Source: an optimization exercise on an open RTL-to-GDS flow (aim: small area and a short achievable clock period). Production flows keep margins and buffers that such runs may drop.
Where RTL was checked, it was by simulation tests only, not by an equivalence proof against the original.
Some runs may be left out. An edit can pass the tests and still lose a function that they never use.
For runs 2 to 12, only the layout was checked, not whether the RTL still works.

## flow/config.mk

```make
export PLATFORM = sky130hd
export DESIGN_NAME = bist
export DESIGN_NICKNAME = bist
export VERILOG_FILES = /design/flow/design.v
export SDC_FILE = /design/flow/constraint.sdc
export NUM_CORES = 4
export LEC_CHECK = 0
export CAP_MARGIN = 20
export CORE_MARGIN = 2
export CORE_UTILIZATION = 40
export SLEW_MARGIN = 20
```

## flow/constraint.sdc

```tcl
create_clock -name core_clock -period 6.0 [get_ports {clk}]
set_input_delay 1.2000 -clock core_clock [delete_from_list [all_inputs] [get_ports {clk}]]
set_output_delay 1.2000 -clock core_clock [all_outputs]
set_load 0.01 [all_outputs]
```

## flow/design.v

```verilog
`timescale 1ns/1ps
module counter #(
    parameter length = 10
) (
    input  logic                  clk,
    input  logic                  ld,       
    input  logic                  u_d,      
    input  logic                  cen,      
    input  logic [length-1:0]     d_in,     
    output logic [length-1:0]     q,        
    output logic                  cout      
);
    logic [length-1:0] next_q;
    always_ff @(posedge clk) begin
        if (cen) begin
            if (ld) begin
                q <= d_in;
                cout <= 0;
            end else begin
                if (u_d) begin
                    next_q = q + 1;
                    cout <= (q == {length{1'b1}});
                    q <= next_q;
                end else begin
                    next_q = q - 1;
                    cout <= (q == {length{1'b0}});
                    q <= next_q;
                end
            end
        end
    end
endmodule
`timescale 1ns/1ps
module controller (
    input  logic clk,         
    input  logic rst,         
    input  logic start,       
    input  logic cout,        
    output logic NbarT,       
    output logic ld           
);
    typedef enum logic [1:0] {RESET, TEST} state_t;
    state_t state, next;
    always_ff @(posedge clk or posedge rst) begin
        if (rst)
            state <= RESET;
        else
            state <= next;
    end
    always_comb begin
        NbarT = 0;
        ld = 0;
        case (state)
            RESET: begin
                ld = 1;
                if (start)
                    next = TEST;
                else
                    next = RESET;
            end
            TEST: begin
                NbarT = 1;
                if (cout)
                    next = RESET;
                else
                    next = TEST;
            end
            default: next = RESET;
        endcase
    end
endmodule
`timescale 1ns/1ps
module decoder (
    input  logic [2:0] q,          
    output logic [7:0] data_t      
);
    always_comb begin
        case (q)
            3'b000: data_t = 8'b10101010;
            3'b001: data_t = 8'b01010101;
            3'b010: data_t = 8'b11110000;
            3'b011: data_t = 8'b00001111;
            3'b100: data_t = 8'b00000000;
            3'b101: data_t = 8'b11111111;
            default: data_t = 8'bxxxxxxxx;
        endcase
    end
endmodule
`timescale 1ns/1ps
module comparator (
    input  logic [7:0] data_t,    
    input  logic [7:0] ramout,    
    output logic       gt,        
    output logic       eq,        
    output logic       lt         
);
    always_comb begin
        gt = 0;
        eq = 0;
        lt = 0;
        if (data_t > ramout)
            gt = 1;
        else if (data_t < ramout)
            lt = 1;
        else
            eq = 1;
    end
endmodule
`timescale 1ns/1ps
module multiplexer #(
    parameter WIDTH = 8
) (
    input  logic [WIDTH-1:0] normal_in,
    input  logic [WIDTH-1:0] bist_in,
    input  logic             NbarT,      
    output logic [WIDTH-1:0] out
);
    always_comb begin
        if (NbarT)
            out = bist_in;
        else
            out = normal_in;
    end
endmodule
`timescale 1ns/1ps
module single_port_ram (
    input  logic         clk,
    input  logic         we,          
    input  logic [5:0]   ramaddr,     
    input  logic [7:0]   ramin,       
    output logic [7:0]   ramout       
);
    logic [7:0] ram [0:63];           
    logic [5:0] addr_reg;
    always_ff @(posedge clk) begin
        addr_reg <= ramaddr;
        if (we)
            ram[ramaddr] <= ramin;
    end
    assign ramout = ram[addr_reg];
endmodule
`timescale 1ns/1ps
module bist #(
    parameter size   = 6,   
    parameter length = 8    
)(
    input  logic                 clk,
    input  logic                 rst,
    input  logic                 start,
    input  logic                 csin,
    input  logic                 rwbarin,
    input  logic                 opr,            
    input  logic [size-1:0]      address,
    input  logic [length-1:0]    datain,
    output logic [length-1:0]    dataout,
    output logic                 fail
);
    logic [size-1:0]      bist_addr;
    logic [length-1:0]    bist_data;
    logic [length-1:0]    ramout;
    logic [length-1:0]    ref_data;
    logic [length-1:0]    pattern_latched;
    logic [6:0]           q;
    logic                 cout, NbarT, ld;
    logic                 we_select;
    logic                 eq, gt, lt;
    logic [2:0]           selector;
    counter #(.length(7)) u_counter (
        .clk(clk),
        .ld(ld),
        .u_d(1'b1),
        .cen(1'b1),
        .d_in(7'd0),
        .q(q),
        .cout(cout)
    );
    controller u_controller (
        .clk(clk),
        .rst(rst),
        .start(start),
        .cout(cout),
        .NbarT(NbarT),
        .ld(ld)
    );
    assign selector = (q[6:4] <= 3'b101) ? q[6:4] : 3'b000;
    decoder u_decoder (
        .q(selector),
        .data_t(ref_data)
    );
    always_ff @(posedge clk or posedge rst) begin
        if (rst)
            pattern_latched <= 0;
        else if (NbarT && q[6] == 1'b0 && q[5:0] == 6'd0)
            pattern_latched <= ref_data;
    end
    comparator u_comparator (
        .data_t(pattern_latched),
        .ramout(ramout),
        .gt(gt),
        .eq(eq),
        .lt(lt)
    );
    multiplexer #(.WIDTH(size)) u_addr_mux (
        .normal_in(address),
        .bist_in(q[size-1:0]),
        .NbarT(NbarT),
        .out(bist_addr)
    );
    multiplexer #(.WIDTH(length)) u_data_mux (
        .normal_in(datain),
        .bist_in(pattern_latched),
        .NbarT(NbarT),
        .out(bist_data)
    );
    assign we_select = (NbarT) ? ~q[6] : ~rwbarin;
    single_port_ram u_ram (
        .clk(clk),
        .we(we_select),
        .ramaddr(bist_addr),
        .ramin(bist_data),
        .ramout(ramout)
    );
    assign dataout = ramout;
    always_ff @(posedge clk or posedge rst) begin
    if (rst) begin
        fail <= 0;
    end 
    else if (NbarT && q[6] == 0 && q[5:0] == 6'd0) begin
        fail <= 0;
    end 
    else if (NbarT && opr && q[6] && !eq) begin
        fail <= 1;
    end
    end
endmodule
```

## flow/run.sh

```bash
#!/bin/bash
# synth_recipe.tcl (not shown) runs the flow's synth.tcl, then flattens the netlist and writes it again
# the make line also repeats each setting of config.mk as NAME=value (left out here)
make -C /OpenROAD-flow-scripts/flow DESIGN_CONFIG=/design/flow/config.mk WORK_HOME=/design/flow/orfs CLKGATE_MAP_FILE= SYNTH_SCRIPT=/design/flow/synth_recipe.tcl finish
```

Run 1, clock distribution:
(1.5 px per um)
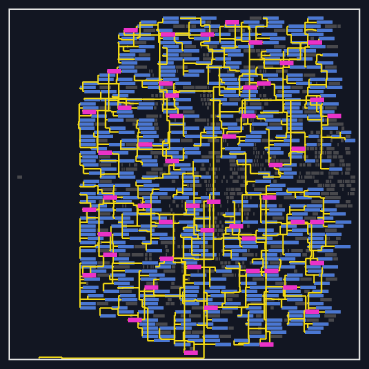
Yellow stands for clock wires, length 5860 um. Magenta stands for clock-net drivers, count 51. Blue stands for flip-flops, count 532.
There are 52 routed clock nets.

Run 1, wires at chosen ports, followed through buffers:
(2 px per um)
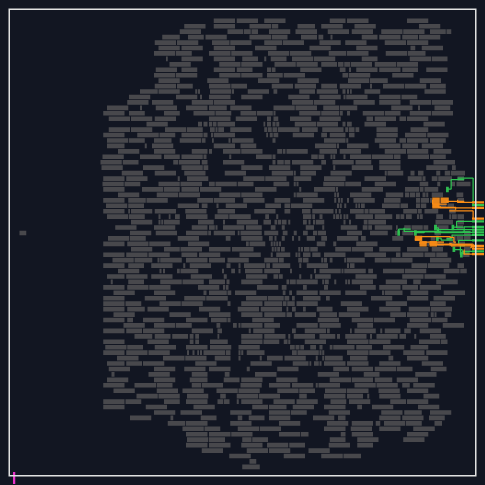
Orange stands for address, bits 6, direction input, edge east, end cells 6, buffers 6, wire 179 um. Green stands for datain, bits 8, direction input, edge east, end cells 8, buffers 8, wire 218 um. Magenta stands for csin, bits 1, direction input, edge south, end cells 0, buffers 0.

==> notes.md, run 1 <==
global-route track usage on met3: 0.0276
largest reg by FF count: u_ram.ram
GRT met2 Usage: 0.273
CP cell instances: buf_4, mux4_2, mux2i_1, mux2i_1, a21oi_1, o21ai_0, clkdlybuf4s50_1
Yosys cell types: 49
status: timing/DRC/antenna clean
die height: 233 um
cell depth of the worst setup path: 7
port buffer count: 27
Synth Area in Compound Gates: 0.0324
Non-clock buffers: 51
Worst-path clk slew: 0.07 ns
hold_sp: u_counter.cout
largest family of logic cells by synthesized area: multiplexers
tap cells: 680
dpl cells: 1716
Site Rows: 83
Post-Synth Adder-Cell Area: 0.00599
R2R Setup Slk: 2.16 ns
routed via count: 10200
CTS tree: built
crit path to: dataout[0]
r2r endpoint: fail
clock root buffer: clkbuf_16
Fin. Hold Viols: 0
final hold slack: 0.399 ns
layout cells sized above 1: 0.222
CP most frequent cell: mux2i_1
fraction of area in multi-input gates: 0.204
I/O pins: 29
commonest non-fill, non-tap cell in the layout: edfxtp_1
sequential fraction of total cell area: 0.668
H-tree depth: 2
# DRC: 0
Hold/Removal Path Class: reg -> reg
largest net degree at the start of global routing: 65
Resized cells post-CTS: 0
most frequent cells in the layout: edfxtp_1 (512), mux4_2 (129), nor2_1 (79), clkbuf_16 (51), nand2_1 (31)
Tot GR Track Use: 0.175
gpl congestion: 0.789
# clk buffers: 59
Synth area leader: edfxtp_1
top cell type's share of synthesized area: 0.736
Synth Area in Simple Gates: 0.0349
DRT met1 WL: 20.5 mm
most common cell in the netlist: edfxtp_1
Routed wire per std cell: 25.7 um
Final Critical Period: 5.23 ns
hold buffer count at CTS: 0
final worst setup slack: 0.767 ns
first-pass GRT wire length: 68.9 mm
Syn Nets: 1064
fin cells: 1808
Cell Area, Synth: 20900 um^2
Max Cap Viol: 0
predominant post-synthesis flop cell: edfxtp_1
max incr delay on CP: 0.79 ns
RSZ-0062 raised after global routing: no
Synth top cells by count: edfxtp_1 (512), mux4_2 (129), nor2_1 (79)
Die X: 233 um
Largest regs: u_ram.ram x512, u_counter.q x7, pattern_latched x4
slowest CP cell: dfxtp_4
antenna violations before repair: 0
Setup TNS: 0 ns
FF+latch count, synth: 532
fill cell total of the finished layout: 4304
register area: 15800 um^2
EDFF count, synth: 512
area of the multi-input gates: 4820 um^2
Nets: 1119
final setup fails: 0
fmax: 191 MHz
Worst Clk Skew: 0.0121 ns
CP Data Required Time: 4.80 ns
Initial Util: 0.406
WL met2: 22.0 mm
Vias/cell: 5.64
async set or reset register ratio after synthesis: 0.0113
crit path max fanout: 44
XOR/XNOR share of the synthesized area: 0.00210
critical path arrival: 4.03 ns
Worst R2R Path Depth: 11
Startpoint Class: register
max_slew headroom: 0.273
sequential cell count: 532
core box area: 51500 um^2
Worst Max-Slew Pin Slew: 1.09 ns
Run 1, signal wires on met3:
(2 px per um)
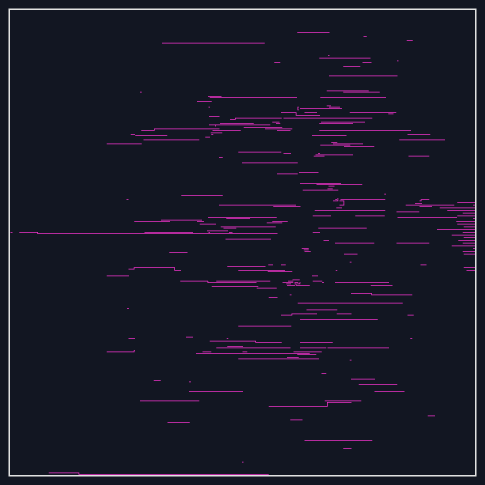
The layer carries 2930 um of wire. 131 nets have wire on it. The wires run mostly horizontal.

Run 1, routing congestion:
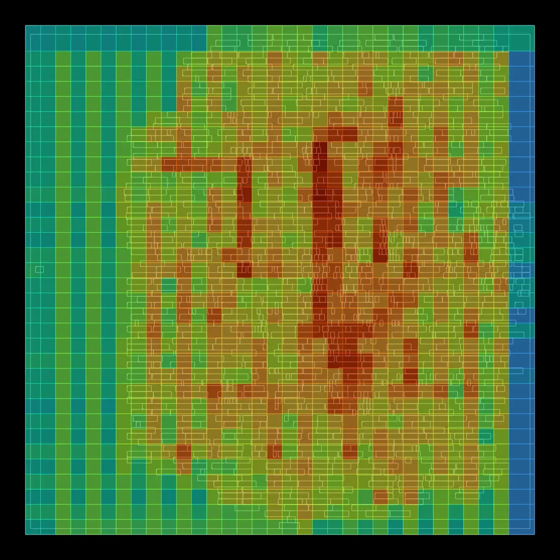
GR peak layer: met2
met1 Use GR: 0.258

Run 1, placed cells, one colour a class:
(1.5 px per um)
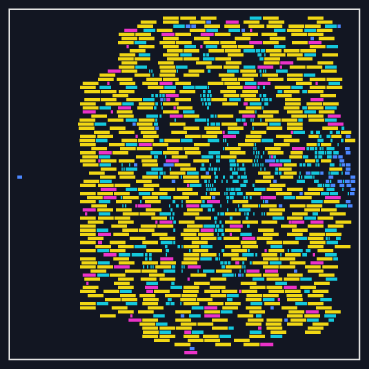

## Run 2: what changed since run 1
==> flow/design.v (replaced) <==
`timescale 1ns/1ps
module bist #(
    parameter size   = 6,
    parameter length = 8
)(
    input  logic                 clk,
    input  logic                 rst,
    input  logic                 start,
    input  logic                 csin,
    input  logic                 rwbarin,
    input  logic                 opr,
    input  logic [size-1:0]      address,
    input  logic [length-1:0]    datain,
    output logic [length-1:0]    dataout,
    output logic                 fail
);
    logic       NbarT;
    logic [6:0] q;
    logic       cout;
    logic       pat;        
    always_ff @(posedge clk or posedge rst) begin
        if (rst)
            NbarT <= 1'b0;
        else if (NbarT)
            NbarT <= ~cout;
        else
            NbarT <= start;
    end
    always_ff @(posedge clk) begin
        if (!NbarT) begin
            q    <= 7'd0;
            cout <= 1'b0;
        end else begin
            q    <= q + 7'd1;
            cout <= (q == 7'd127);
        end
    end
    wire q_zero = (q == 7'd0);
    always_ff @(posedge clk or posedge rst) begin
        if (rst)
            pat <= 1'b0;
        else if (NbarT && q_zero)
            pat <= 1'b1;
    end
    wire [7:0] P = {pat, 1'b0, pat, 1'b0, pat, 1'b0, pat, 1'b0};
    wire [5:0] a  = NbarT ? q[5:0] : address;
    wire       we = NbarT ? ~q[6]  : ~rwbarin;
    wire [7:0] wd = NbarT ? P      : datain;
    logic [7:0] ram [0:63];
    always_ff @(posedge clk) begin
        if (we)
            ram[a] <= wd;
    end
    always_ff @(posedge clk) begin
        dataout <= we ? wd : ram[a];
    end
    always_ff @(posedge clk or posedge rst) begin
        if (rst)
            fail <= 1'b0;
        else if (NbarT && q_zero)
            fail <= 1'b0;
        else if (NbarT && opr && q[6] && (dataout != P))
            fail <= 1'b1;
    end
endmodule
Run 2, placed cells, one colour a class:
(1.5 px per um)
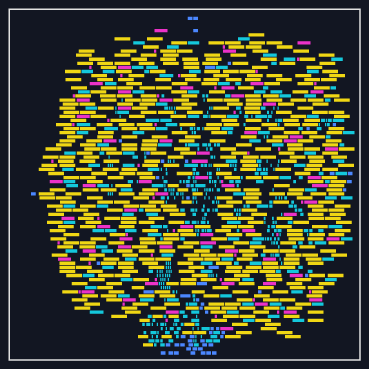
Cyan stands for remaining logic cells, cells 477, share of their area 21%. Blue stands for remaining buffers and delay cells, cells 55, share of their area 2.4%. Magenta stands for clock drivers and dummy loads, cells 99, share of their area 7.3%. Yellow stands for registers, cells 529, share of their area 69%.

Run 2, routing congestion:
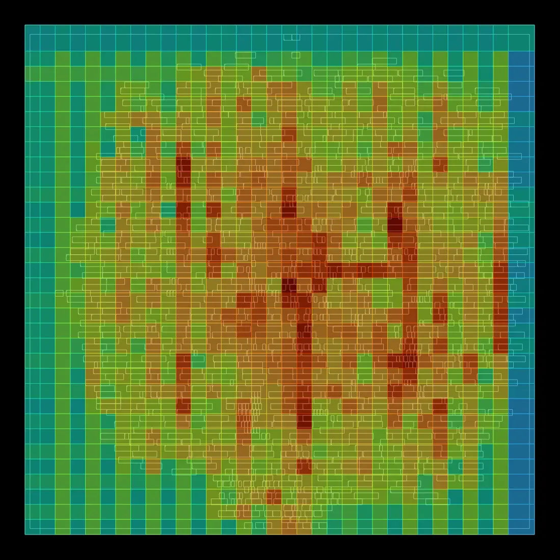
Tot GR Track Use: 0.182
global-route track usage on met3: 0.0310
Routed wire per std cell: 26.1 um

Run 2, wires at chosen ports, followed through buffers:
(2 px per um)
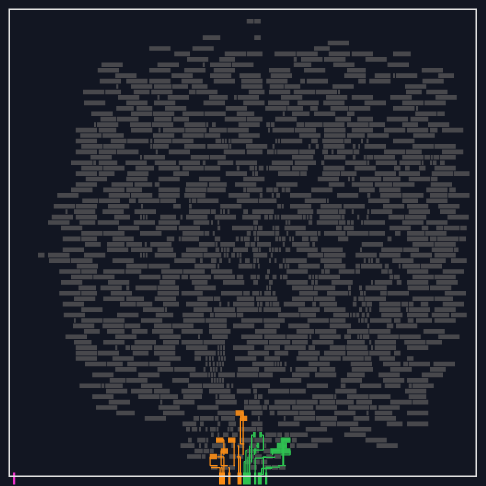
Magenta stands for csin, bits 1, direction input, edge south, end cells 0, buffers 0. Green stands for datain, bits 8, direction input, edge south, end cells 8, buffers 8, wire 169 um. Orange stands for address, bits 6, direction input, edge south, end cells 6, buffers 6, wire 137 um.

==> notes.md, run 2 <==
CP cell instances: buf_4, nor2_1, a22oi_1, nand3_1, o21ai_0, a221oi_1, clkdlybuf4s50_1 (was buf_4, mux4_2, mux2i_1, mux2i_1, a21oi_1, o21ai_0, clkdlybuf4s50_1)
WL met2: 23.6 mm (was 22.0 mm)
H-tree depth: 2 (unchanged)
predominant post-synthesis flop cell: edfxtp_1 (unchanged)
Max Cap Viol: 0 (unchanged)
DRT met1 WL: 20.1 mm (was 20.5 mm)
Site Rows: 83 (unchanged)
hold buffer count at CTS: 0 (unchanged)
Initial Util: 0.406 (about the same)
max_slew headroom: 0.312 (was 0.273)
RSZ-0062 raised after global routing: no (unchanged)
Worst Max-Slew Pin Slew: 1.03 ns (was 1.09 ns)
R2R Setup Slk: 2.33 ns (was 2.16 ns)
XOR/XNOR share of the synthesized area: 0.00209 (was 0.00210)
# clk buffers: 73 (was 59)
critical path arrival: 3.96 ns (was 4.03 ns)
Die X: 233 um (about the same)
Yosys cell types: 55 (was 49)
Syn Nets: 1074 (was 1064)
final worst setup slack: 0.837 ns (was 0.767 ns)
Synth Area in Compound Gates: 0.0255 (was 0.0324)
Worst-path clk slew: 0.06 ns (was 0.07 ns)
EDFF count, synth: 512 (unchanged)
Final Critical Period: 5.16 ns (was 5.23 ns)
top cell type's share of synthesized area: 0.735 (was 0.736)
commonest non-fill, non-tap cell in the layout: edfxtp_1 (unchanged)
Resized cells post-CTS: 0 (unchanged)
crit path max fanout: 16 (was 44)
Nets: 1139 (was 1119)
GRT met2 Usage: 0.295 (was 0.273)
CP Data Required Time: 4.80 ns (about the same)
Non-clock buffers: 55 (was 51)
dpl cells: 1741 (was 1716)
fin cells: 1840 (was 1808)
CTS tree: built (unchanged)
gpl congestion: 0.818 (was 0.789)
# DRC: 0 (unchanged)
Largest regs: ram x512, q x7 (was u_ram.ram x512, u_counter.q x7, pattern_latched x4)
cell depth of the worst setup path: 7 (unchanged)
fraction of area in multi-input gates: 0.205 (was 0.204)
async set or reset register ratio after synthesis: 0.00567 (was 0.0113)
Post-Synth Adder-Cell Area: 0.00120 (was 0.00599)
r2r endpoint: fail (unchanged)
routed via count: 10300 (was 10200)
Cell Area, Synth: 20900 um^2 (about the same)
clock root buffer: clkbuf_16 (unchanged)
Synth top cells by count: edfxtp_1 (512), mux4_2 (107), nor2_1 (86) (was edfxtp_1 (512), mux4_2 (129), nor2_1 (79))
largest net degree at the start of global routing: 65 (unchanged)
largest reg by FF count: ram (was u_ram.ram)
largest family of logic cells by synthesized area: multiplexers (unchanged)
first-pass GRT wire length: 70.8 mm (was 68.9 mm)
sequential cell count: 529 (was 532)
most frequent cells in the layout: edfxtp_1 (512), mux4_2 (107), nor2_1 (86), clkbuf_16 (57), nand2_1 (56) (was edfxtp_1 (512), mux4_2 (129), nor2_1 (79), clkbuf_16 (51), nand2_1 (31))
slowest CP cell: a221oi_1 (was dfxtp_4)
register area: 15700 um^2 (was 15800 um^2)
max incr delay on CP: 0.83 ns (was 0.79 ns)
FF+latch count, synth: 529 (was 532)
sequential fraction of total cell area: 0.663 (was 0.668)
Synth area leader: edfxtp_1 (unchanged)
status: timing/DRC/antenna clean (unchanged)
area of the multi-input gates: 4860 um^2 (was 4820 um^2)
Fin. Hold Viols: 0 (unchanged)
antenna violations before repair: 1 (was 0)
fmax: 194 MHz (was 191 MHz)
final setup fails: 0 (unchanged)
Run 2, signal wires on met3:
(2 px per um)
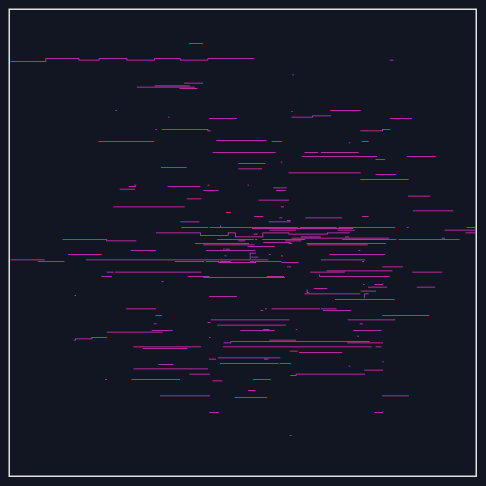

## Run 3: what changed since run 2
--- a/flow/design.v
+++ b/flow/design.v
@@ -48,9 +48,22 @@
     wire [7:0] wd = NbarT ? P      : datain;
-    logic [7:0] ram [0:63];
-    always_ff @(posedge clk) begin
-        if (we)
-            ram[a] <= wd;
+    logic [63:0] sel;
+    logic [7:0]  mem [64];
+    logic [7:0]  rd;
+    always_comb begin
+        for (int r = 0; r < 64; r++)
+            sel[r] = (a == r[5:0]);
+    end
+    for (genvar r = 0; r < 64; r++) begin : g_word
+        always_ff @(posedge clk) begin
+            if (we && sel[r])
+                mem[r] <= wd;
+        end
+    end
+    always_comb begin
+        rd = 8'd0;
+        for (int r = 0; r < 64; r++)
+            rd = rd | (mem[r] & {8{sel[r]}});
     end
     always_ff @(posedge clk) begin
-        dataout <= we ? wd : ram[a];
+        dataout <= we ? wd : rd;
     end
--- a/flow/config.mk
+++ b/flow/config.mk
@@ -10,2 +10,3 @@
 export CORE_UTILIZATION = 40
+export SETUP_SLACK_MARGIN = 3.0
 export SLEW_MARGIN = 20
Run 3, signal wires on met3:
(2 px per um)
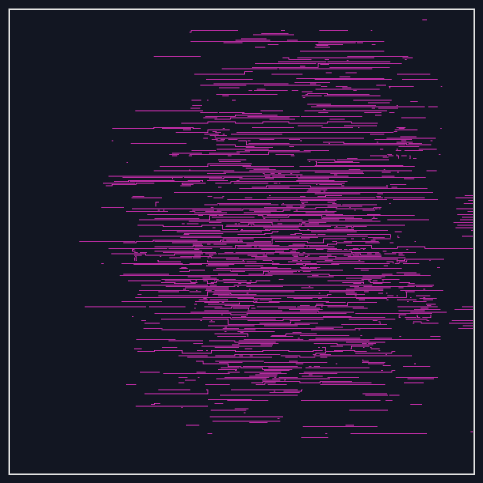
The layer carries 12900 um of wire. The longest straight run is 129 um. The wires run mostly horizontal.

Run 3, routing congestion:
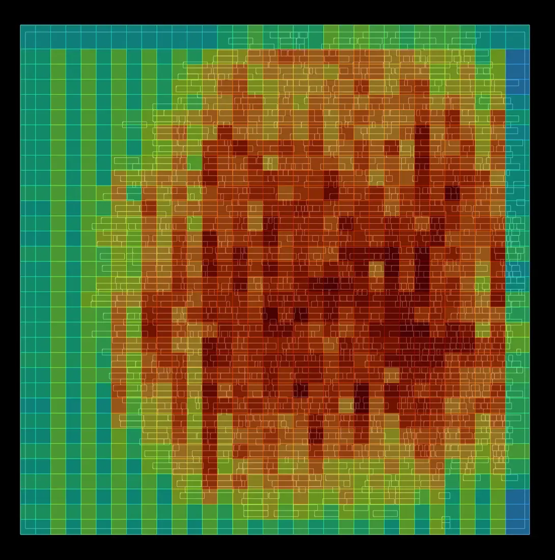
Tot GR Track Use: 0.317
global-route track usage on met3: 0.121
met1 Use GR: 0.394

Run 3, wires at chosen ports, followed through buffers:
(2 px per um)
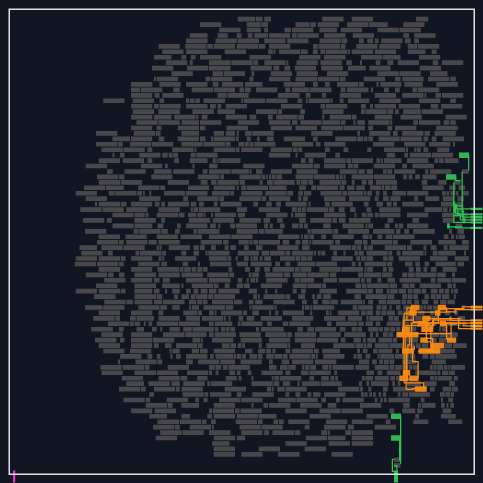
Orange stands for address, bits 6, direction input, edge east, end cells 22, buffers 7, wire 503 um. Green stands for datain, bits 8, direction input, edge 6 east, 2 south, end cells 8, buffers 8, wire 187 um. Magenta stands for csin, bits 1, direction input, edge south, end cells 0, buffers 0.

==> notes.md, run 3 <==
status: timing/DRC/antenna clean (unchanged)
register area: 15800 um^2 (was 15700 um^2)
Final Critical Period: 3.27 ns (was 5.16 ns)
die height: 232 um (was 233 um)
antenna violations before repair: 1 (unchanged)
fmax: 306 MHz (was 194 MHz)
hold depth: 1 (unchanged)
WL met2: 35.8 mm (was 23.6 mm)
Synth Area in Simple Gates: 0.0895 (was 0.0440)
Post-Synthesis Cells: 1302 (was 1052)
H-tree depth: 2 (unchanged)
layout cells sized above 1: 0.298 (was 0.202)
most frequent cells in the layout: edfxtp_1 (512), buf_4 (160), a22oi_1 (115), clkbuf_16 (55), nand2_1 (45) (was edfxtp_1 (512), mux4_2 (107), nor2_1 (86), clkbuf_16 (57), nand2_1 (56))
sequential fraction of total cell area: 0.602 (was 0.663)
Worst Clk Skew: 0.0262 ns (was 0.0153 ns)
largest family of logic cells by synthesized area: compound AO/OA/AOI/OAI gates (was multiplexers)
# DRC: 0 (unchanged)
Yosys cell types: 71 (was 55)
Largest regs: mem x512, dataout x8, q x7 (was ram x512, q x7)
Nets: 1532 (was 1139)
hold_sp: cout (unchanged)
CP Data Required Time: 6.48 ns (was 4.80 ns)
Post-Synth Adder-Cell Area: 0.00121 (was 0.00120)
critical path arrival: 3.74 ns (was 3.96 ns)
Worst-path clk slew: 0.06 ns (about the same)
final hold slack: 0.430 ns (was 0.426 ns)
Die X: 232 um (was 233 um)
fraction of area in multi-input gates: 0.220 (was 0.205)
Max Cap Viol: 0 (unchanged)
critical path type: reg -> reg (was reg -> out)
Longest Clk Path Bufs: 3 (unchanged)
predominant post-synthesis flop cell: edfxtp_1 (unchanged)
core box area: 51300 um^2 (was 51500 um^2)
CP cell instances: buf_12, and3b_2, buf_12, o22ai_4, buf_6, o22ai_1, or4_4, or4_4, o32a_1 (was buf_4, nor2_1, a22oi_1, nand3_1, o21ai_0, a221oi_1, clkdlybuf4s50_1)
DRT met1 WL: 29.0 mm (was 20.1 mm)
GR peak layer: met2 (unchanged)
setup bufs post-CTS: 74 (was 0)
clock root buffer: clkbuf_16 (unchanged)
most common cell in the netlist: edfxtp_1 (unchanged)
Hold/Removal Path Class: reg -> reg (unchanged)
XOR/XNOR share of the synthesized area: 0.00169 (was 0.00209)
CTS Buf Count: 53 (was 54)
fill cell total of the finished layout: 4169 (was 4356)
R2R Setup Slk: 2.73 ns (was 2.33 ns)
sequential share of the synthesized area: 0.760 (was 0.752)
nature of the critical path endpoint: register (was output port)
RSZ-0062 raised after global routing: yes (was no)
first-pass GRT wire length: 116 mm (was 70.8 mm)
final worst setup slack: 2.73 ns (was 0.837 ns)
Placement Setup Slack: 1.03 ns (was 1.40 ns)
Worst Max-Slew Pin Slew: 1.15 ns (was 1.03 ns)
tap cells: 680 (unchanged)
r2r endpoint: dataout[6] (was fail)
initial DRC count: 2665 (was 1016)
I/O pins: 29 (unchanged)
ant diodes: 2 (was 0)
largest net degree at the start of global routing: 66 (was 65)
Syn Nets: 1324 (was 1074)
Setup TNS: 0 ns (unchanged)
CTS tree: built (unchanged)
Fin. Hold Viols: 0 (unchanged)
FF+latch count, synth: 531 (was 529)
crit path to: dataout[6] (was dataout[1])
Routed wire per std cell: 38.2 um (was 26.1 um)
Worst R2R Path Depth: 9 (unchanged)
Site Rows: 83 (unchanged)
crit path launch: NbarT
inverters: 10 (was 16)
non-clk buf share: 0.0772 (was 0.0229)
top cell type's share of synthesized area: 0.741 (was 0.735)
ranking of synthesized cells by area: edfxtp_1 (74%), a22oi_1 (4.5%), a22o_1 (1.6%) (was edfxtp_1 (73%), mux4_2 (12%), mux2i_1 (2.0%))
Post-Layout Inst Area: 26200 um^2 (was 23700 um^2)
DP Area: 22700 um^2 (was 22100 um^2)
largest reg by FF count: mem (was ram)
fin cells: 2235 (was 1840)
Multi-In Gates: 694 (was 461)
Initial Util: 0.404 (was 0.406)
Synth top cells by count: edfxtp_1 (512), a22oi_1 (125), nor2_1 (75) (was edfxtp_1 (512), mux4_2 (107), nor2_1 (86))
top cell category: flip-flops and latches (unchanged)
gpl congestion: 0.989 (was 0.818)
dpl cells: 2037 (was 1741)
Cell Area, Synth: 20700 um^2 (was 20900 um^2)
Startpoint Class: register (unchanged)
max incr delay on CP: 0.56 ns (was 0.83 ns)
Resized cells post-CTS: 188 (was 0)
die area: 53700 um^2 (was 54200 um^2)
max reg flops: 512 (unchanged)
slowest CP cell: or4_4 (was a221oi_1)
Vias/cell: 6.87 (was 5.59)
Layout Utilization: 0.511 (was 0.461)
drt total wl: 85.3 mm (was 48.1 mm)
Avg Inst Size Synth: 15.9 um^2 (was 19.9 um^2)
routed via count: 15300 (was 10300)
# clk buffers: 82 (was 73)
GRT met2 Usage: 0.457 (was 0.295)
final setup fails: 0 (unchanged)
Synth Area in Compound Gates: 0.129 (was 0.0255)
Synth area leader: edfxtp_1 (unchanged)
async set or reset register ratio after synthesis: 0.00565 (was 0.00567)
Hold Path Sink: NbarT (unchanged)
max_slew headroom: 0.226 (was 0.312)
cell depth of the worst setup path: 9 (was 7)
hold buffer count at CTS: 0 (unchanged)
EDFF count, synth: 512 (unchanged)
sequential cell count: 531 (was 529)
Non-clock buffers: 220 (was 55)
area of the multi-input gates: 5780 um^2 (was 4860 um^2)
port buffer count: 27 (unchanged)
crit path max fanout: 12 (was 16)
commonest non-fill, non-tap cell in the layout: edfxtp_1 (unchanged)
Run 3, clock distribution:
(1.5 px per um)
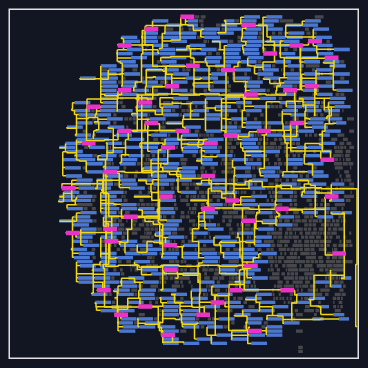

## Run 4: what changed since run 3
--- a/flow/config.mk
+++ b/flow/config.mk
@@ -10,3 +10,2 @@
 export CORE_UTILIZATION = 40
-export SETUP_SLACK_MARGIN = 3.0
 export SLEW_MARGIN = 20
Run 4, clock distribution:
(1.5 px per um)
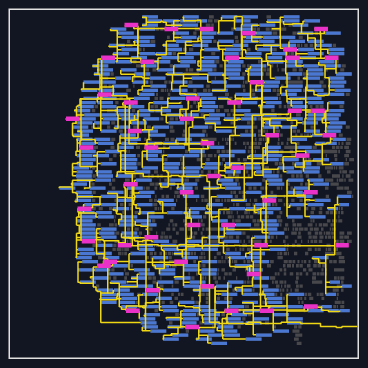
clk latency of the worst-skew pair: 0.62 ns
Worst Clk Skew: 0.0260 ns

Run 4, wires at chosen ports, followed through buffers:
(2 px per um)
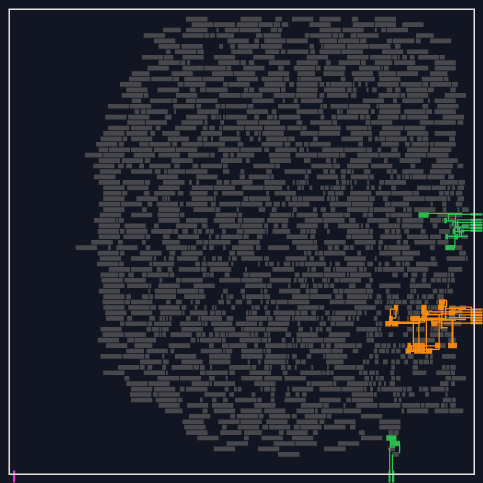
Green stands for datain, bits 8, direction input, edge 6 east, 2 south, end cells 8, buffers 8, wire 170 um. Magenta stands for csin, bits 1, direction input, edge south, end cells 0, buffers 0. Orange stands for address, bits 6, direction input, edge east, end cells 22, buffers 6, wire 452 um.

Run 4, routing congestion:
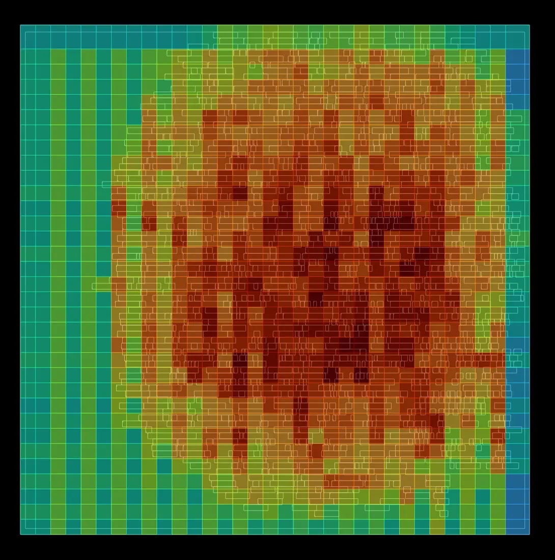
GRT met2 Usage: 0.442
Layout Utilization: 0.474
met1 Use GR: 0.391
global-route track usage on met3: 0.103

==> notes.md, run 4 <==
slowest CP cell: o22ai_1 (was or4_4)
Syn Nets: 1324 (unchanged)
async set or reset register ratio after synthesis: 0.00565 (unchanged)
nature of the critical path endpoint: register (unchanged)
Initial Util: 0.404 (unchanged)
EDFF count, synth: 512 (unchanged)
max_slew headroom: 0.142 (was 0.226)
Cell Area, Synth: 20700 um^2 (unchanged)
fill cell total of the finished layout: 4363 (was 4169)
Routed wire per std cell: 37.7 um (was 38.2 um)
Startpoint Class: input port (was register)
DP Area: 22600 um^2 (was 22700 um^2)
Synth Area in Simple Gates: 0.0895 (unchanged)
H-tree depth: 2 (unchanged)
layout cells sized above 1: 0.164 (was 0.298)
Die X: 232 um (unchanged)
ant diodes: 1 (was 2)
largest reg by FF count: mem (unchanged)
Synth area leader: edfxtp_1 (unchanged)
top cell type's share of synthesized area: 0.741 (unchanged)
status: timing/DRC/antenna clean (unchanged)
Post-Layout Inst Area: 24300 um^2 (was 26200 um^2)
die height: 232 um (unchanged)
Synth Area in Compound Gates: 0.129 (unchanged)
commonest non-fill, non-tap cell in the layout: edfxtp_1 (unchanged)
routed via count: 14600 (was 15300)
FF+latch count, synth: 531 (unchanged)
r2r endpoint: dataout[4] (was dataout[6])
Vias/cell: 6.79 (was 6.87)
port buffer count: 27 (unchanged)
RSZ-0062 raised after global routing: no (was yes)
WL met2: 34.4 mm (was 35.8 mm)
antenna violations before repair: 3 (was 1)
CP Data Required Time: 6.52 ns (was 6.48 ns)
ranking of synthesized cells by area: edfxtp_1 (74%), a22oi_1 (4.5%), a22o_1 (1.6%) (unchanged)
Synth top cells by count: edfxtp_1 (512), a22oi_1 (125), nor2_1 (75) (unchanged)
initial DRC count: 2914 (was 2665)
CP cell instances: clkdlybuf4s50_1, nor3b_1, buf_4, o22ai_1, nor2_1, a221oi_1, nand4_1, or4_1, o32a_1 (was buf_12, and3b_2, buf_12, o22ai_4, buf_6, o22ai_1, or4_4, or4_4, o32a_1)
Hold/Removal Path Class: reg -> reg (unchanged)
CTS Buf Count: 52 (was 53)
sequential cell count: 531 (unchanged)
Avg Inst Size Synth: 15.9 um^2 (unchanged)
# DRC: 0 (unchanged)
R2R Setup Slk: 1.59 ns (was 2.73 ns)
hold_sp: cout (unchanged)
XOR/XNOR share of the synthesized area: 0.00169 (unchanged)
top cell category: flip-flops and latches (unchanged)
Multi-In Gates: 693 (was 694)
Yosys cell types: 71 (unchanged)
Resized cells post-CTS: 0 (was 188)
I/O pins: 29 (unchanged)
max incr delay on CP: 0.87 ns (was 0.56 ns)
sequential fraction of total cell area: 0.648 (was 0.602)
tap cells: 680 (unchanged)
Largest regs: mem x512, dataout x8, q x7 (unchanged)
Tot GR Track Use: 0.304 (was 0.317)
dpl cells: 2059 (was 2037)
fmax: 217 MHz (was 306 MHz)
max reg flops: 512 (unchanged)
Placement Setup Slack: 1.01 ns (was 1.03 ns)
drt total wl: 81.2 mm (was 85.3 mm)
final setup fails: 0 (unchanged)
Worst R2R Path Depth: 7 (was 9)
Non-clock buffers: 147 (was 220)
non-clk buf share: 0.0483 (was 0.0772)
final hold slack: 0.411 ns (was 0.430 ns)
GR peak layer: met2 (unchanged)
critical path arrival: 5.12 ns (was 3.74 ns)
gpl congestion: 0.985 (was 0.989)
area of the multi-input gates: 4810 um^2 (was 5780 um^2)
Fin. Hold Viols: 0 (unchanged)
crit path to: dataout[4] (was dataout[6])
Site Rows: 83 (unchanged)
sequential share of the synthesized area: 0.760 (unchanged)
Post-Synth Adder-Cell Area: 0.00121 (unchanged)
Worst-path clk slew: 0.07 ns (was 0.06 ns)
DRT met1 WL: 28.1 mm (was 29.0 mm)
Hold Path Sink: NbarT (unchanged)
inverters: 10 (unchanged)
Max Cap Viol: 0 (unchanged)
CTS tree: built (unchanged)
fin cells: 2155 (was 2235)
Nets: 1457 (was 1532)
Run 4, signal wires on met3:
(2 px per um)
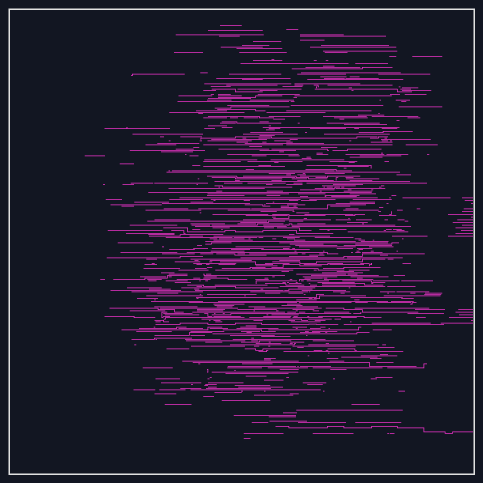

## Run 5: what changed since run 4
--- a/flow/design.v
+++ b/flow/design.v
@@ -48,23 +48,45 @@
     wire [7:0] wd = NbarT ? P      : datain;
-    logic [63:0] sel;
-    logic [7:0]  mem [64];
-    logic [7:0]  rd;
-    always_comb begin
-        for (int r = 0; r < 64; r++)
-            sel[r] = (a == r[5:0]);
+    logic       pw;
+    logic [5:0] pa;
+    logic [7:0] pd;
+    always_ff @(posedge clk) begin
+        pw <= we;
+        pa <= a;
+        pd <= wd;
     end
+    logic [7:0] mem [64];
     for (genvar r = 0; r < 64; r++) begin : g_word
         always_ff @(posedge clk) begin
-            if (we && sel[r])
-                mem[r] <= wd;
+            if (pw && pa == r[5:0])
+                mem[r] <= pd;
         end
     end
+    logic [15:0] lsel;
     always_comb begin
-        rd = 8'd0;
-        for (int r = 0; r < 64; r++)
-            rd = rd | (mem[r] & {8{sel[r]}});
+        for (int l = 0; l < 16; l++)
+            lsel[l] = (a[3:0] == l[3:0]);
+    end
+    wire lhit = pw && (pa[3:0] == a[3:0]);
+    logic [7:0] cand [4];
+    logic [1:0] hsel;
+    for (genvar j = 0; j < 4; j++) begin : g_cand
+        logic [7:0] rd;
+        always_comb begin
+            rd = 8'd0;
+            for (int l = 0; l < 16; l++)
+                rd = rd | (mem[j*16 + l] & {8{lsel[l]}});
+        end
+        always_ff @(posedge clk) begin
+            if (we)
+                cand[j] <= wd;
+            else if (lhit && pa[5:4] == j[1:0])
+                cand[j] <= pd;
+            else
+                cand[j] <= rd;
+        end
     end
     always_ff @(posedge clk) begin
-        dataout <= we ? wd : rd;
+        hsel <= a[5:4];
     end
+    assign dataout = cand[hsel];
     always_ff @(posedge clk or posedge rst) begin
--- a/flow/config.mk
+++ b/flow/config.mk
@@ -10,2 +10,3 @@
 export CORE_UTILIZATION = 40
+export SETUP_SLACK_MARGIN = 3.0
 export SLEW_MARGIN = 20
Run 5, signal wires on met3:
(2 px per um)
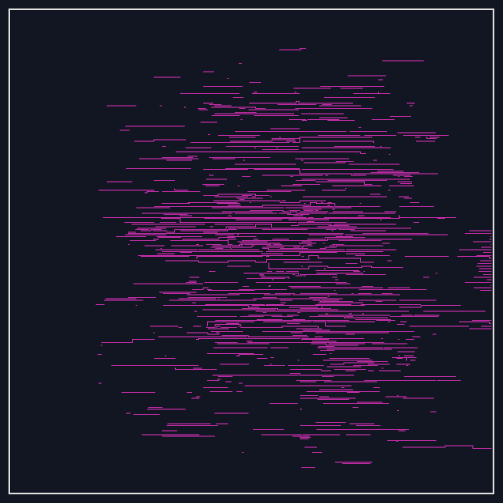
global-route track usage on met3: 0.0667
routed via count: 15300
drt total wl: 75.6 mm

Run 5, clock distribution:
(1.5 px per um)
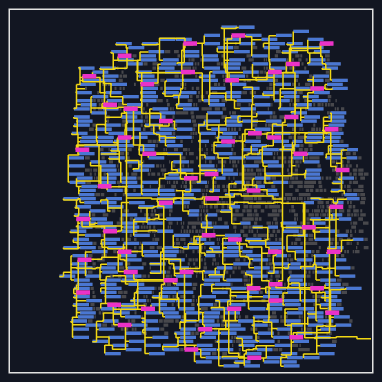
Magenta stands for clock-net drivers, count 57. Blue stands for flip-flops, count 570. Yellow stands for clock wires, length 6670 um.
Position of the flops: all over the die. There are 58 routed clock nets.

Run 5, wires at chosen ports, followed through buffers:
(2 px per um)
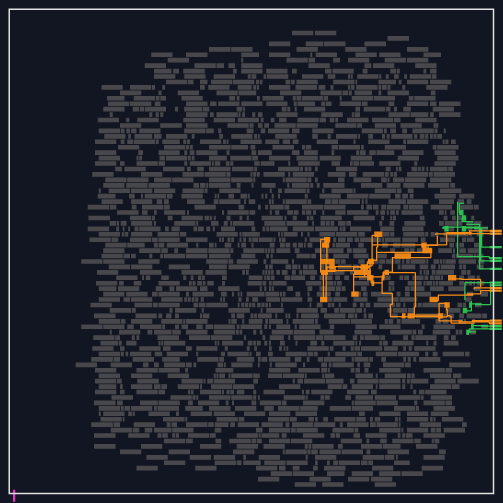
Green stands for datain, bits 8, direction input, edge east, end cells 8, buffers 8, wire 251 um. Orange stands for address, bits 6, direction input, edge east, end cells 26, buffers 6, wire 658 um. Magenta stands for csin, bits 1, direction input, edge south, end cells 0, buffers 0.

==> notes.md, run 5 <==
Synth Area in Simple Gates: 0.0783 (was 0.0895)
fraction of area in multi-input gates: 0.215 (was 0.198)
antenna violations before repair: 3 (unchanged)
ranking of synthesized cells by area: edfxtp_1 (68%), dfxtp_1 (4.9%), a22oi_1 (2.2%) (was edfxtp_1 (74%), a22oi_1 (4.5%), a22o_1 (1.6%))
EDFF count, synth: 512 (unchanged)
H-tree depth: 2 (unchanged)
Site Rows: 86 (was 83)
Tot GR Track Use: 0.259 (was 0.304)
sequential cell count: 570 (was 531)
fin cells: 2398 (was 2155)
largest reg by FF count: mem (unchanged)
crit path max fanout: 5 (was 7)
Worst R2R Path Depth: 9 (was 7)
Worst Max-Slew Pin Slew: 1.19 ns (was 1.29 ns)
fill cell total of the finished layout: 4773 (was 4363)
predominant post-synthesis flop cell: edfxtp_1 (unchanged)
final setup fails: 0 (unchanged)
GRT met2 Usage: 0.388 (was 0.442)
tap cells: 748 (was 680)
initial DRC count: 2620 (was 2914)
setup bufs post-CTS: 17 (was 0)
Synth area leader: edfxtp_1 (unchanged)
Hold/Removal Path Class: reg -> reg (unchanged)
Layout Utilization: 0.470 (was 0.474)
clk latency of the worst-skew pair: 0.62 ns (about the same)
Routed wire per std cell: 31.5 um (was 37.7 um)
Initial Util: 0.407 (was 0.404)
max incr delay on CP: 0.57 ns (was 0.87 ns)
Syn Nets: 1554 (was 1324)
crit path launch: hsel[1] (was address[5])
Fin. Hold Viols: 0 (unchanged)
Vias/cell: 6.40 (was 6.79)
Post-Synth Adder-Cell Area: 0.00111 (was 0.00121)
Multi-In Gates: 837 (was 693)
Largest regs: mem x512, cand x32, pd x8 (was mem x512, dataout x8, q x7)
most frequent cells in the layout: edfxtp_1 (512), nor2_1 (99), o21ai_0 (83), nand2_1 (76), buf_4 (73) (was edfxtp_1 (512), a22oi_1 (125), buf_4 (117), nor2_1 (70), nand2_1 (55))
Resized cells post-CTS: 108 (was 0)
Worst Clk Skew: 0.0100 ns (was 0.0260 ns)
die height: 241 um (was 232 um)
CTS Buf Count: 57 (was 52)
Post-Synthesis Cells: 1532 (was 1302)
clock root buffer: clkbuf_16 (unchanged)
Avg Inst Size Synth: 14.7 um^2 (was 15.9 um^2)
r2r endpoint: cand[1][3] (was dataout[4])
CP most frequent cell: buf_6
Startpoint Class: register (was input port)
status: timing/DRC/antenna clean (unchanged)
sequential fraction of total cell area: 0.636 (was 0.648)
hold depth: 1 (unchanged)
Max Cap Viol: 0 (unchanged)
R2R Setup Slk: 2.98 ns (was 1.59 ns)
Post-Layout Inst Area: 26100 um^2 (was 24300 um^2)
Nets: 1629 (was 1457)
met1 Use GR: 0.357 (was 0.391)
dpl cells: 2257 (was 2059)
Run 5, placed cells, one colour a class:
(1.5 px per um)
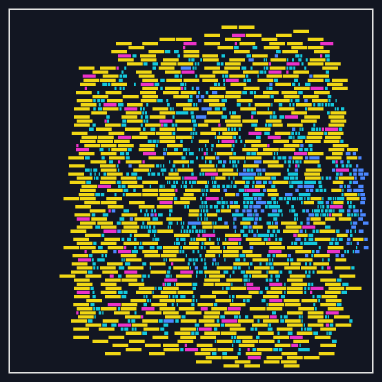

## Run 6: what changed since run 5
--- a/flow/config.mk
+++ b/flow/config.mk
@@ -9,3 +9,5 @@
 export CORE_MARGIN = 2
-export CORE_UTILIZATION = 40
+export CORE_UTILIZATION = 60
+export CTS_CLUSTER_DIAMETER = 70
+export CTS_CLUSTER_SIZE = 30
 export SETUP_SLACK_MARGIN = 3.0
Run 6, placed cells, one colour a class:
(2 px per um)
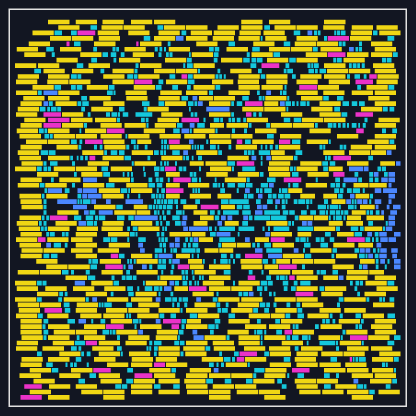
Magenta stands for clock drivers and dummy loads, cells 62, share of their area 5.0%. Cyan stands for remaining logic cells, cells 854, share of their area 23%. Yellow stands for registers, cells 570, share of their area 67%. Blue stands for remaining buffers and delay cells, cells 124, share of their area 5.2%.

Run 6, wires at chosen ports, followed through buffers:
(2 px per um)
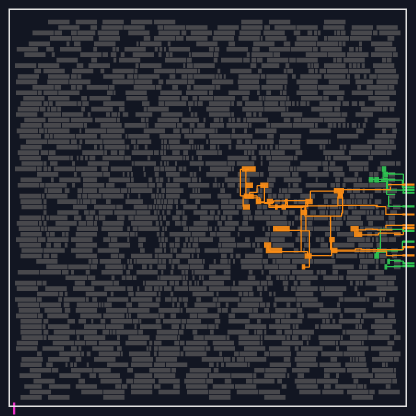
Magenta stands for csin, bits 1, direction input, edge south, end cells 0, buffers 0. Green stands for datain, bits 8, direction input, edge east, end cells 8, buffers 8, wire 180 um. Orange stands for address, bits 6, direction input, edge east, end cells 26, buffers 6, wire 612 um.

==> notes.md, run 6 <==
max_slew headroom: 0.223 (was 0.201)
uppermost layer routed: met4 (was met5)
max reg flops: 512 (unchanged)
Startpoint Class: register (unchanged)
fraction of area in multi-input gates: 0.223 (was 0.215)
Max Cap Viol: 0 (unchanged)
Post-Layout Inst Area: 25400 um^2 (was 26100 um^2)
Avg Inst Size Synth: 14.7 um^2 (unchanged)
DPL Wire Length: 42.0 mm (was 43.8 mm)
XOR/XNOR share of the synthesized area: 0.00350 (unchanged)
DR WL met3: 9.67 mm (was 9.62 mm)
drt total wl: 71.8 mm (was 75.6 mm)
largest reg by FF count: mem (unchanged)
fmax: 329 MHz (was 319 MHz)
setup bufs post-CTS: 29 (was 17)
Cell Area, Synth: 22500 um^2 (unchanged)
Multi-In Gates: 836 (was 837)
RSZ-0062 raised after global routing: yes (unchanged)
met1 Use GR: 0.541 (was 0.357)
Routed wire per std cell: 34.6 um (was 31.5 um)
vias in the first global route: 14300 (was 14400)
status: timing/DRC/antenna clean (unchanged)
layout cells sized above 1: 0.160 (was 0.167)
cell depth of the worst setup path: 3 (was 4)
CTS Buf Count: 35 (was 57)
Yosys warnings: 3 (unchanged)
Longest Clk Path Bufs: 3 (unchanged)
Syn Nets: 1554 (unchanged)
H-tree depth: 2 (unchanged)
crit path max fanout: 4 (was 5)
crit path launch: hsel[1] (unchanged)
Synth Area in Compound Gates: 0.128 (unchanged)
CP most frequent cell: buf_6 (unchanged)
fin cells: 2078 (was 2398)
Worst Clk Skew: 0.0330 ns (was 0.0100 ns)
nature of the critical path endpoint: output port (unchanged)
Die X: 198 um (was 241 um)
DP Area: 23400 um^2 (was 23800 um^2)
final hold slack: 0.408 ns (was 0.416 ns)
Final Critical Period: 3.04 ns (was 3.13 ns)
WL met2: 30.9 mm (was 33.0 mm)
first-pass GRT wire length: 102 mm (was 107 mm)
hold buffer count at CTS: 0 (unchanged)
async set or reset register ratio after synthesis: 0.00526 (unchanged)
Synth area leader: edfxtp_1 (unchanged)
I/O pins: 29 (unchanged)
ranking of synthesized cells by area: edfxtp_1 (68%), dfxtp_1 (4.9%), a22oi_1 (2.2%) (unchanged)
fill cell total of the finished layout: 2518 (was 4773)
post-synthesis mux area share: 0.0292 (unchanged)
core box area: 36800 um^2 (was 55400 um^2)
FF+latch count, synth: 570 (unchanged)
critical path arrival: 1.84 ns (was 1.93 ns)
Worst R2R Start: NbarT (unchanged)
Worst Max-Slew Pin Slew: 1.16 ns (was 1.19 ns)
total gr overflow: 0 (unchanged)
worst path bufs/invs: 2 (was 3)
hold depth: 1 (unchanged)
# clk buffers: 36 (was 74)
R2R Setup Slk: 3.06 ns (was 2.98 ns)
top cell category: flip-flops and latches (unchanged)
clock root buffer: clkbuf_16 (unchanged)
Site Rows: 70 (was 86)
# DRC: 0 (unchanged)
ant diodes: 0 (unchanged)
antenna-violating nets left: 0 (unchanged)
inverters: 18 (unchanged)
clk latency of the worst-skew pair: 0.59 ns (was 0.62 ns)
clk sinks: 570 (unchanged)
Worst-path clk slew: 0.11 ns (was 0.06 ns)
area grow syn2layout: 12.9% (was 15.7%)
final worst setup slack: 2.96 ns (was 2.87 ns)
Post-Synthesis Cells: 1532 (unchanged)
final slew viol count: 0 (unchanged)
register area: 16600 um^2 (about the same)
predominant post-synthesis flop cell: edfxtp_1 (unchanged)
die height: 198 um (was 241 um)
Initial Util: 0.613 (was 0.407)
Synth top cells by count: edfxtp_1 (512), nor2_1 (109), o21ai_0 (83) (unchanged)
sequential cell count: 570 (unchanged)
final setup fails: 0 (unchanged)
tap cells: 468 (was 748)
area of the multi-input gates: 5660 um^2 (was 5620 um^2)
Hold/Removal Path Class: reg -> reg (unchanged)
largest family of logic cells by synthesized area: compound AO/OA/AOI/OAI gates (unchanged)
Vias/cell: 7.29 (was 6.40)
antenna violations before repair: 1 (was 3)
sequential fraction of total cell area: 0.651 (was 0.636)
initial DRC count: 2490 (was 2620)
Largest regs: mem x512, cand x32, pd x8 (unchanged)
max incr delay on CP: 0.58 ns (was 0.57 ns)
Setup TNS: 0 ns (unchanged)
Synth Area in Simple Gates: 0.0783 (unchanged)
Placement Setup Slack: 1.40 ns (was 1.38 ns)
sequential share of the synthesized area: 0.735 (unchanged)
DR pass1 iterations: 7 (was 6)
Nets: 1607 (was 1629)
crit path to: dataout[5] (was dataout[3])
hold_sp: cout (unchanged)
crit-path leading delay family: multiplexers (unchanged)
r2r endpoint: cand[1][1] (was cand[1][3])
CP cell instances: buf_6, mux4_2, buf_6 (was buf_6, buf_6, mux4_2, buf_6)
most frequent cells in the layout: edfxtp_1 (512), nor2_1 (97), o21ai_0 (82), nand2_1 (75), buf_4 (70) (was edfxtp_1 (512), nor2_1 (99), o21ai_0 (83), nand2_1 (76), buf_4 (73))
port buffer count: 27 (unchanged)
Fin. Hold Viols: 0 (unchanged)
non-clk buf share: 0.0507 (was 0.0450)
DRT met1 WL: 27.5 mm (was 29.1 mm)
clock network area share: 0.0490 (was 0.0650)
Post-Synth Adder-Cell Area: 0.00111 (unchanged)
Layout Utilization: 0.692 (was 0.470)
Resized cells post-CTS: 116 (was 108)
EDFF count, synth: 512 (unchanged)
gpl congestion: 0.932 (was 0.914)
slowest CP cell: mux4_2 (unchanged)
CTS tree: built (unchanged)
routed via count: 15200 (was 15300)
most common cell in the netlist: edfxtp_1 (unchanged)
Non-clock buffers: 124 (was 123)
part of the cycle the worst path needs: 0.507 (was 0.522)
top cell type's share of synthesized area: 0.682 (unchanged)
critical path type: reg -> out (unchanged)
dpl cells: 1972 (was 2257)
die area: 39100 um^2 (was 58200 um^2)
largest net degree at the start of global routing: 69 (unchanged)
Hold Path Sink: NbarT (unchanged)
commonest non-fill, non-tap cell in the layout: edfxtp_1 (unchanged)
Yosys cell types: 76 (unchanged)
Worst R2R Path Depth: 8 (was 9)
CP Data Required Time: 4.80 ns (about the same)
Run 6, routing congestion:
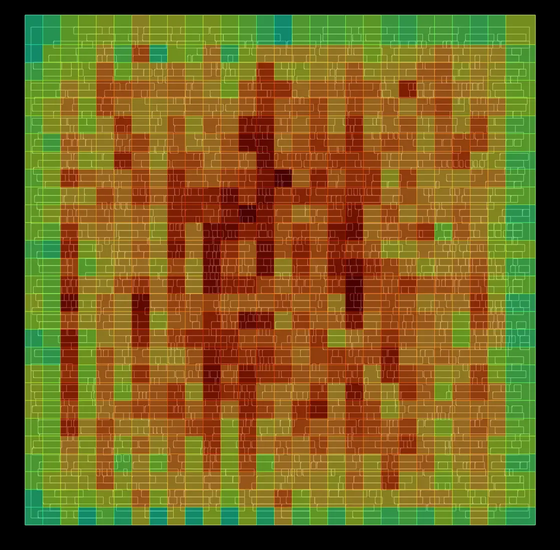
GRT met2 Usage: 0.541
GR peak layer: met1
Tot GR Track Use: 0.374
global-route track usage on met3: 0.0928

Run 6, signal wires on met3:
(2 px per um)
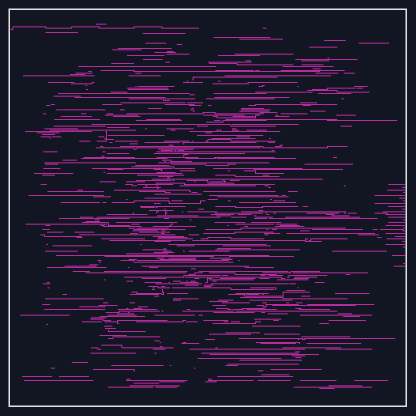

## Run 7: what changed since run 6
--- a/flow/config.mk
+++ b/flow/config.mk
@@ -10,4 +10,4 @@
 export CORE_UTILIZATION = 60
-export CTS_CLUSTER_DIAMETER = 70
-export CTS_CLUSTER_SIZE = 30
+export CTS_CLUSTER_DIAMETER = 120
+export CTS_CLUSTER_SIZE = 24
 export SETUP_SLACK_MARGIN = 3.0
Run 7, signal wires on met3:
(2 px per um)
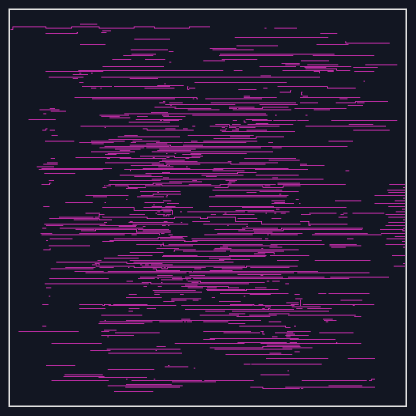
The wires run mostly horizontal. The layer carries 9900 um of wire. 290 nets have wire on it.

Run 7, wires at chosen ports, followed through buffers:
(2 px per um)
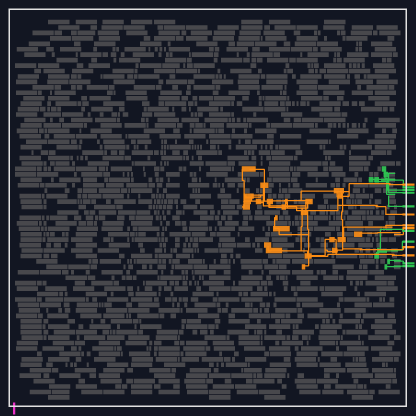
Green stands for datain, bits 8, direction input, edge east, end cells 8, buffers 8, wire 180 um. Orange stands for address, bits 6, direction input, edge east, end cells 26, buffers 6, wire 657 um. Magenta stands for csin, bits 1, direction input, edge south, end cells 0, buffers 0.

Run 7, placed cells, one colour a class:
(2 px per um)
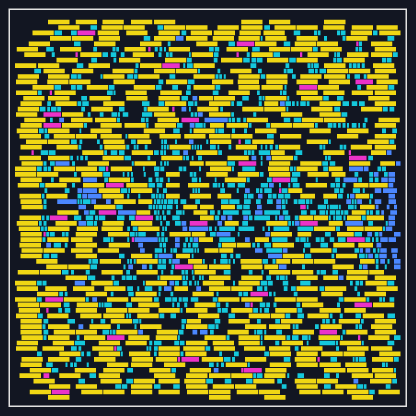
core box area: 36800 um^2
Post-Layout Inst Area: 24800 um^2

==> notes.md, run 7 <==
max reg flops: 512 (unchanged)
sequential share of the synthesized area: 0.735 (unchanged)
largest reg by FF count: mem (unchanged)
routed via count: 15000 (was 15200)
die height: 198 um (unchanged)
antenna violations before repair: 2 (was 1)
Synth area leader: edfxtp_1 (unchanged)
sequential fraction of total cell area: 0.668 (was 0.651)
setup bufs post-CTS: 22 (was 29)
Synth Area in Simple Gates: 0.0783 (unchanged)
Post-Synth Adder-Cell Area: 0.00111 (unchanged)
Post-Synthesis Cells: 1532 (unchanged)
total gr overflow: 0 (unchanged)
DP Area: 23400 um^2 (unchanged)
FF+latch count, synth: 570 (unchanged)
Worst Clk Skew: 0.0293 ns (was 0.0330 ns)
Max Cap Viol: 0 (unchanged)
Largest regs: mem x512, cand x32, pd x8 (unchanged)
top cell category: flip-flops and latches (unchanged)
clk sinks: 570 (unchanged)
Hold/Removal Path Class: reg -> reg (unchanged)
initial DRC count: 2472 (was 2490)
tap cells: 468 (unchanged)
met1 Use GR: 0.546 (was 0.541)
ant diodes: 0 (unchanged)
async set or reset register ratio after synthesis: 0.00526 (unchanged)
Startpoint Class: register (unchanged)
Syn Nets: 1554 (unchanged)
ranking of synthesized cells by area: edfxtp_1 (68%), dfxtp_1 (4.9%), a22oi_1 (2.2%) (unchanged)
max_slew headroom: 0.197 (was 0.223)
Routed wire per std cell: 34.9 um (was 34.6 um)
clock root buffer: clkbuf_16 (unchanged)
Tot GR Track Use: 0.371 (was 0.374)
Non-clock buffers: 116 (was 124)
first-pass GRT wire length: 101 mm (was 102 mm)
CTS tree: built (unchanged)
Layout Utilization: 0.675 (was 0.692)
Worst Max-Slew Pin Slew: 1.20 ns (was 1.16 ns)
# clk buffers: 48 (was 36)
R2R Setup Slk: 3.05 ns (was 3.06 ns)
Site Rows: 70 (unchanged)
Fin. Hold Viols: 0 (unchanged)
fraction of area in multi-input gates: 0.226 (was 0.223)
XOR/XNOR share of the synthesized area: 0.00350 (unchanged)
Synth top cells by count: edfxtp_1 (512), nor2_1 (109), o21ai_0 (83) (unchanged)
nature of the critical path endpoint: output port (unchanged)
Setup TNS: 0 ns (unchanged)
crit path to: dataout[5] (unchanged)
status: timing/DRC/antenna clean (unchanged)
Final Critical Period: 3.07 ns (was 3.04 ns)
Synth Area in Compound Gates: 0.128 (unchanged)
die area: 39100 um^2 (unchanged)
inverters: 18 (unchanged)
antenna-violating nets left: 0 (unchanged)
area grow syn2layout: 10.2% (was 12.9%)
clk latency of the worst-skew pair: 0.62 ns (was 0.59 ns)
post-synthesis mux area share: 0.0292 (unchanged)
Placement Setup Slack: 1.40 ns (unchanged)
Yosys cell types: 76 (unchanged)
CP cell instances: buf_6, mux4_2, buf_6 (unchanged)
global-route track usage on met3: 0.0898 (was 0.0928)
CP most frequent cell: buf_6 (unchanged)
sequential cell count: 570 (unchanged)
critical path type: reg -> out (unchanged)
Vias/cell: 7.29 (about the same)
largest family of logic cells by synthesized area: compound AO/OA/AOI/OAI gates (unchanged)
I/O pins: 29 (unchanged)
layout cells sized above 1: 0.133 (was 0.160)
final setup fails: 0 (unchanged)
CTS Buf Count: 27 (was 35)
crit-path leading delay family: multiplexers (unchanged)
worst path bufs/invs: 2 (unchanged)
non-clk buf share: 0.0483 (was 0.0507)
final hold slack: 0.407 ns (was 0.408 ns)
commonest non-fill, non-tap cell in the layout: edfxtp_1 (unchanged)
Worst R2R Path Depth: 9 (was 8)
Avg Inst Size Synth: 14.7 um^2 (unchanged)
RSZ-0062 raised after global routing: yes (unchanged)
DRT met1 WL: 27.4 mm (was 27.5 mm)
largest net degree at the start of global routing: 69 (unchanged)
H-tree depth: 1 (was 2)
EDFF count, synth: 512 (unchanged)
port buffer count: 27 (unchanged)
top cell type's share of synthesized area: 0.682 (unchanged)
final slew viol count: 0 (unchanged)
Initial Util: 0.613 (unchanged)
Nets: 1591 (was 1607)
uppermost layer routed: met5 (was met4)
drt total wl: 71.8 mm (about the same)
DPL Wire Length: 42.0 mm (unchanged)
area of the multi-input gates: 5610 um^2 (was 5660 um^2)
Worst-path clk slew: 0.10 ns (was 0.11 ns)
Run 7, routing congestion:
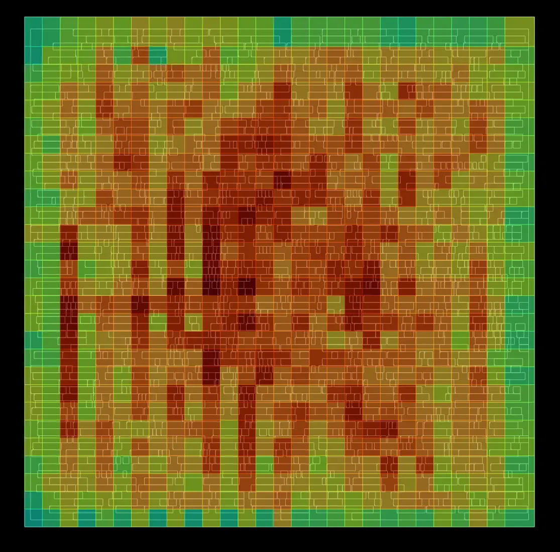

## Run 8: what changed since run 7
--- a/flow/config.mk
+++ b/flow/config.mk
@@ -7,3 +7,3 @@
 export LEC_CHECK = 0
-export CAP_MARGIN = 20
+export CAP_MARGIN = 5
 export CORE_MARGIN = 2
@@ -13,2 +13,2 @@
 export SETUP_SLACK_MARGIN = 3.0
-export SLEW_MARGIN = 20
+export SLEW_MARGIN = 5
Run 8, routing congestion:
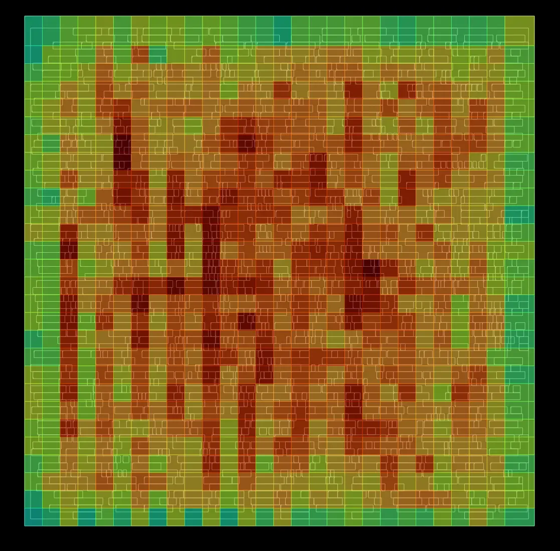
Tot GR Track Use: 0.371
Layout Utilization: 0.674
global-route track usage on met3: 0.0857
met1 Use GR: 0.545
Routed wire per std cell: 34.8 um

Run 8, clock distribution:
(2 px per um)
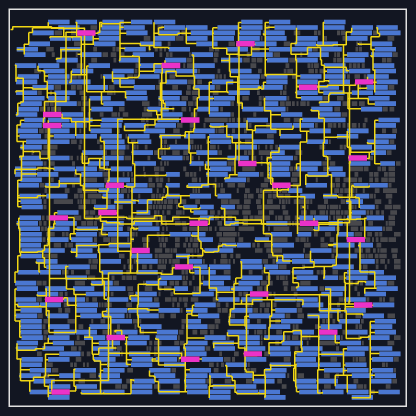
Magenta stands for clock-net drivers, count 27. Blue stands for flip-flops, count 570. Yellow stands for clock wires, length 5500 um.
Position of the flops: all over the die.

Run 8, wires at chosen ports, followed through buffers:
(2 px per um)
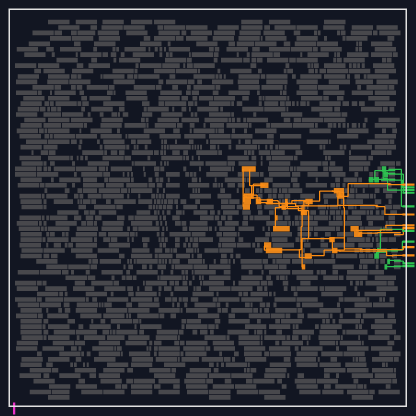
I/O pins: 29
port buffer count: 27

==> notes.md, run 8 <==
fill cell total of the finished layout: 2574 (was 2577)
CTS Buf Count: 27 (unchanged)
commonest non-fill, non-tap cell in the layout: edfxtp_1 (unchanged)
Worst R2R Path Depth: 8 (was 9)
die area: 39100 um^2 (unchanged)
Worst R2R Start: NbarT (unchanged)
setup bufs post-CTS: 27 (was 22)
# clk buffers: 48 (unchanged)
EDFF count, synth: 512 (unchanged)
Multi-In Gates: 836 (unchanged)
sequential share of the synthesized area: 0.735 (unchanged)
fin cells: 2059 (was 2058)
most common cell in the netlist: edfxtp_1 (unchanged)
hold depth: 1 (unchanged)
largest net degree at the start of global routing: 69 (unchanged)
CP most frequent cell: buf_6 (unchanged)
final hold slack: 0.406 ns (was 0.407 ns)
critical path arrival: 1.87 ns (about the same)
Worst Clk Skew: 0.0337 ns (was 0.0293 ns)
Hold/Removal Path Class: reg -> reg (unchanged)
CP cell instances: buf_6, mux4_2, buf_6 (unchanged)
final setup fails: 0 (unchanged)
Non-clock buffers: 116 (unchanged)
register area: 16600 um^2 (unchanged)
fraction of area in multi-input gates: 0.226 (about the same)
vias in the first global route: 14200 (about the same)
hold_sp: cout (unchanged)
Synth top cells by count: edfxtp_1 (512), nor2_1 (109), o21ai_0 (83) (unchanged)
Syn Nets: 1554 (unchanged)
die height: 198 um (unchanged)
Synth Area in Simple Gates: 0.0783 (unchanged)
core box area: 36800 um^2 (unchanged)
part of the cycle the worst path needs: 0.512 (about the same)
Synth area leader: edfxtp_1 (unchanged)
gpl congestion: 0.932 (unchanged)
largest reg by FF count: mem (unchanged)
GRT met2 Usage: 0.539 (was 0.537)
fmax: 326 MHz (about the same)
ant diodes: 1 (was 0)
crit path to: dataout[3] (was dataout[5])
critical path type: reg -> out (unchanged)
layout cells sized above 1: 0.133 (about the same)
async set or reset register ratio after synthesis: 0.00526 (unchanged)
max incr delay on CP: 0.58 ns (was 0.59 ns)
Longest Clk Path Bufs: 3 (unchanged)
crit-path leading delay family: multiplexers (unchanged)
DR pass1 iterations: 6 (unchanged)
Die X: 198 um (unchanged)
DR WL met3: 9.85 mm (was 9.90 mm)
Final Critical Period: 3.07 ns (about the same)
hold buffer count at CTS: 0 (unchanged)
final slew viol count: 0 (unchanged)
nature of the critical path endpoint: output port (unchanged)
RSZ-0062 raised after global routing: yes (unchanged)
slowest CP cell: mux4_2 (unchanged)
crit path launch: hsel[1] (unchanged)
sequential fraction of total cell area: 0.668 (about the same)
Post-Synthesis Cells: 1532 (unchanged)
# DRC: 0 (unchanged)
area grow syn2layout: 10.1% (was 10.2%)
DPL Wire Length: 42.0 mm (about the same)
clock network area share: 0.0311 (about the same)
clk sinks: 570 (unchanged)
total gr overflow: 0 (unchanged)
Hold Path Sink: NbarT (unchanged)
XOR/XNOR share of the synthesized area: 0.00350 (unchanged)
ranking of synthesized cells by area: edfxtp_1 (68%), dfxtp_1 (4.9%), a22oi_1 (2.2%) (unchanged)
Initial Util: 0.613 (unchanged)
clock root buffer: clkbuf_16 (unchanged)
Synth Area in Compound Gates: 0.128 (unchanged)
FF+latch count, synth: 570 (unchanged)
Site Rows: 70 (unchanged)
final worst setup slack: 2.93 ns (about the same)
max_slew headroom: 0.224 (was 0.197)
top cell type's share of synthesized area: 0.682 (unchanged)
top cell category: flip-flops and latches (unchanged)
drt total wl: 71.6 mm (was 71.8 mm)
Vias/cell: 7.27 (was 7.29)
Setup TNS: 0 ns (unchanged)
largest family of logic cells by synthesized area: compound AO/OA/AOI/OAI gates (unchanged)
CTS tree: built (unchanged)
status: timing/DRC/antenna clean (unchanged)
Max Cap Viol: 0 (unchanged)
Largest regs: mem x512, cand x32, pd x8 (unchanged)
Avg Inst Size Synth: 14.7 um^2 (unchanged)
initial DRC count: 2378 (was 2472)
Fin. Hold Viols: 0 (unchanged)
clk latency of the worst-skew pair: 0.61 ns (was 0.62 ns)
dpl cells: 1972 (unchanged)
routed via count: 15000 (about the same)
DP Area: 23400 um^2 (about the same)
Placement Setup Slack: 1.40 ns (about the same)
sequential cell count: 570 (unchanged)
DRT met1 WL: 27.2 mm (was 27.4 mm)
GR peak layer: met1 (unchanged)
H-tree depth: 1 (unchanged)
antenna violations before repair: 3 (was 2)
area of the multi-input gates: 5610 um^2 (unchanged)
Resized cells post-CTS: 108 (was 109)
non-clk buf share: 0.0477 (was 0.0483)
worst path bufs/invs: 2 (unchanged)
Nets: 1591 (unchanged)
Yosys warnings: 3 (unchanged)
post-synthesis mux area share: 0.0292 (unchanged)
Worst-path clk slew: 0.10 ns (about the same)
cell depth of the worst setup path: 3 (unchanged)
first-pass GRT wire length: 101 mm (about the same)
uppermost layer routed: met4 (was met5)
Post-Synth Adder-Cell Area: 0.00111 (unchanged)
r2r endpoint: cand[1][1] (was cand[3][1])
predominant post-synthesis flop cell: edfxtp_1 (unchanged)
R2R Setup Slk: 3.06 ns (was 3.05 ns)
Cell Area, Synth: 22500 um^2 (unchanged)
max reg flops: 512 (unchanged)
Post-Layout Inst Area: 24800 um^2 (about the same)
CP Data Required Time: 4.80 ns (about the same)
antenna-violating nets left: 0 (unchanged)
crit path max fanout: 5 (unchanged)
tap cells: 468 (unchanged)
Yosys cell types: 76 (unchanged)
Run 8, signal wires on met3:
(2 px per um)
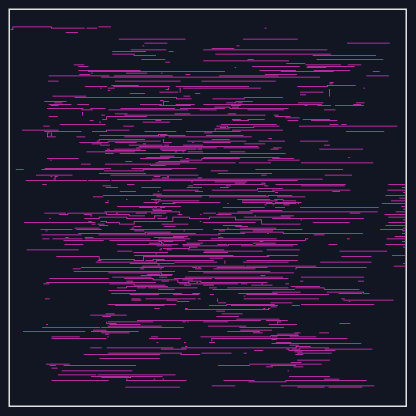

## Run 9: what changed since run 8
==> flow/config.mk (replaced) <==
export PLATFORM = sky130hd
export DESIGN_NAME = bist
export DESIGN_NICKNAME = bist
export VERILOG_FILES = /design/flow/design.v
export SDC_FILE = /design/flow/constraint.sdc
export NUM_CORES = 4
export LEC_CHECK = 0
export CAP_MARGIN = 20
export CORE_MARGIN = 2
export CORE_UTILIZATION = 60
export CTS_BUF_LIST = sky130_fd_sc_hd__clkbuf_4 sky130_fd_sc_hd__clkbuf_8
export SETUP_SLACK_MARGIN = 3.3
export SLEW_MARGIN = 20
Run 9, signal wires on met3:
(2 px per um)
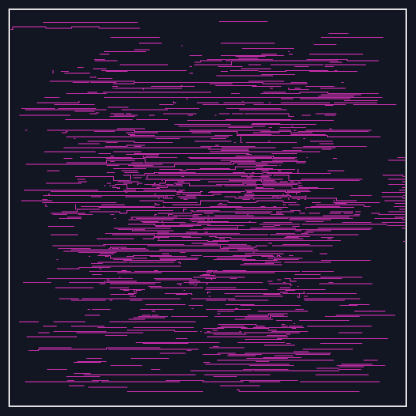
334 nets have wire on it. The longest straight run is 139 um. The wires run mostly horizontal. The layer holds 16% of the routed length. The layer carries 12300 um of wire.

Run 9, clock distribution:
(2 px per um)
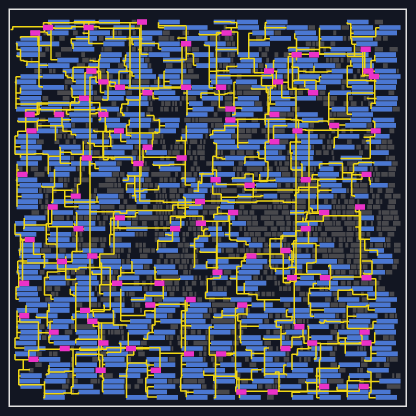
Magenta stands for clock-net drivers, count 89. Yellow stands for clock wires, length 6770 um. Blue stands for flip-flops, count 570.
Position of the flops: all over the die.

==> notes.md, run 9 <==
inverters: 18 (unchanged)
slowest CP cell: mux4_2 (unchanged)
hold buffer count at CTS: 0 (unchanged)
met1 Use GR: 0.544 (was 0.545)
tap cells: 468 (unchanged)
top cell type's share of synthesized area: 0.682 (unchanged)
cell depth of the worst setup path: 3 (unchanged)
Max Cap Viol: 0 (unchanged)
sequential cell count: 570 (unchanged)
Synth Area in Compound Gates: 0.128 (unchanged)
Worst R2R Start: NbarT (unchanged)
fill cell total of the finished layout: 2387 (was 2574)
initial DRC count: 2666 (was 2378)
predominant post-synthesis flop cell: edfxtp_1 (unchanged)
WL met2: 33.8 mm (was 31.3 mm)
Startpoint Class: register (unchanged)
async set or reset register ratio after synthesis: 0.00526 (unchanged)
largest reg by FF count: mem (unchanged)
CTS Buf Count: 89 (was 27)
GR peak layer: met2 (was met1)
status: timing/DRC/antenna clean (unchanged)
DP Area: 23400 um^2 (about the same)
fmax: 316 MHz (was 326 MHz)
Fin. Hold Viols: 0 (unchanged)
fraction of area in multi-input gates: 0.223 (was 0.226)
# clk buffers: 130 (was 48)
final worst setup slack: 2.84 ns (was 2.93 ns)
worst path bufs/invs: 2 (unchanged)
I/O pins: 29 (unchanged)
Synth area leader: edfxtp_1 (unchanged)
CTS tree: built (unchanged)
Nets: 1741 (was 1591)
Synth top cells by count: edfxtp_1 (512), nor2_1 (109), o21ai_0 (83) (unchanged)
Placement Setup Slack: 1.48 ns (was 1.40 ns)
clk latency of the worst-skew pair: 0.68 ns (was 0.61 ns)
EDFF count, synth: 512 (unchanged)
Hold Path Sink: NbarT (unchanged)
core box area: 36800 um^2 (unchanged)
clk sinks: 570 (unchanged)
DPL Wire Length: 42.1 mm (was 42.0 mm)
first-pass GRT wire length: 106 mm (was 101 mm)
Yosys warnings: 3 (unchanged)
r2r endpoint: cand[2][1] (was cand[1][1])
clock network area share: 0.0625 (was 0.0311)
die height: 198 um (unchanged)
vias in the first global route: 15000 (was 14200)
most frequent cells in the layout: edfxtp_1 (512), buf_4 (113), clkbuf_8 (96), nand2_1 (74), o21ai_0 (74) (was edfxtp_1 (512), nor2_1 (103), o21ai_0 (82), nand2_1 (76), buf_4 (66))
largest net degree at the start of global routing: 69 (unchanged)
hold depth: 1 (unchanged)
DR WL met3: 12.3 mm (was 9.85 mm)
GRT met2 Usage: 0.568 (was 0.539)
Final Critical Period: 3.16 ns (was 3.07 ns)
drt total wl: 77.9 mm (was 71.6 mm)
Resized cells post-CTS: 190 (was 108)
Multi-In Gates: 836 (unchanged)
crit path max fanout: 6 (was 5)
area of the multi-input gates: 6080 um^2 (was 5610 um^2)
commonest non-fill, non-tap cell in the layout: edfxtp_1 (unchanged)
Post-Synth Adder-Cell Area: 0.00111 (unchanged)
RSZ-0062 raised after global routing: yes (unchanged)
ranking of synthesized cells by area: edfxtp_1 (68%), dfxtp_1 (4.9%), a22oi_1 (2.2%) (unchanged)
Yosys cell types: 76 (unchanged)
Non-clock buffers: 204 (was 116)
Worst Clk Skew: 0.0389 ns (was 0.0337 ns)
port buffer count: 27 (unchanged)
Avg Inst Size Synth: 14.7 um^2 (unchanged)
CP cell instances: buf_12, mux4_2, buf_6 (was buf_6, mux4_2, buf_6)
Vias/cell: 7.17 (was 7.27)
Post-Synthesis Cells: 1532 (unchanged)
routed via count: 16200 (was 15000)
Routed wire per std cell: 34.5 um (was 34.8 um)
crit path launch: hsel[1] (unchanged)
antenna-violating nets left: 0 (unchanged)
FF+latch count, synth: 570 (unchanged)
most common cell in the netlist: edfxtp_1 (unchanged)
DRT met1 WL: 27.9 mm (was 27.2 mm)
global-route track usage on met3: 0.115 (was 0.0857)
Worst-path clk slew: 0.06 ns (was 0.10 ns)
Die X: 198 um (unchanged)
total gr overflow: 0 (unchanged)
critical path type: reg -> out (unchanged)
nature of the critical path endpoint: output port (unchanged)
setup bufs post-CTS: 51 (was 27)
layout cells sized above 1: 0.286 (was 0.133)
clock root buffer: clkbuf_8 (was clkbuf_16)
Setup TNS: 0 ns (unchanged)
CP Data Required Time: 4.80 ns (about the same)
antenna violations before repair: 0 (was 3)
top cell category: flip-flops and latches (unchanged)
max incr delay on CP: 0.60 ns (was 0.58 ns)
R2R Setup Slk: 3.13 ns (was 3.06 ns)
Run 9, placed cells, one colour a class:
(2 px per um)
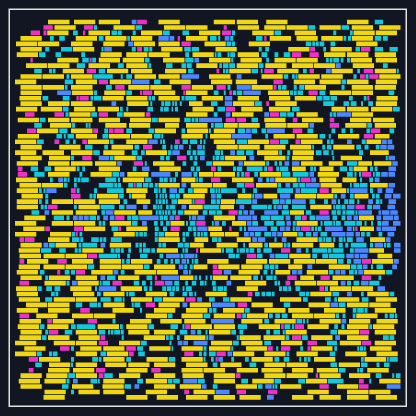
Post-Layout Inst Area: 27300 um^2
sequential fraction of total cell area: 0.607
Site Rows: 70
Layout Utilization: 0.742

Run 9, wires at chosen ports, followed through buffers:
(2 px per um)
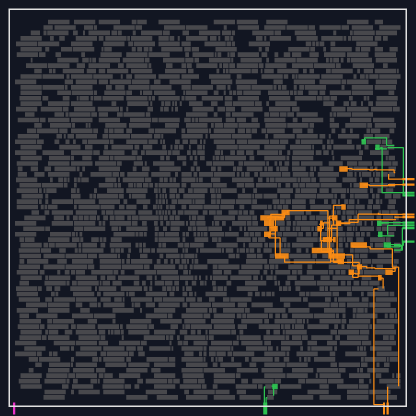

## Run 10: what changed since run 9
--- a/flow/design.v
+++ b/flow/design.v
@@ -48,10 +48,2 @@
     wire [7:0] wd = NbarT ? P      : datain;
-    logic       pw;
-    logic [5:0] pa;
-    logic [7:0] pd;
-    always_ff @(posedge clk) begin
-        pw <= we;
-        pa <= a;
-        pd <= wd;
-    end
     logic [7:0] mem [64];
@@ -59,4 +51,4 @@
         always_ff @(posedge clk) begin
-            if (pw && pa == r[5:0])
-                mem[r] <= pd;
+            if (we && a == r[5:0])
+                mem[r] <= wd;
         end
@@ -68,3 +60,2 @@
     end
-    wire lhit = pw && (pa[3:0] == a[3:0]);
     logic [7:0] cand [4];
@@ -79,8 +70,3 @@
         always_ff @(posedge clk) begin
-            if (we)
-                cand[j] <= wd;
-            else if (lhit && pa[5:4] == j[1:0])
-                cand[j] <= pd;
-            else
-                cand[j] <= rd;
+            cand[j] <= we ? wd : rd;
         end
--- a/flow/config.mk
+++ b/flow/config.mk
@@ -10,4 +10,5 @@
 export CORE_UTILIZATION = 60
-export CTS_BUF_LIST = sky130_fd_sc_hd__clkbuf_4 sky130_fd_sc_hd__clkbuf_8
-export SETUP_SLACK_MARGIN = 3.3
+export CTS_CLUSTER_DIAMETER = 120
+export CTS_CLUSTER_SIZE = 24
+export SETUP_SLACK_MARGIN = 3.0
 export SLEW_MARGIN = 20
Run 10, wires at chosen ports, followed through buffers:
(2 px per um)
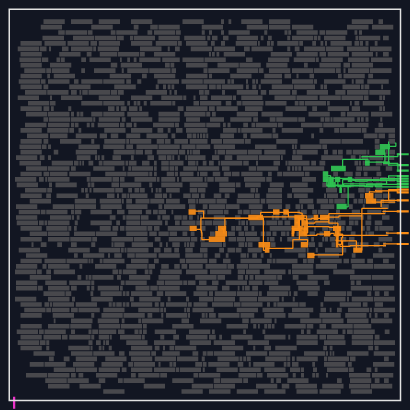
Green stands for datain, bits 8, direction input, edge east, end cells 15, buffers 8, wire 317 um. Orange stands for address, bits 6, direction input, edge east, end cells 29, buffers 6, wire 578 um. Magenta stands for csin, bits 1, direction input, edge south, end cells 0, buffers 0.

Run 10, signal wires on met3:
(2 px per um)
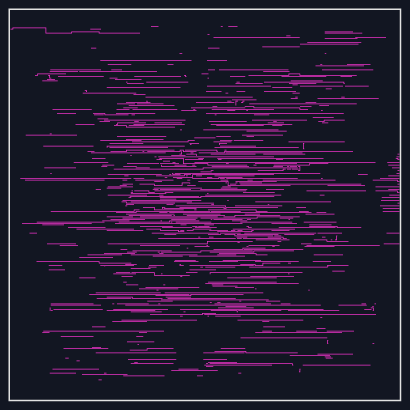
routed via count: 14300
drt total wl: 68.3 mm
global-route track usage on met3: 0.0836

==> notes.md, run 10 <==
RSZ-0062 raised after global routing: yes (unchanged)
WL met2: 29.9 mm (was 33.8 mm)
ranking of synthesized cells by area: edfxtp_1 (70%), dfxtp_1 (3.8%), a22oi_1 (3.1%) (was edfxtp_1 (68%), dfxtp_1 (4.9%), a22oi_1 (2.2%))
# clk buffers: 48 (was 130)
Synth top cells by count: edfxtp_1 (512), nor2_1 (109), a22oi_1 (89) (was edfxtp_1 (512), nor2_1 (109), o21ai_0 (83))
largest family of logic cells by synthesized area: compound AO/OA/AOI/OAI gates (unchanged)
XOR/XNOR share of the synthesized area: 0.00200 (was 0.00350)
worst path bufs/invs: 1 (was 2)
Site Rows: 69 (was 70)
most frequent cells in the layout: edfxtp_1 (512), a22oi_1 (89), nand3_1 (83), a21oi_1 (82), buf_4 (57) (was edfxtp_1 (512), buf_4 (113), clkbuf_8 (96), nand2_1 (74), o21ai_0 (74))
crit path to: mem[47][6] (was dataout[3])
sequential fraction of total cell area: 0.664 (was 0.607)
Largest regs: mem x512, cand x32, q x7 (was mem x512, cand x32, pd x8)
tap cells: 461 (was 468)
area of the multi-input gates: 5770 um^2 (was 6080 um^2)
hold depth: 1 (unchanged)
Non-clock buffers: 106 (was 204)
met1 Use GR: 0.531 (was 0.544)
Avg Inst Size Synth: 15.2 um^2 (was 14.7 um^2)
Cell Area, Synth: 21900 um^2 (was 22500 um^2)
fraction of area in multi-input gates: 0.235 (was 0.223)
Longest Clk Path Bufs: 3 (unchanged)
Yosys cell types: 74 (was 76)
final slew viol count: 0 (unchanged)
clock network area share: 0.0315 (was 0.0625)
antenna-violating nets left: 0 (unchanged)
CTS Buf Count: 27 (was 89)
die height: 195 um (was 198 um)
top cell category: flip-flops and latches (unchanged)
crit-path leading delay family: simple AND/OR/NAND/NOR gates (was multiplexers)
Multi-In Gates: 777 (was 836)
Placement Setup Slack: 1.38 ns (was 1.48 ns)
Worst Clk Skew: 0.0288 ns (was 0.0389 ns)
Hold Path Sink: NbarT (unchanged)
final setup fails: 0 (unchanged)
first-pass GRT wire length: 96.6 mm (was 106 mm)
DR pass1 iterations: 7 (unchanged)
dpl cells: 1875 (was 1971)
max incr delay on CP: 0.50 ns (was 0.60 ns)
part of the cycle the worst path needs: 0.514 (was 0.527)
Resized cells post-CTS: 190 (unchanged)
CTS tree: built (unchanged)
async set or reset register ratio after synthesis: 0.00539 (was 0.00526)
inverters: 12 (was 18)
critical path arrival: 3.32 ns (was 1.96 ns)
Vias/cell: 7.30 (was 7.17)
largest net degree at the start of global routing: 66 (was 69)
clock root buffer: clkbuf_16 (was clkbuf_8)
Startpoint Class: input port (was register)
# DRC: 0 (unchanged)
clk sinks: 557 (was 570)
antenna violations before repair: 0 (unchanged)
Yosys warnings: 3 (unchanged)
Fin. Hold Viols: 0 (unchanged)
Max Cap Viol: 0 (unchanged)
Routed wire per std cell: 34.8 um (was 34.5 um)
gpl congestion: 1.01 (was 0.918)
Worst R2R Start: q[1] (was NbarT)
initial DRC count: 2239 (was 2666)
H-tree depth: 1 (was 3)
R2R Setup Slk: 2.92 ns (was 3.13 ns)
Synth Area in Simple Gates: 0.0755 (was 0.0783)
vias in the first global route: 13300 (was 15000)
sequential share of the synthesized area: 0.745 (was 0.735)
CP most frequent cell: nand2_1
CP cell instances: clkdlybuf4s15_2, nand3b_4, nand2_1, nand2_1, nor2_4 (was buf_12, mux4_2, buf_6)
Worst Max-Slew Pin Slew: 1.06 ns (was 1.10 ns)
Post-Layout Inst Area: 24600 um^2 (was 27300 um^2)
post-synthesis mux area share: 0.0248 (was 0.0292)
cell depth of the worst setup path: 5 (was 3)
Final Critical Period: 3.08 ns (was 3.16 ns)
largest reg by FF count: mem (unchanged)
nature of the critical path endpoint: register (was output port)
EDFF count, synth: 512 (unchanged)
Post-Synthesis Cells: 1439 (was 1532)
GR peak layer: met2 (unchanged)
fin cells: 1963 (was 2256)
max_slew headroom: 0.293 (was 0.266)
uppermost layer routed: met4 (unchanged)
crit path max fanout: 11 (was 6)
Worst R2R Path Depth: 4 (was 12)
Worst-path clk slew: 0.10 ns (was 0.06 ns)
crit path launch: address[1] (was hsel[1])
Synth Area in Compound Gates: 0.125 (was 0.128)
GRT met2 Usage: 0.533 (was 0.568)
I/O pins: 29 (unchanged)
Setup TNS: 0 ns (unchanged)
FF+latch count, synth: 557 (was 570)
fill cell total of the finished layout: 2495 (was 2387)
Die X: 195 um (was 198 um)
ant diodes: 1 (was 0)
Initial Util: 0.611 (was 0.613)
total gr overflow: 0 (unchanged)
register area: 16300 um^2 (was 16600 um^2)
port buffer count: 27 (unchanged)
hold_sp: cout (unchanged)
DRT met1 WL: 26.0 mm (was 27.9 mm)
sequential cell count: 557 (was 570)
max reg flops: 512 (unchanged)
Tot GR Track Use: 0.361 (was 0.389)
Layout Utilization: 0.687 (was 0.742)
die area: 38000 um^2 (was 39100 um^2)
setup bufs post-CTS: 22 (was 51)
Nets: 1503 (was 1741)
core box area: 35700 um^2 (was 36800 um^2)
Hold/Removal Path Class: reg -> reg (unchanged)
final worst setup slack: 2.92 ns (was 2.84 ns)
slowest CP cell: nand2_1 (was mux4_2)
top cell type's share of synthesized area: 0.703 (was 0.682)
DR WL met3: 9.05 mm (was 12.3 mm)
fmax: 324 MHz (was 316 MHz)
Post-Synth Adder-Cell Area: 0.00114 (was 0.00111)
clk latency of the worst-skew pair: 0.58 ns (was 0.68 ns)
DPL Wire Length: 40.9 mm (was 42.1 mm)
critical path type: in -> reg (was reg -> out)
most common cell in the netlist: edfxtp_1 (unchanged)
layout cells sized above 1: 0.175 (was 0.286)
status: timing/DRC/antenna clean (unchanged)
DP Area: 22700 um^2 (was 23400 um^2)
predominant post-synthesis flop cell: edfxtp_1 (unchanged)
commonest non-fill, non-tap cell in the layout: edfxtp_1 (unchanged)
hold buffer count at CTS: 0 (unchanged)
Syn Nets: 1461 (was 1554)
Synth area leader: edfxtp_1 (unchanged)
r2r endpoint: mem[47][6] (was cand[2][1])
CP Data Required Time: 6.24 ns (was 4.80 ns)
final hold slack: 0.404 ns (was 0.411 ns)
non-clk buf share: 0.0440 (was 0.0830)
area grow syn2layout: 12.3% (was 21.2%)
Run 10, clock distribution:
(2 px per um)
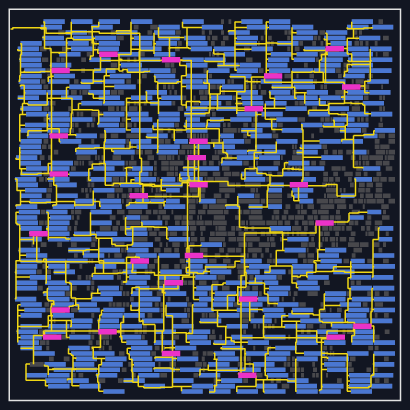
Blue stands for flip-flops, count 557. Magenta stands for clock-net drivers, count 27. Yellow stands for clock wires, length 5230 um.
Position of the flops: all over the die. There are 28 routed clock nets.

Run 10, placed cells, one colour a class:
(2 px per um)
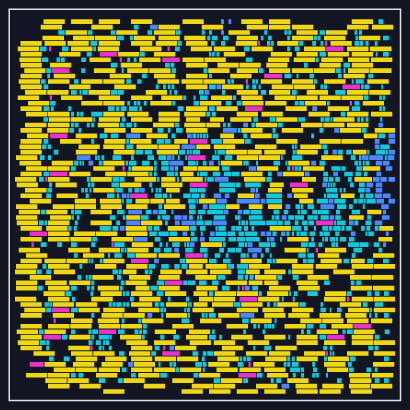

## Run 11: what changed since run 10
--- a/flow/design.v
+++ b/flow/design.v
@@ -1,2 +1,16 @@
 `timescale 1ns/1ps
+module ao8 (
+    input  logic [7:0] s,
+    input  logic [7:0] d,
+    output logic       y
+);
+    assign y = |(s & d);
+endmodule
+module ao4 (
+    input  logic [3:0] s,
+    input  logic [3:0] d,
+    output logic       y
+);
+    assign y = |(s & d);
+endmodule
 module bist #(
@@ -61,9 +75,14 @@
     logic [7:0] cand [4];
-    logic [1:0] hsel;
+    logic [3:0] hsel;
     for (genvar j = 0; j < 4; j++) begin : g_cand
         logic [7:0] rd;
-        always_comb begin
-            rd = 8'd0;
-            for (int l = 0; l < 16; l++)
-                rd = rd | (mem[j*16 + l] & {8{lsel[l]}});
+        for (genvar b = 0; b < 8; b++) begin : g_bit
+            logic [15:0] col;
+            logic [1:0]  half;
+            for (genvar l = 0; l < 16; l++) begin : g_col
+                assign col[l] = mem[j*16 + l][b];
+            end
+            ao8 u_lo (.s(lsel[7:0]),  .d(col[7:0]),  .y(half[0]));
+            ao8 u_hi (.s(lsel[15:8]), .d(col[15:8]), .y(half[1]));
+            assign rd[b] = half[0] | half[1];
         end
@@ -74,5 +93,9 @@
     always_ff @(posedge clk) begin
-        hsel <= a[5:4];
+        for (int j = 0; j < 4; j++)
+            hsel[j] <= (a[5:4] == j[1:0]);
     end
-    assign dataout = cand[hsel];
+    for (genvar b = 0; b < 8; b++) begin : g_out
+        ao4 u_out (.s(hsel), .d({cand[3][b], cand[2][b], cand[1][b], cand[0][b]}),
+                   .y(dataout[b]));
+    end
     always_ff @(posedge clk or posedge rst) begin
--- a/flow/config.mk
+++ b/flow/config.mk
@@ -14 +14,2 @@
 export SLEW_MARGIN = 20
+export SYNTH_HIERARCHICAL = 1
Run 11, placed cells, one colour a class:
(2 px per um)
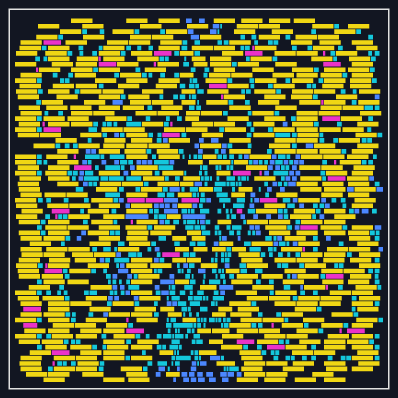
core box area: 33600 um^2
Post-Layout Inst Area: 23600 um^2

Run 11, clock distribution:
(2 px per um)
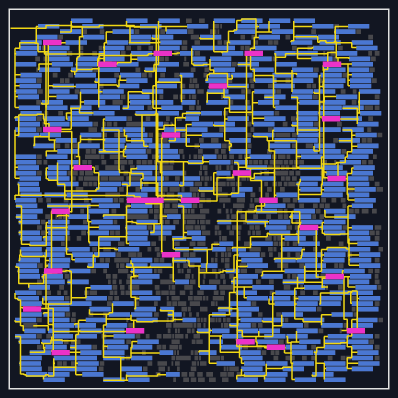
Magenta stands for clock-net drivers, count 27. Blue stands for flip-flops, count 559. Yellow stands for clock wires, length 5090 um.
Position of the flops: all over the die.

Run 11, wires at chosen ports, followed through buffers:
(2 px per um)
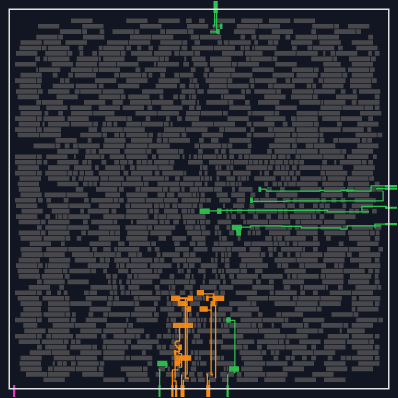
Orange stands for address, bits 6, direction input, edge south, end cells 14, buffers 6, wire 285 um. Green stands for datain, bits 8, direction input, edge 4 east, 2 south, 2 north, end cells 11, buffers 8, wire 410 um. Magenta stands for csin, bits 1, direction input, edge south, end cells 0, buffers 0.

==> notes.md, run 11 <==
Cell Area, Synth: 20500 um^2 (was 21900 um^2)
post-synthesis mux area share: 0.000488 (was 0.0248)
predominant post-synthesis flop cell: edfxtp_1 (unchanged)
gpl congestion: 0.860 (was 1.01)
crit path max fanout: 16 (was 11)
hold buffer count at CTS: 0 (unchanged)
cell depth of the worst setup path: 8 (was 5)
Resized cells post-CTS: 84 (was 190)
final hold slack: 0.415 ns (was 0.404 ns)
fraction of area in multi-input gates: 0.193 (was 0.235)
clk sinks: 559 (was 557)
port buffer count: 27 (unchanged)
area grow syn2layout: 14.9% (was 12.3%)
CTS tree: built (unchanged)
drt total wl: 51.4 mm (was 68.3 mm)
routed via count: 12200 (was 14300)
inverters: 12 (unchanged)
Non-clock buffers: 148 (was 106)
RSZ-0062 raised after global routing: yes (unchanged)
sequential cell count: 559 (was 557)
Max Cap Viol: 0 (unchanged)
nature of the critical path endpoint: register (unchanged)
Site Rows: 67 (was 69)
commonest non-fill, non-tap cell in the layout: edfxtp_1 (unchanged)
Largest regs: mem x512, cand x32, q x7 (unchanged)
CTS Buf Count: 27 (unchanged)
Worst-path clk slew: 0.10 ns (about the same)
Multi-In Gates: 593 (was 777)
final slew viol count: 0 (unchanged)
DR WL met3: 3.78 mm (was 9.05 mm)
ranking of synthesized cells by area: edfxtp_1 (75%), a22oi_1 (9.9%), dfxtp_1 (4.3%) (was edfxtp_1 (70%), dfxtp_1 (3.8%), a22oi_1 (3.1%))
hold_sp: cout (unchanged)
Post-Synthesis Cells: 1193 (was 1439)
crit path to: cand[1][7] (was mem[47][6])
Avg Inst Size Synth: 17.2 um^2 (was 15.2 um^2)
R2R Setup Slk: 3.11 ns (was 2.92 ns)
antenna-violating nets left: 0 (unchanged)
tap cells: 448 (was 461)
Setup TNS: 0 ns (unchanged)
Initial Util: 0.611 (about the same)
max_slew headroom: 0.250 (was 0.293)
DPL Wire Length: 31.0 mm (was 40.9 mm)
# DRC: 0 (unchanged)
part of the cycle the worst path needs: 0.484 (was 0.514)
max reg flops: 512 (unchanged)
Die X: 189 um (was 195 um)
XOR/XNOR share of the synthesized area: 0.00128 (was 0.00200)
Yosys warnings: 9 (was 3)
sequential share of the synthesized area: 0.795 (was 0.745)
dpl cells: 1708 (was 1875)
Longest Clk Path Bufs: 3 (unchanged)
# clk buffers: 48 (unchanged)
largest net degree at the start of global routing: 65 (was 66)
Startpoint Class: input port (unchanged)
Fin. Hold Viols: 0 (unchanged)
status: timing/DRC/antenna clean (unchanged)
clock root buffer: clkbuf_16 (unchanged)
Nets: 1363 (was 1503)
critical path arrival: 3.43 ns (was 3.32 ns)
most common cell in the netlist: edfxtp_1 (unchanged)
async set or reset register ratio after synthesis: 0.00537 (was 0.00539)
Post-Synth Adder-Cell Area: 0.00122 (was 0.00114)
vias in the first global route: 11800 (was 13300)
I/O pins: 29 (unchanged)
setup bufs post-CTS: 38 (was 22)
r2r endpoint: cand[1][4] (was mem[47][6])
hold depth: 1 (unchanged)
most frequent cells in the layout: edfxtp_1 (512), a22oi_1 (262), buf_4 (104), nand4_1 (65), dfxtp_1 (40) (was edfxtp_1 (512), a22oi_1 (89), nand3_1 (83), a21oi_1 (82), buf_4 (57))
GRT met2 Usage: 0.480 (was 0.533)
Placement Setup Slack: 1.50 ns (was 1.38 ns)
Run 11, routing congestion:
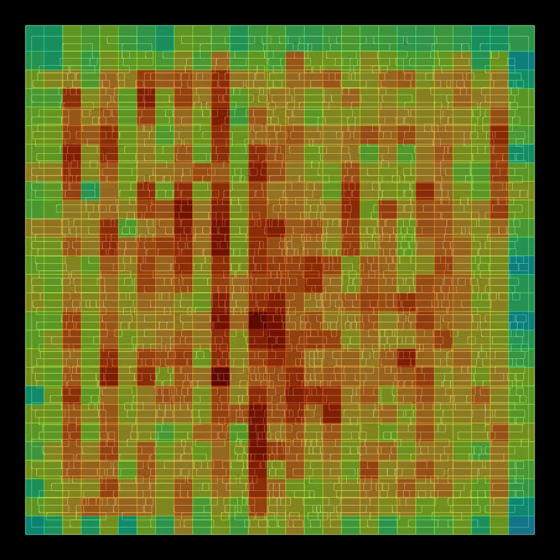

## Run 12: what changed since run 11
--- a/flow/config.mk
+++ b/flow/config.mk
@@ -12,3 +12,3 @@
 export CTS_CLUSTER_SIZE = 24
-export SETUP_SLACK_MARGIN = 3.0
+export SETUP_SLACK_MARGIN = 3.3
 export SLEW_MARGIN = 20
Run 12, routing congestion:
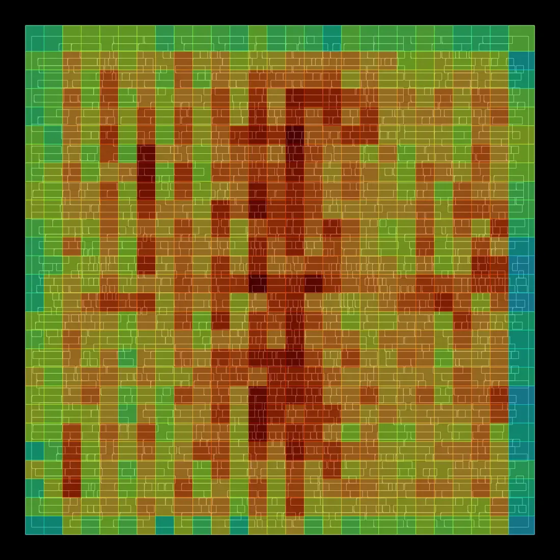
Layout Utilization: 0.745
Routed wire per std cell: 29.7 um

Run 12, wires at chosen ports, followed through buffers:
(2 px per um)
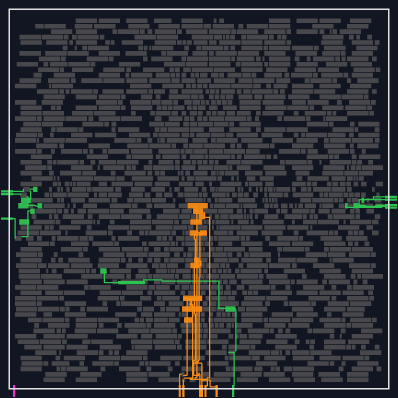
Green stands for datain, bits 8, direction input, edge 4 east, 3 west, 1 south, end cells 12, buffers 8, wire 277 um. Magenta stands for csin, bits 1, direction input, edge south, end cells 0, buffers 0. Orange stands for address, bits 6, direction input, edge south, end cells 14, buffers 6, wire 502 um.

Run 12, clock distribution:
(2 px per um)
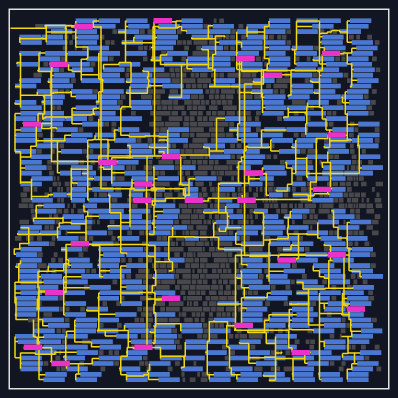
Yellow stands for clock wires, length 5020 um. Blue stands for flip-flops, count 559. Magenta stands for clock-net drivers, count 27.
Position of the flops: all over the die.

==> notes.md, run 12 <==
status: timing/DRC/antenna clean (unchanged)
fraction of area in multi-input gates: 0.202 (was 0.193)
register area: 16300 um^2 (about the same)
H-tree depth: 1 (unchanged)
clk sinks: 559 (unchanged)
Synth top cells by count: edfxtp_1 (512), a22oi_1 (272), nand4_1 (65) (unchanged)
Resized cells post-CTS: 144 (was 84)
largest reg by FF count: mem (unchanged)
critical path arrival: 3.34 ns (was 3.43 ns)
Worst R2R Start: hsel[0] (was NbarT)
Worst-path clk slew: 0.10 ns (about the same)
crit path to: fail (was cand[1][7])
core box area: 33600 um^2 (unchanged)
r2r endpoint: fail (was cand[1][4])
Hold Path Sink: NbarT (unchanged)
Final Critical Period: 2.89 ns (was 2.90 ns)
Synth area leader: edfxtp_1 (unchanged)
final hold slack: 0.457 ns (was 0.415 ns)
CP most frequent cell: buf_4
DRT met1 WL: 22.7 mm (was 20.7 mm)
inverters: 12 (unchanged)
final slew viol count: 0 (unchanged)
met1 Use GR: 0.454 (was 0.424)
routed via count: 12800 (was 12200)
Avg Inst Size Synth: 17.2 um^2 (unchanged)
die height: 189 um (unchanged)
Synth Area in Simple Gates: 0.0624 (unchanged)
Longest Clk Path Bufs: 3 (unchanged)
async set or reset register ratio after synthesis: 0.00537 (unchanged)
uppermost layer routed: met5 (was met4)
Fin. Hold Viols: 0 (unchanged)
hold depth: 1 (unchanged)
crit-path leading delay family: buffers and inverters (was simple AND/OR/NAND/NOR gates)
hold buffer count at CTS: 0 (unchanged)
hold_sp: cout (unchanged)
non-clk buf share: 0.0899 (was 0.0553)
Setup TNS: 0 ns (unchanged)
fmax: 346 MHz (was 344 MHz)
Site Rows: 67 (unchanged)
clock root buffer: clkbuf_16 (unchanged)
Multi-In Gates: 603 (was 593)
Nets: 1442 (was 1363)
Post-Synth Adder-Cell Area: 0.00122 (unchanged)
GR peak layer: met2 (unchanged)
sequential cell count: 559 (unchanged)
fill cell total of the finished layout: 1980 (was 2213)
EDFF count, synth: 512 (unchanged)
slowest CP cell: dfxtp_4 (was nor2_2)
antenna-violating nets left: 0 (unchanged)
initial DRC count: 1397 (was 1400)
sequential fraction of total cell area: 0.653 (was 0.693)
setup bufs post-CTS: 107 (was 38)
Hold/Removal Path Class: reg -> reg (unchanged)
top cell category: flip-flops and latches (unchanged)
area grow syn2layout: 22.0% (was 14.9%)
DP Area: 22100 um^2 (was 22000 um^2)
nature of the critical path endpoint: register (unchanged)
DR WL met3: 4.76 mm (was 3.78 mm)
RSZ-0062 raised after global routing: yes (unchanged)
Tot GR Track Use: 0.307 (was 0.293)
max incr delay on CP: 0.41 ns (was 0.87 ns)
Largest regs: mem x512, cand x32, q x7 (unchanged)
clock network area share: 0.0313 (was 0.0332)
Max Cap Viol: 0 (unchanged)
critical path type: reg -> reg (was in -> reg)
final worst setup slack: 3.11 ns (was 3.10 ns)
Vias/cell: 6.76 (was 6.73)
tap cells: 448 (unchanged)
dpl cells: 1681 (was 1708)
DR pass1 iterations: 6 (unchanged)
top cell type's share of synthesized area: 0.749 (unchanged)
first-pass GRT wire length: 79.6 mm (was 76.5 mm)
die area: 35700 um^2 (unchanged)
Synth Area in Compound Gates: 0.128 (unchanged)
Yosys cell types: 46 (unchanged)
largest net degree at the start of global routing: 65 (unchanged)
total gr overflow: 0 (unchanged)
Non-clock buffers: 217 (was 148)
Syn Nets: 1215 (unchanged)
Worst Max-Slew Pin Slew: 1.08 ns (was 1.12 ns)
global-route track usage on met3: 0.0413 (was 0.0343)
GRT met2 Usage: 0.481 (was 0.480)
part of the cycle the worst path needs: 0.482 (was 0.484)
clk latency of the worst-skew pair: 0.60 ns (was 0.58 ns)
ant diodes: 0 (unchanged)
final setup fails: 0 (unchanged)
ranking of synthesized cells by area: edfxtp_1 (75%), a22oi_1 (9.9%), dfxtp_1 (4.3%) (unchanged)
R2R Setup Slk: 3.11 ns (about the same)
XOR/XNOR share of the synthesized area: 0.00128 (unchanged)
CTS Buf Count: 27 (unchanged)
Die X: 189 um (unchanged)
Worst R2R Path Depth: 14 (was 11)
CP cell instances: a22oi_2, nand2_1, buf_4, buf_4, buf_4, buf_4, buf_4, buf_4, buf_4, buf_4, buf_4, or4_1, mux2i_1, a31oi_1 (was dlygate4sd2_1, nor3b_2, nor2_1, buf_6, nor2_2, a22oi_1, nand4_1, o31a_1)
predominant post-synthesis flop cell: edfxtp_1 (unchanged)
Yosys warnings: 9 (unchanged)
sequential share of the synthesized area: 0.795 (unchanged)
cell depth of the worst setup path: 14 (was 8)
vias in the first global route: 12200 (was 11800)
fin cells: 1889 (was 1810)
FF+latch count, synth: 559 (unchanged)
most frequent cells in the layout: edfxtp_1 (512), a22oi_1 (247), buf_4 (135), nand4_1 (65), buf_12 (43) (was edfxtp_1 (512), a22oi_1 (262), buf_4 (104), nand4_1 (65), dfxtp_1 (40))
WL met2: 26.4 mm (was 25.4 mm)
CP Data Required Time: 6.45 ns (was 6.53 ns)
layout cells sized above 1: 0.261 (was 0.178)
max reg flops: 512 (unchanged)
antenna violations before repair: 1 (was 0)
area of the multi-input gates: 5060 um^2 (was 4550 um^2)
# clk buffers: 48 (unchanged)
commonest non-fill, non-tap cell in the layout: edfxtp_1 (unchanged)
gpl congestion: 0.887 (was 0.860)
crit path launch: hsel[0] (was address[2])
Cell Area, Synth: 20500 um^2 (unchanged)
# DRC: 0 (unchanged)
Post-Layout Inst Area: 25000 um^2 (was 23600 um^2)
Post-Synthesis Cells: 1193 (unchanged)
DPL Wire Length: 30.1 mm (was 31.0 mm)
worst path bufs/invs: 9 (was 2)
crit path max fanout: 8 (was 16)
drt total wl: 56.1 mm (was 51.4 mm)
most common cell in the netlist: edfxtp_1 (unchanged)
Initial Util: 0.611 (unchanged)
port buffer count: 27 (unchanged)
post-synthesis mux area share: 0.000488 (unchanged)
Startpoint Class: register (was input port)
max_slew headroom: 0.277 (was 0.250)
Placement Setup Slack: 1.53 ns (was 1.50 ns)
largest family of logic cells by synthesized area: compound AO/OA/AOI/OAI gates (unchanged)
I/O pins: 29 (unchanged)
CTS tree: built (unchanged)
Run 12, signal wires on met3:
(2 px per um)
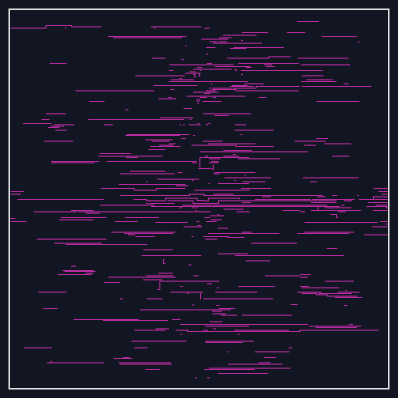

## Run 13: what changed since run 12
--- a/flow/design.v
+++ b/flow/design.v
@@ -62,2 +62,10 @@
     wire [7:0] wd = NbarT ? P      : datain;
+    logic       pw;
+    logic [5:0] pa;
+    logic [7:0] pd;
+    always_ff @(posedge clk) begin
+        pw <= we;
+        pa <= a;
+        pd <= wd;
+    end
     logic [7:0] mem [64];
@@ -65,4 +73,4 @@
         always_ff @(posedge clk) begin
-            if (we && a == r[5:0])
-                mem[r] <= wd;
+            if (pw && pa == r[5:0])
+                mem[r] <= pd;
         end
@@ -74,2 +82,3 @@
     end
+    wire lhit = pw && (pa[3:0] == a[3:0]);
     logic [7:0] cand [4];
@@ -89,3 +98,8 @@
         always_ff @(posedge clk) begin
-            cand[j] <= we ? wd : rd;
+            if (we)
+                cand[j] <= wd;
+            else if (lhit && pa[5:4] == j[1:0])
+                cand[j] <= pd;
+            else
+                cand[j] <= rd;
         end
--- a/flow/config.mk
+++ b/flow/config.mk
@@ -12,3 +12,3 @@
 export CTS_CLUSTER_SIZE = 24
-export SETUP_SLACK_MARGIN = 3.3
+export SETUP_SLACK_MARGIN = 3.0
 export SLEW_MARGIN = 20
Run 13, signal wires on met3:
(2 px per um)
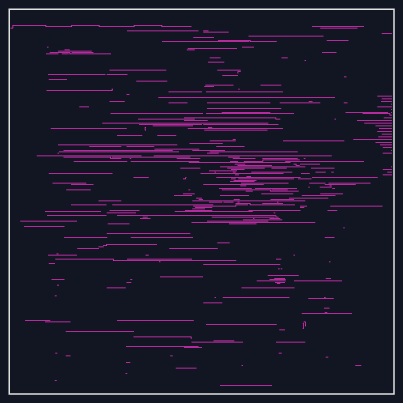
174 nets have wire on it. The longest straight run is 88.8 um. The layer holds 8.7% of the routed length. The layer carries 4750 um of wire.

Run 13, routing congestion:
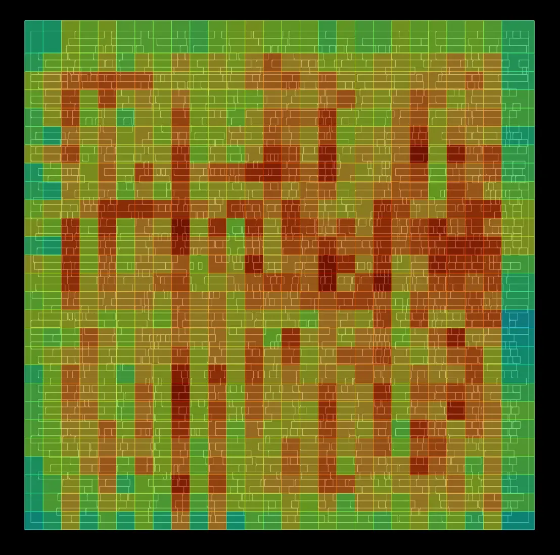
met1 Use GR: 0.429
Layout Utilization: 0.686
Routed wire per std cell: 29.4 um
GR peak layer: met2
global-route track usage on met3: 0.0444

==> notes.md, run 13 <==
final slew viol count: 0 (unchanged)
fmax: 340 MHz (was 346 MHz)
sequential cell count: 574 (was 559)
die height: 192 um (was 189 um)
EDFF count, synth: 512 (unchanged)
Site Rows: 68 (was 67)
initial DRC count: 1519 (was 1397)
uppermost layer routed: met4 (was met5)
sequential share of the synthesized area: 0.788 (was 0.795)
core box area: 34600 um^2 (was 33600 um^2)
gpl congestion: 0.893 (was 0.887)
CP most frequent cell: buf_4 (unchanged)
area grow syn2layout: 12.5% (was 22.0%)
layout cells sized above 1: 0.127 (was 0.261)
Worst R2R Path Depth: 8 (was 14)
DR pass1 iterations: 6 (unchanged)
dpl cells: 1741 (was 1681)
Hold/Removal Path Class: reg -> reg (unchanged)
Synth area leader: edfxtp_1 (unchanged)
crit path launch: address[1] (was hsel[0])
inverters: 14 (was 12)
Die X: 192 um (was 189 um)
final setup fails: 0 (unchanged)
crit path max fanout: 6 (was 8)
Max Cap Viol: 0 (unchanged)
vias in the first global route: 12000 (was 12200)
Yosys warnings: 9 (unchanged)
ranking of synthesized cells by area: edfxtp_1 (73%), a22oi_1 (9.7%), dfxtp_1 (5.6%) (was edfxtp_1 (75%), a22oi_1 (9.9%), dfxtp_1 (4.3%))
r2r endpoint: cand[2][0] (was fail)
max_slew headroom: 0.384 (was 0.277)
Placement Setup Slack: 1.57 ns (was 1.53 ns)
Startpoint Class: input port (was register)
R2R Setup Slk: 3.11 ns (about the same)
Yosys cell types: 40 (was 46)
Cell Area, Synth: 21100 um^2 (was 20500 um^2)
largest net degree at the start of global routing: 69 (was 65)
setup bufs post-CTS: 52 (was 107)
non-clk buf share: 0.0446 (was 0.0899)
Avg Inst Size Synth: 16.6 um^2 (was 17.2 um^2)
DR WL met3: 4.75 mm (was 4.76 mm)
top cell category: flip-flops and latches (unchanged)
GRT met2 Usage: 0.481 (about the same)
FF+latch count, synth: 574 (was 559)
most common cell in the netlist: edfxtp_1 (unchanged)
DP Area: 22100 um^2 (about the same)
crit path to: cand[2][0] (was fail)
Synth Area in Simple Gates: 0.0683 (was 0.0624)
clk latency of the worst-skew pair: 0.58 ns (was 0.60 ns)
critical path type: in -> reg (was reg -> reg)
DRT met1 WL: 22.0 mm (was 22.7 mm)
most frequent cells in the layout: edfxtp_1 (512), a22oi_1 (266), nor2_1 (83), nand4_1 (65), buf_4 (53) (was edfxtp_1 (512), a22oi_1 (247), buf_4 (135), nand4_1 (65), buf_12 (43))
DPL Wire Length: 31.2 mm (was 30.1 mm)
largest reg by FF count: mem (unchanged)
Syn Nets: 1294 (was 1215)
async set or reset register ratio after synthesis: 0.00523 (was 0.00537)
predominant post-synthesis flop cell: edfxtp_1 (unchanged)
worst path bufs/invs: 3 (was 9)
Setup TNS: 0 ns (unchanged)
Worst Clk Skew: 0.0300 ns (was 0.0328 ns)
critical path arrival: 3.43 ns (was 3.34 ns)
Worst R2R Start: NbarT (was hsel[0])
fin cells: 1855 (was 1889)
Post-Layout Inst Area: 23800 um^2 (was 25000 um^2)
max incr delay on CP: 0.62 ns (was 0.41 ns)
sequential fraction of total cell area: 0.701 (was 0.653)
post-synthesis mux area share: 0.00604 (was 0.000488)
WL met2: 26.3 mm (was 26.4 mm)
Non-clock buffers: 102 (was 217)
Multi-In Gates: 661 (was 603)
Fin. Hold Viols: 0 (unchanged)
clock root buffer: clkbuf_16 (unchanged)
Largest regs: mem x512, cand x32, pd x8 (was mem x512, cand x32, q x7)
final hold slack: 0.413 ns (was 0.457 ns)
nature of the critical path endpoint: register (unchanged)
die area: 36700 um^2 (was 35700 um^2)
final worst setup slack: 3.06 ns (was 3.11 ns)
CP cell instances: dlygate4sd2_1, mux2i_4, buf_4, buf_4, xnor2_1, or3_2, o31a_1, o31ai_1 (was a22oi_2, nand2_1, buf_4, buf_4, buf_4, buf_4, buf_4, buf_4, buf_4, buf_4, buf_4, or4_1, mux2i_1, a31oi_1)
CP Data Required Time: 6.49 ns (was 6.45 ns)
Longest Clk Path Bufs: 3 (unchanged)
first-pass GRT wire length: 78.2 mm (was 79.6 mm)
Tot GR Track Use: 0.297 (was 0.307)
Hold Path Sink: NbarT (unchanged)
max reg flops: 512 (unchanged)
top cell type's share of synthesized area: 0.728 (was 0.749)
crit-path leading delay family: buffers and inverters (unchanged)
drt total wl: 54.5 mm (was 56.1 mm)
register area: 16700 um^2 (was 16300 um^2)
routed via count: 12400 (was 12800)
Worst-path clk slew: 0.10 ns (about the same)
largest family of logic cells by synthesized area: compound AO/OA/AOI/OAI gates (unchanged)
slowest CP cell: or3_2 (was dfxtp_4)
commonest non-fill, non-tap cell in the layout: edfxtp_1 (unchanged)
hold_sp: cout (unchanged)
antenna violations before repair: 0 (was 1)
H-tree depth: 1 (unchanged)
port buffer count: 27 (unchanged)
Final Critical Period: 2.94 ns (was 2.89 ns)
I/O pins: 29 (unchanged)
hold depth: 1 (unchanged)
# DRC: 0 (unchanged)
hold buffer count at CTS: 0 (unchanged)
Synth top cells by count: edfxtp_1 (512), a22oi_1 (272), nor2_1 (104) (was edfxtp_1 (512), a22oi_1 (272), nand4_1 (65))
Initial Util: 0.610 (was 0.611)
fraction of area in multi-input gates: 0.196 (was 0.202)
Nets: 1402 (was 1442)
part of the cycle the worst path needs: 0.490 (was 0.482)
cell depth of the worst setup path: 8 (was 14)
ant diodes: 0 (unchanged)
area of the multi-input gates: 4660 um^2 (was 5060 um^2)
RSZ-0062 raised after global routing: no (was yes)
Resized cells post-CTS: 64 (was 144)
Worst Max-Slew Pin Slew: 0.920 ns (was 1.08 ns)
# clk buffers: 49 (was 48)
clock network area share: 0.0323 (was 0.0313)
status: timing/DRC/antenna clean (unchanged)
Vias/cell: 6.71 (was 6.76)
Post-Synth Adder-Cell Area: 0.00119 (was 0.00122)
Post-Synthesis Cells: 1272 (was 1193)
fill cell total of the finished layout: 2317 (was 1980)
XOR/XNOR share of the synthesized area: 0.00373 (was 0.00128)
clk sinks: 574 (was 559)
CTS tree: built (unchanged)
tap cells: 455 (was 448)
antenna-violating nets left: 0 (unchanged)
total gr overflow: 0 (unchanged)
CTS Buf Count: 27 (unchanged)
Synth Area in Compound Gates: 0.123 (was 0.128)
Run 13, clock distribution:
(2 px per um)
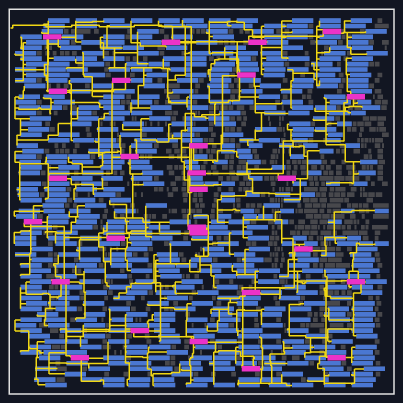
Yellow stands for clock wires, length 5310 um. Blue stands for flip-flops, count 574. Magenta stands for clock-net drivers, count 27.
There are 28 routed clock nets. Position of the flops: all over the die.


==> screenshots <==
Routing congestion.
(a)
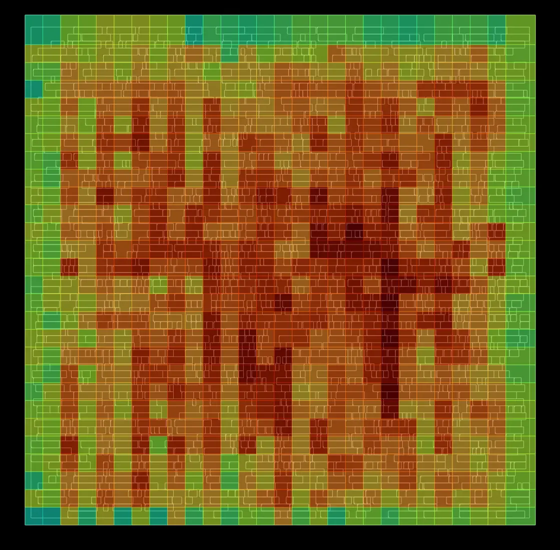
(b)
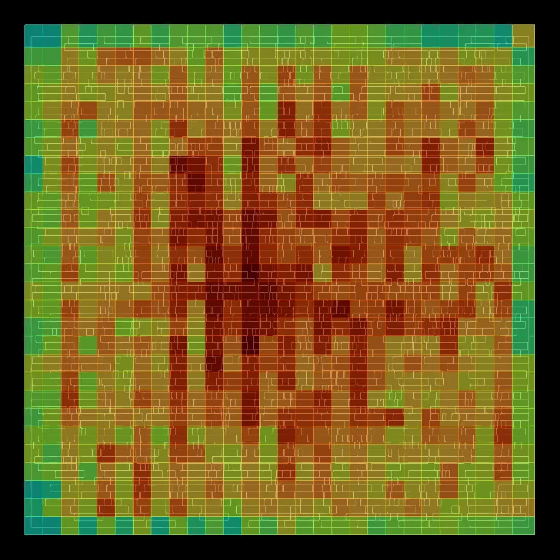
(c)
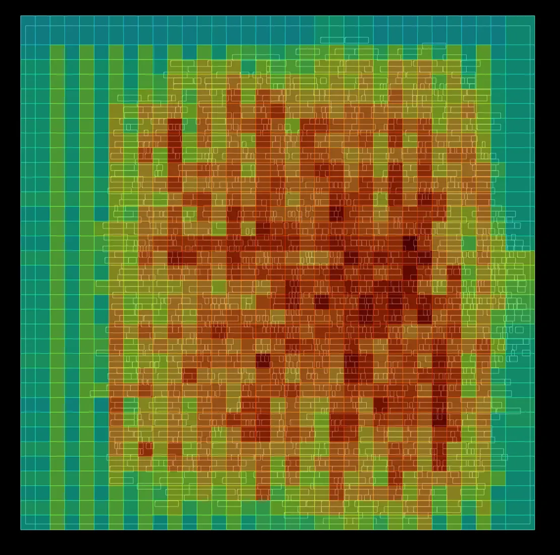
| picture | from |
|---|---|
| (c) | run 5 |
| (a) | run 9 |
| (b) | run 10 |


==> layout pictures side by side <==
Clock distribution.
image #1
(2 px per um)
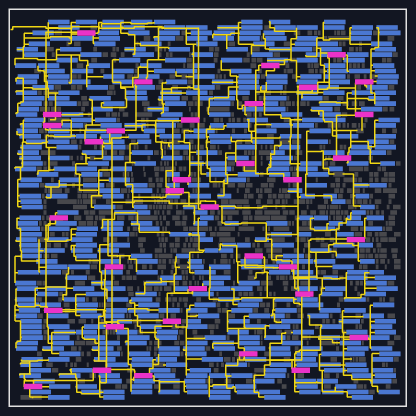
image #2
(1.5 px per um)
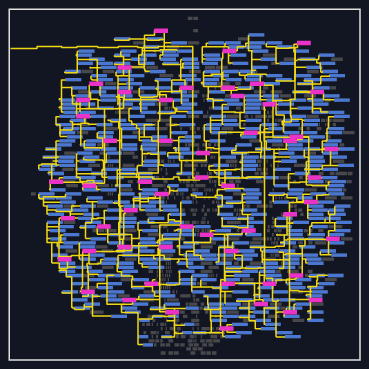
The one with the largest die is image #2.
| picture | from |
|---|---|
| image #2 | run 2 |
| image #1 | run 6 |

## port drivers added, routing unchanged
The flow's constraints put no driver on any port. The routed layouts listed below were extracted and timed again, unchanged, in two steps. Step 1 (the two cells are an assumption about what drives the block):
set clk [get_ports {clk}]
set_driving_cell -lib_cell sky130_fd_sc_hd__clkbuf_16 $clk
set_driving_cell -lib_cell sky130_fd_sc_hd__buf_2 [delete_from_list [all_inputs] $clk]
Step 2 adds t to the input delays and takes it off the output delays; t is the mean of the earliest and latest rising clock arrival at the registers after step 1. Input paths then give back, and output paths get back, about the clock's delay inside the block. Slacks: no drivers / after step 1 / after step 2; pairs: no drivers / after step 1.
| run | t, ns | setup WS [ns] | worst hold slack (ns) | worst data-port slew with drivers (ns) |
|---|---|---|---|---|
| run 1 | 0.625 | 0.767 / 0.715 / 1.341 | 0.399 / 0.399 / 0.399 | 0.06 |
| run 2 | 0.653 | 0.837 / 0.780 / 1.432 | 0.426 / 0.426 / 0.426 | 0.04 |
| run 3 | 0.685 | 2.734 / 2.734 / 2.091 | 0.430 / 0.430 / 0.430 | 0.07 |
| run 4 | 0.668 | 1.395 / 1.424 / 0.756 | 0.411 / 0.411 / 0.411 | 0.05 |
| run 5 | 0.681 | 2.866 / 2.802 / 2.318 | 0.416 / 0.416 / 0.416 | 0.05 |
| run 6 | 0.627 | 2.958 / 2.902 / 2.416 | 0.408 / 0.408 / 0.408 | 0.04 |
| run 7 | 0.663 | 2.928 / 2.867 / 2.369 | 0.407 / 0.407 / 0.407 | 0.04 |
| run 8 | 0.657 | 2.928 / 2.868 / 2.380 | 0.406 / 0.406 / 0.406 | 0.04 |
| run 9 | 0.716 | 2.840 / 2.787 / 2.457 | 0.411 / 0.411 / 0.411 | 0.07 |
| run 10 | 0.623 | 2.918 / 2.925 / 2.319 | 0.404 / 0.404 / 0.404 | 0.04 |
| run 11 | 0.625 | 3.095 / 3.050 / 2.503 | 0.415 / 0.415 / 0.415 | 0.09 |
| run 12 | 0.639 | 3.109 / 3.100 / 2.697 | 0.457 / 0.457 / 0.457 | 0.04 |
| run 13 | 0.619 | 3.063 / 3.075 / 2.477 | 0.413 / 0.413 / 0.413 | 0.05 |
After both steps every run listed still meets setup and hold. The setup slack of run 3, which loses most, moves by 0.000 ns with the drivers and by -0.643 ns with both steps.
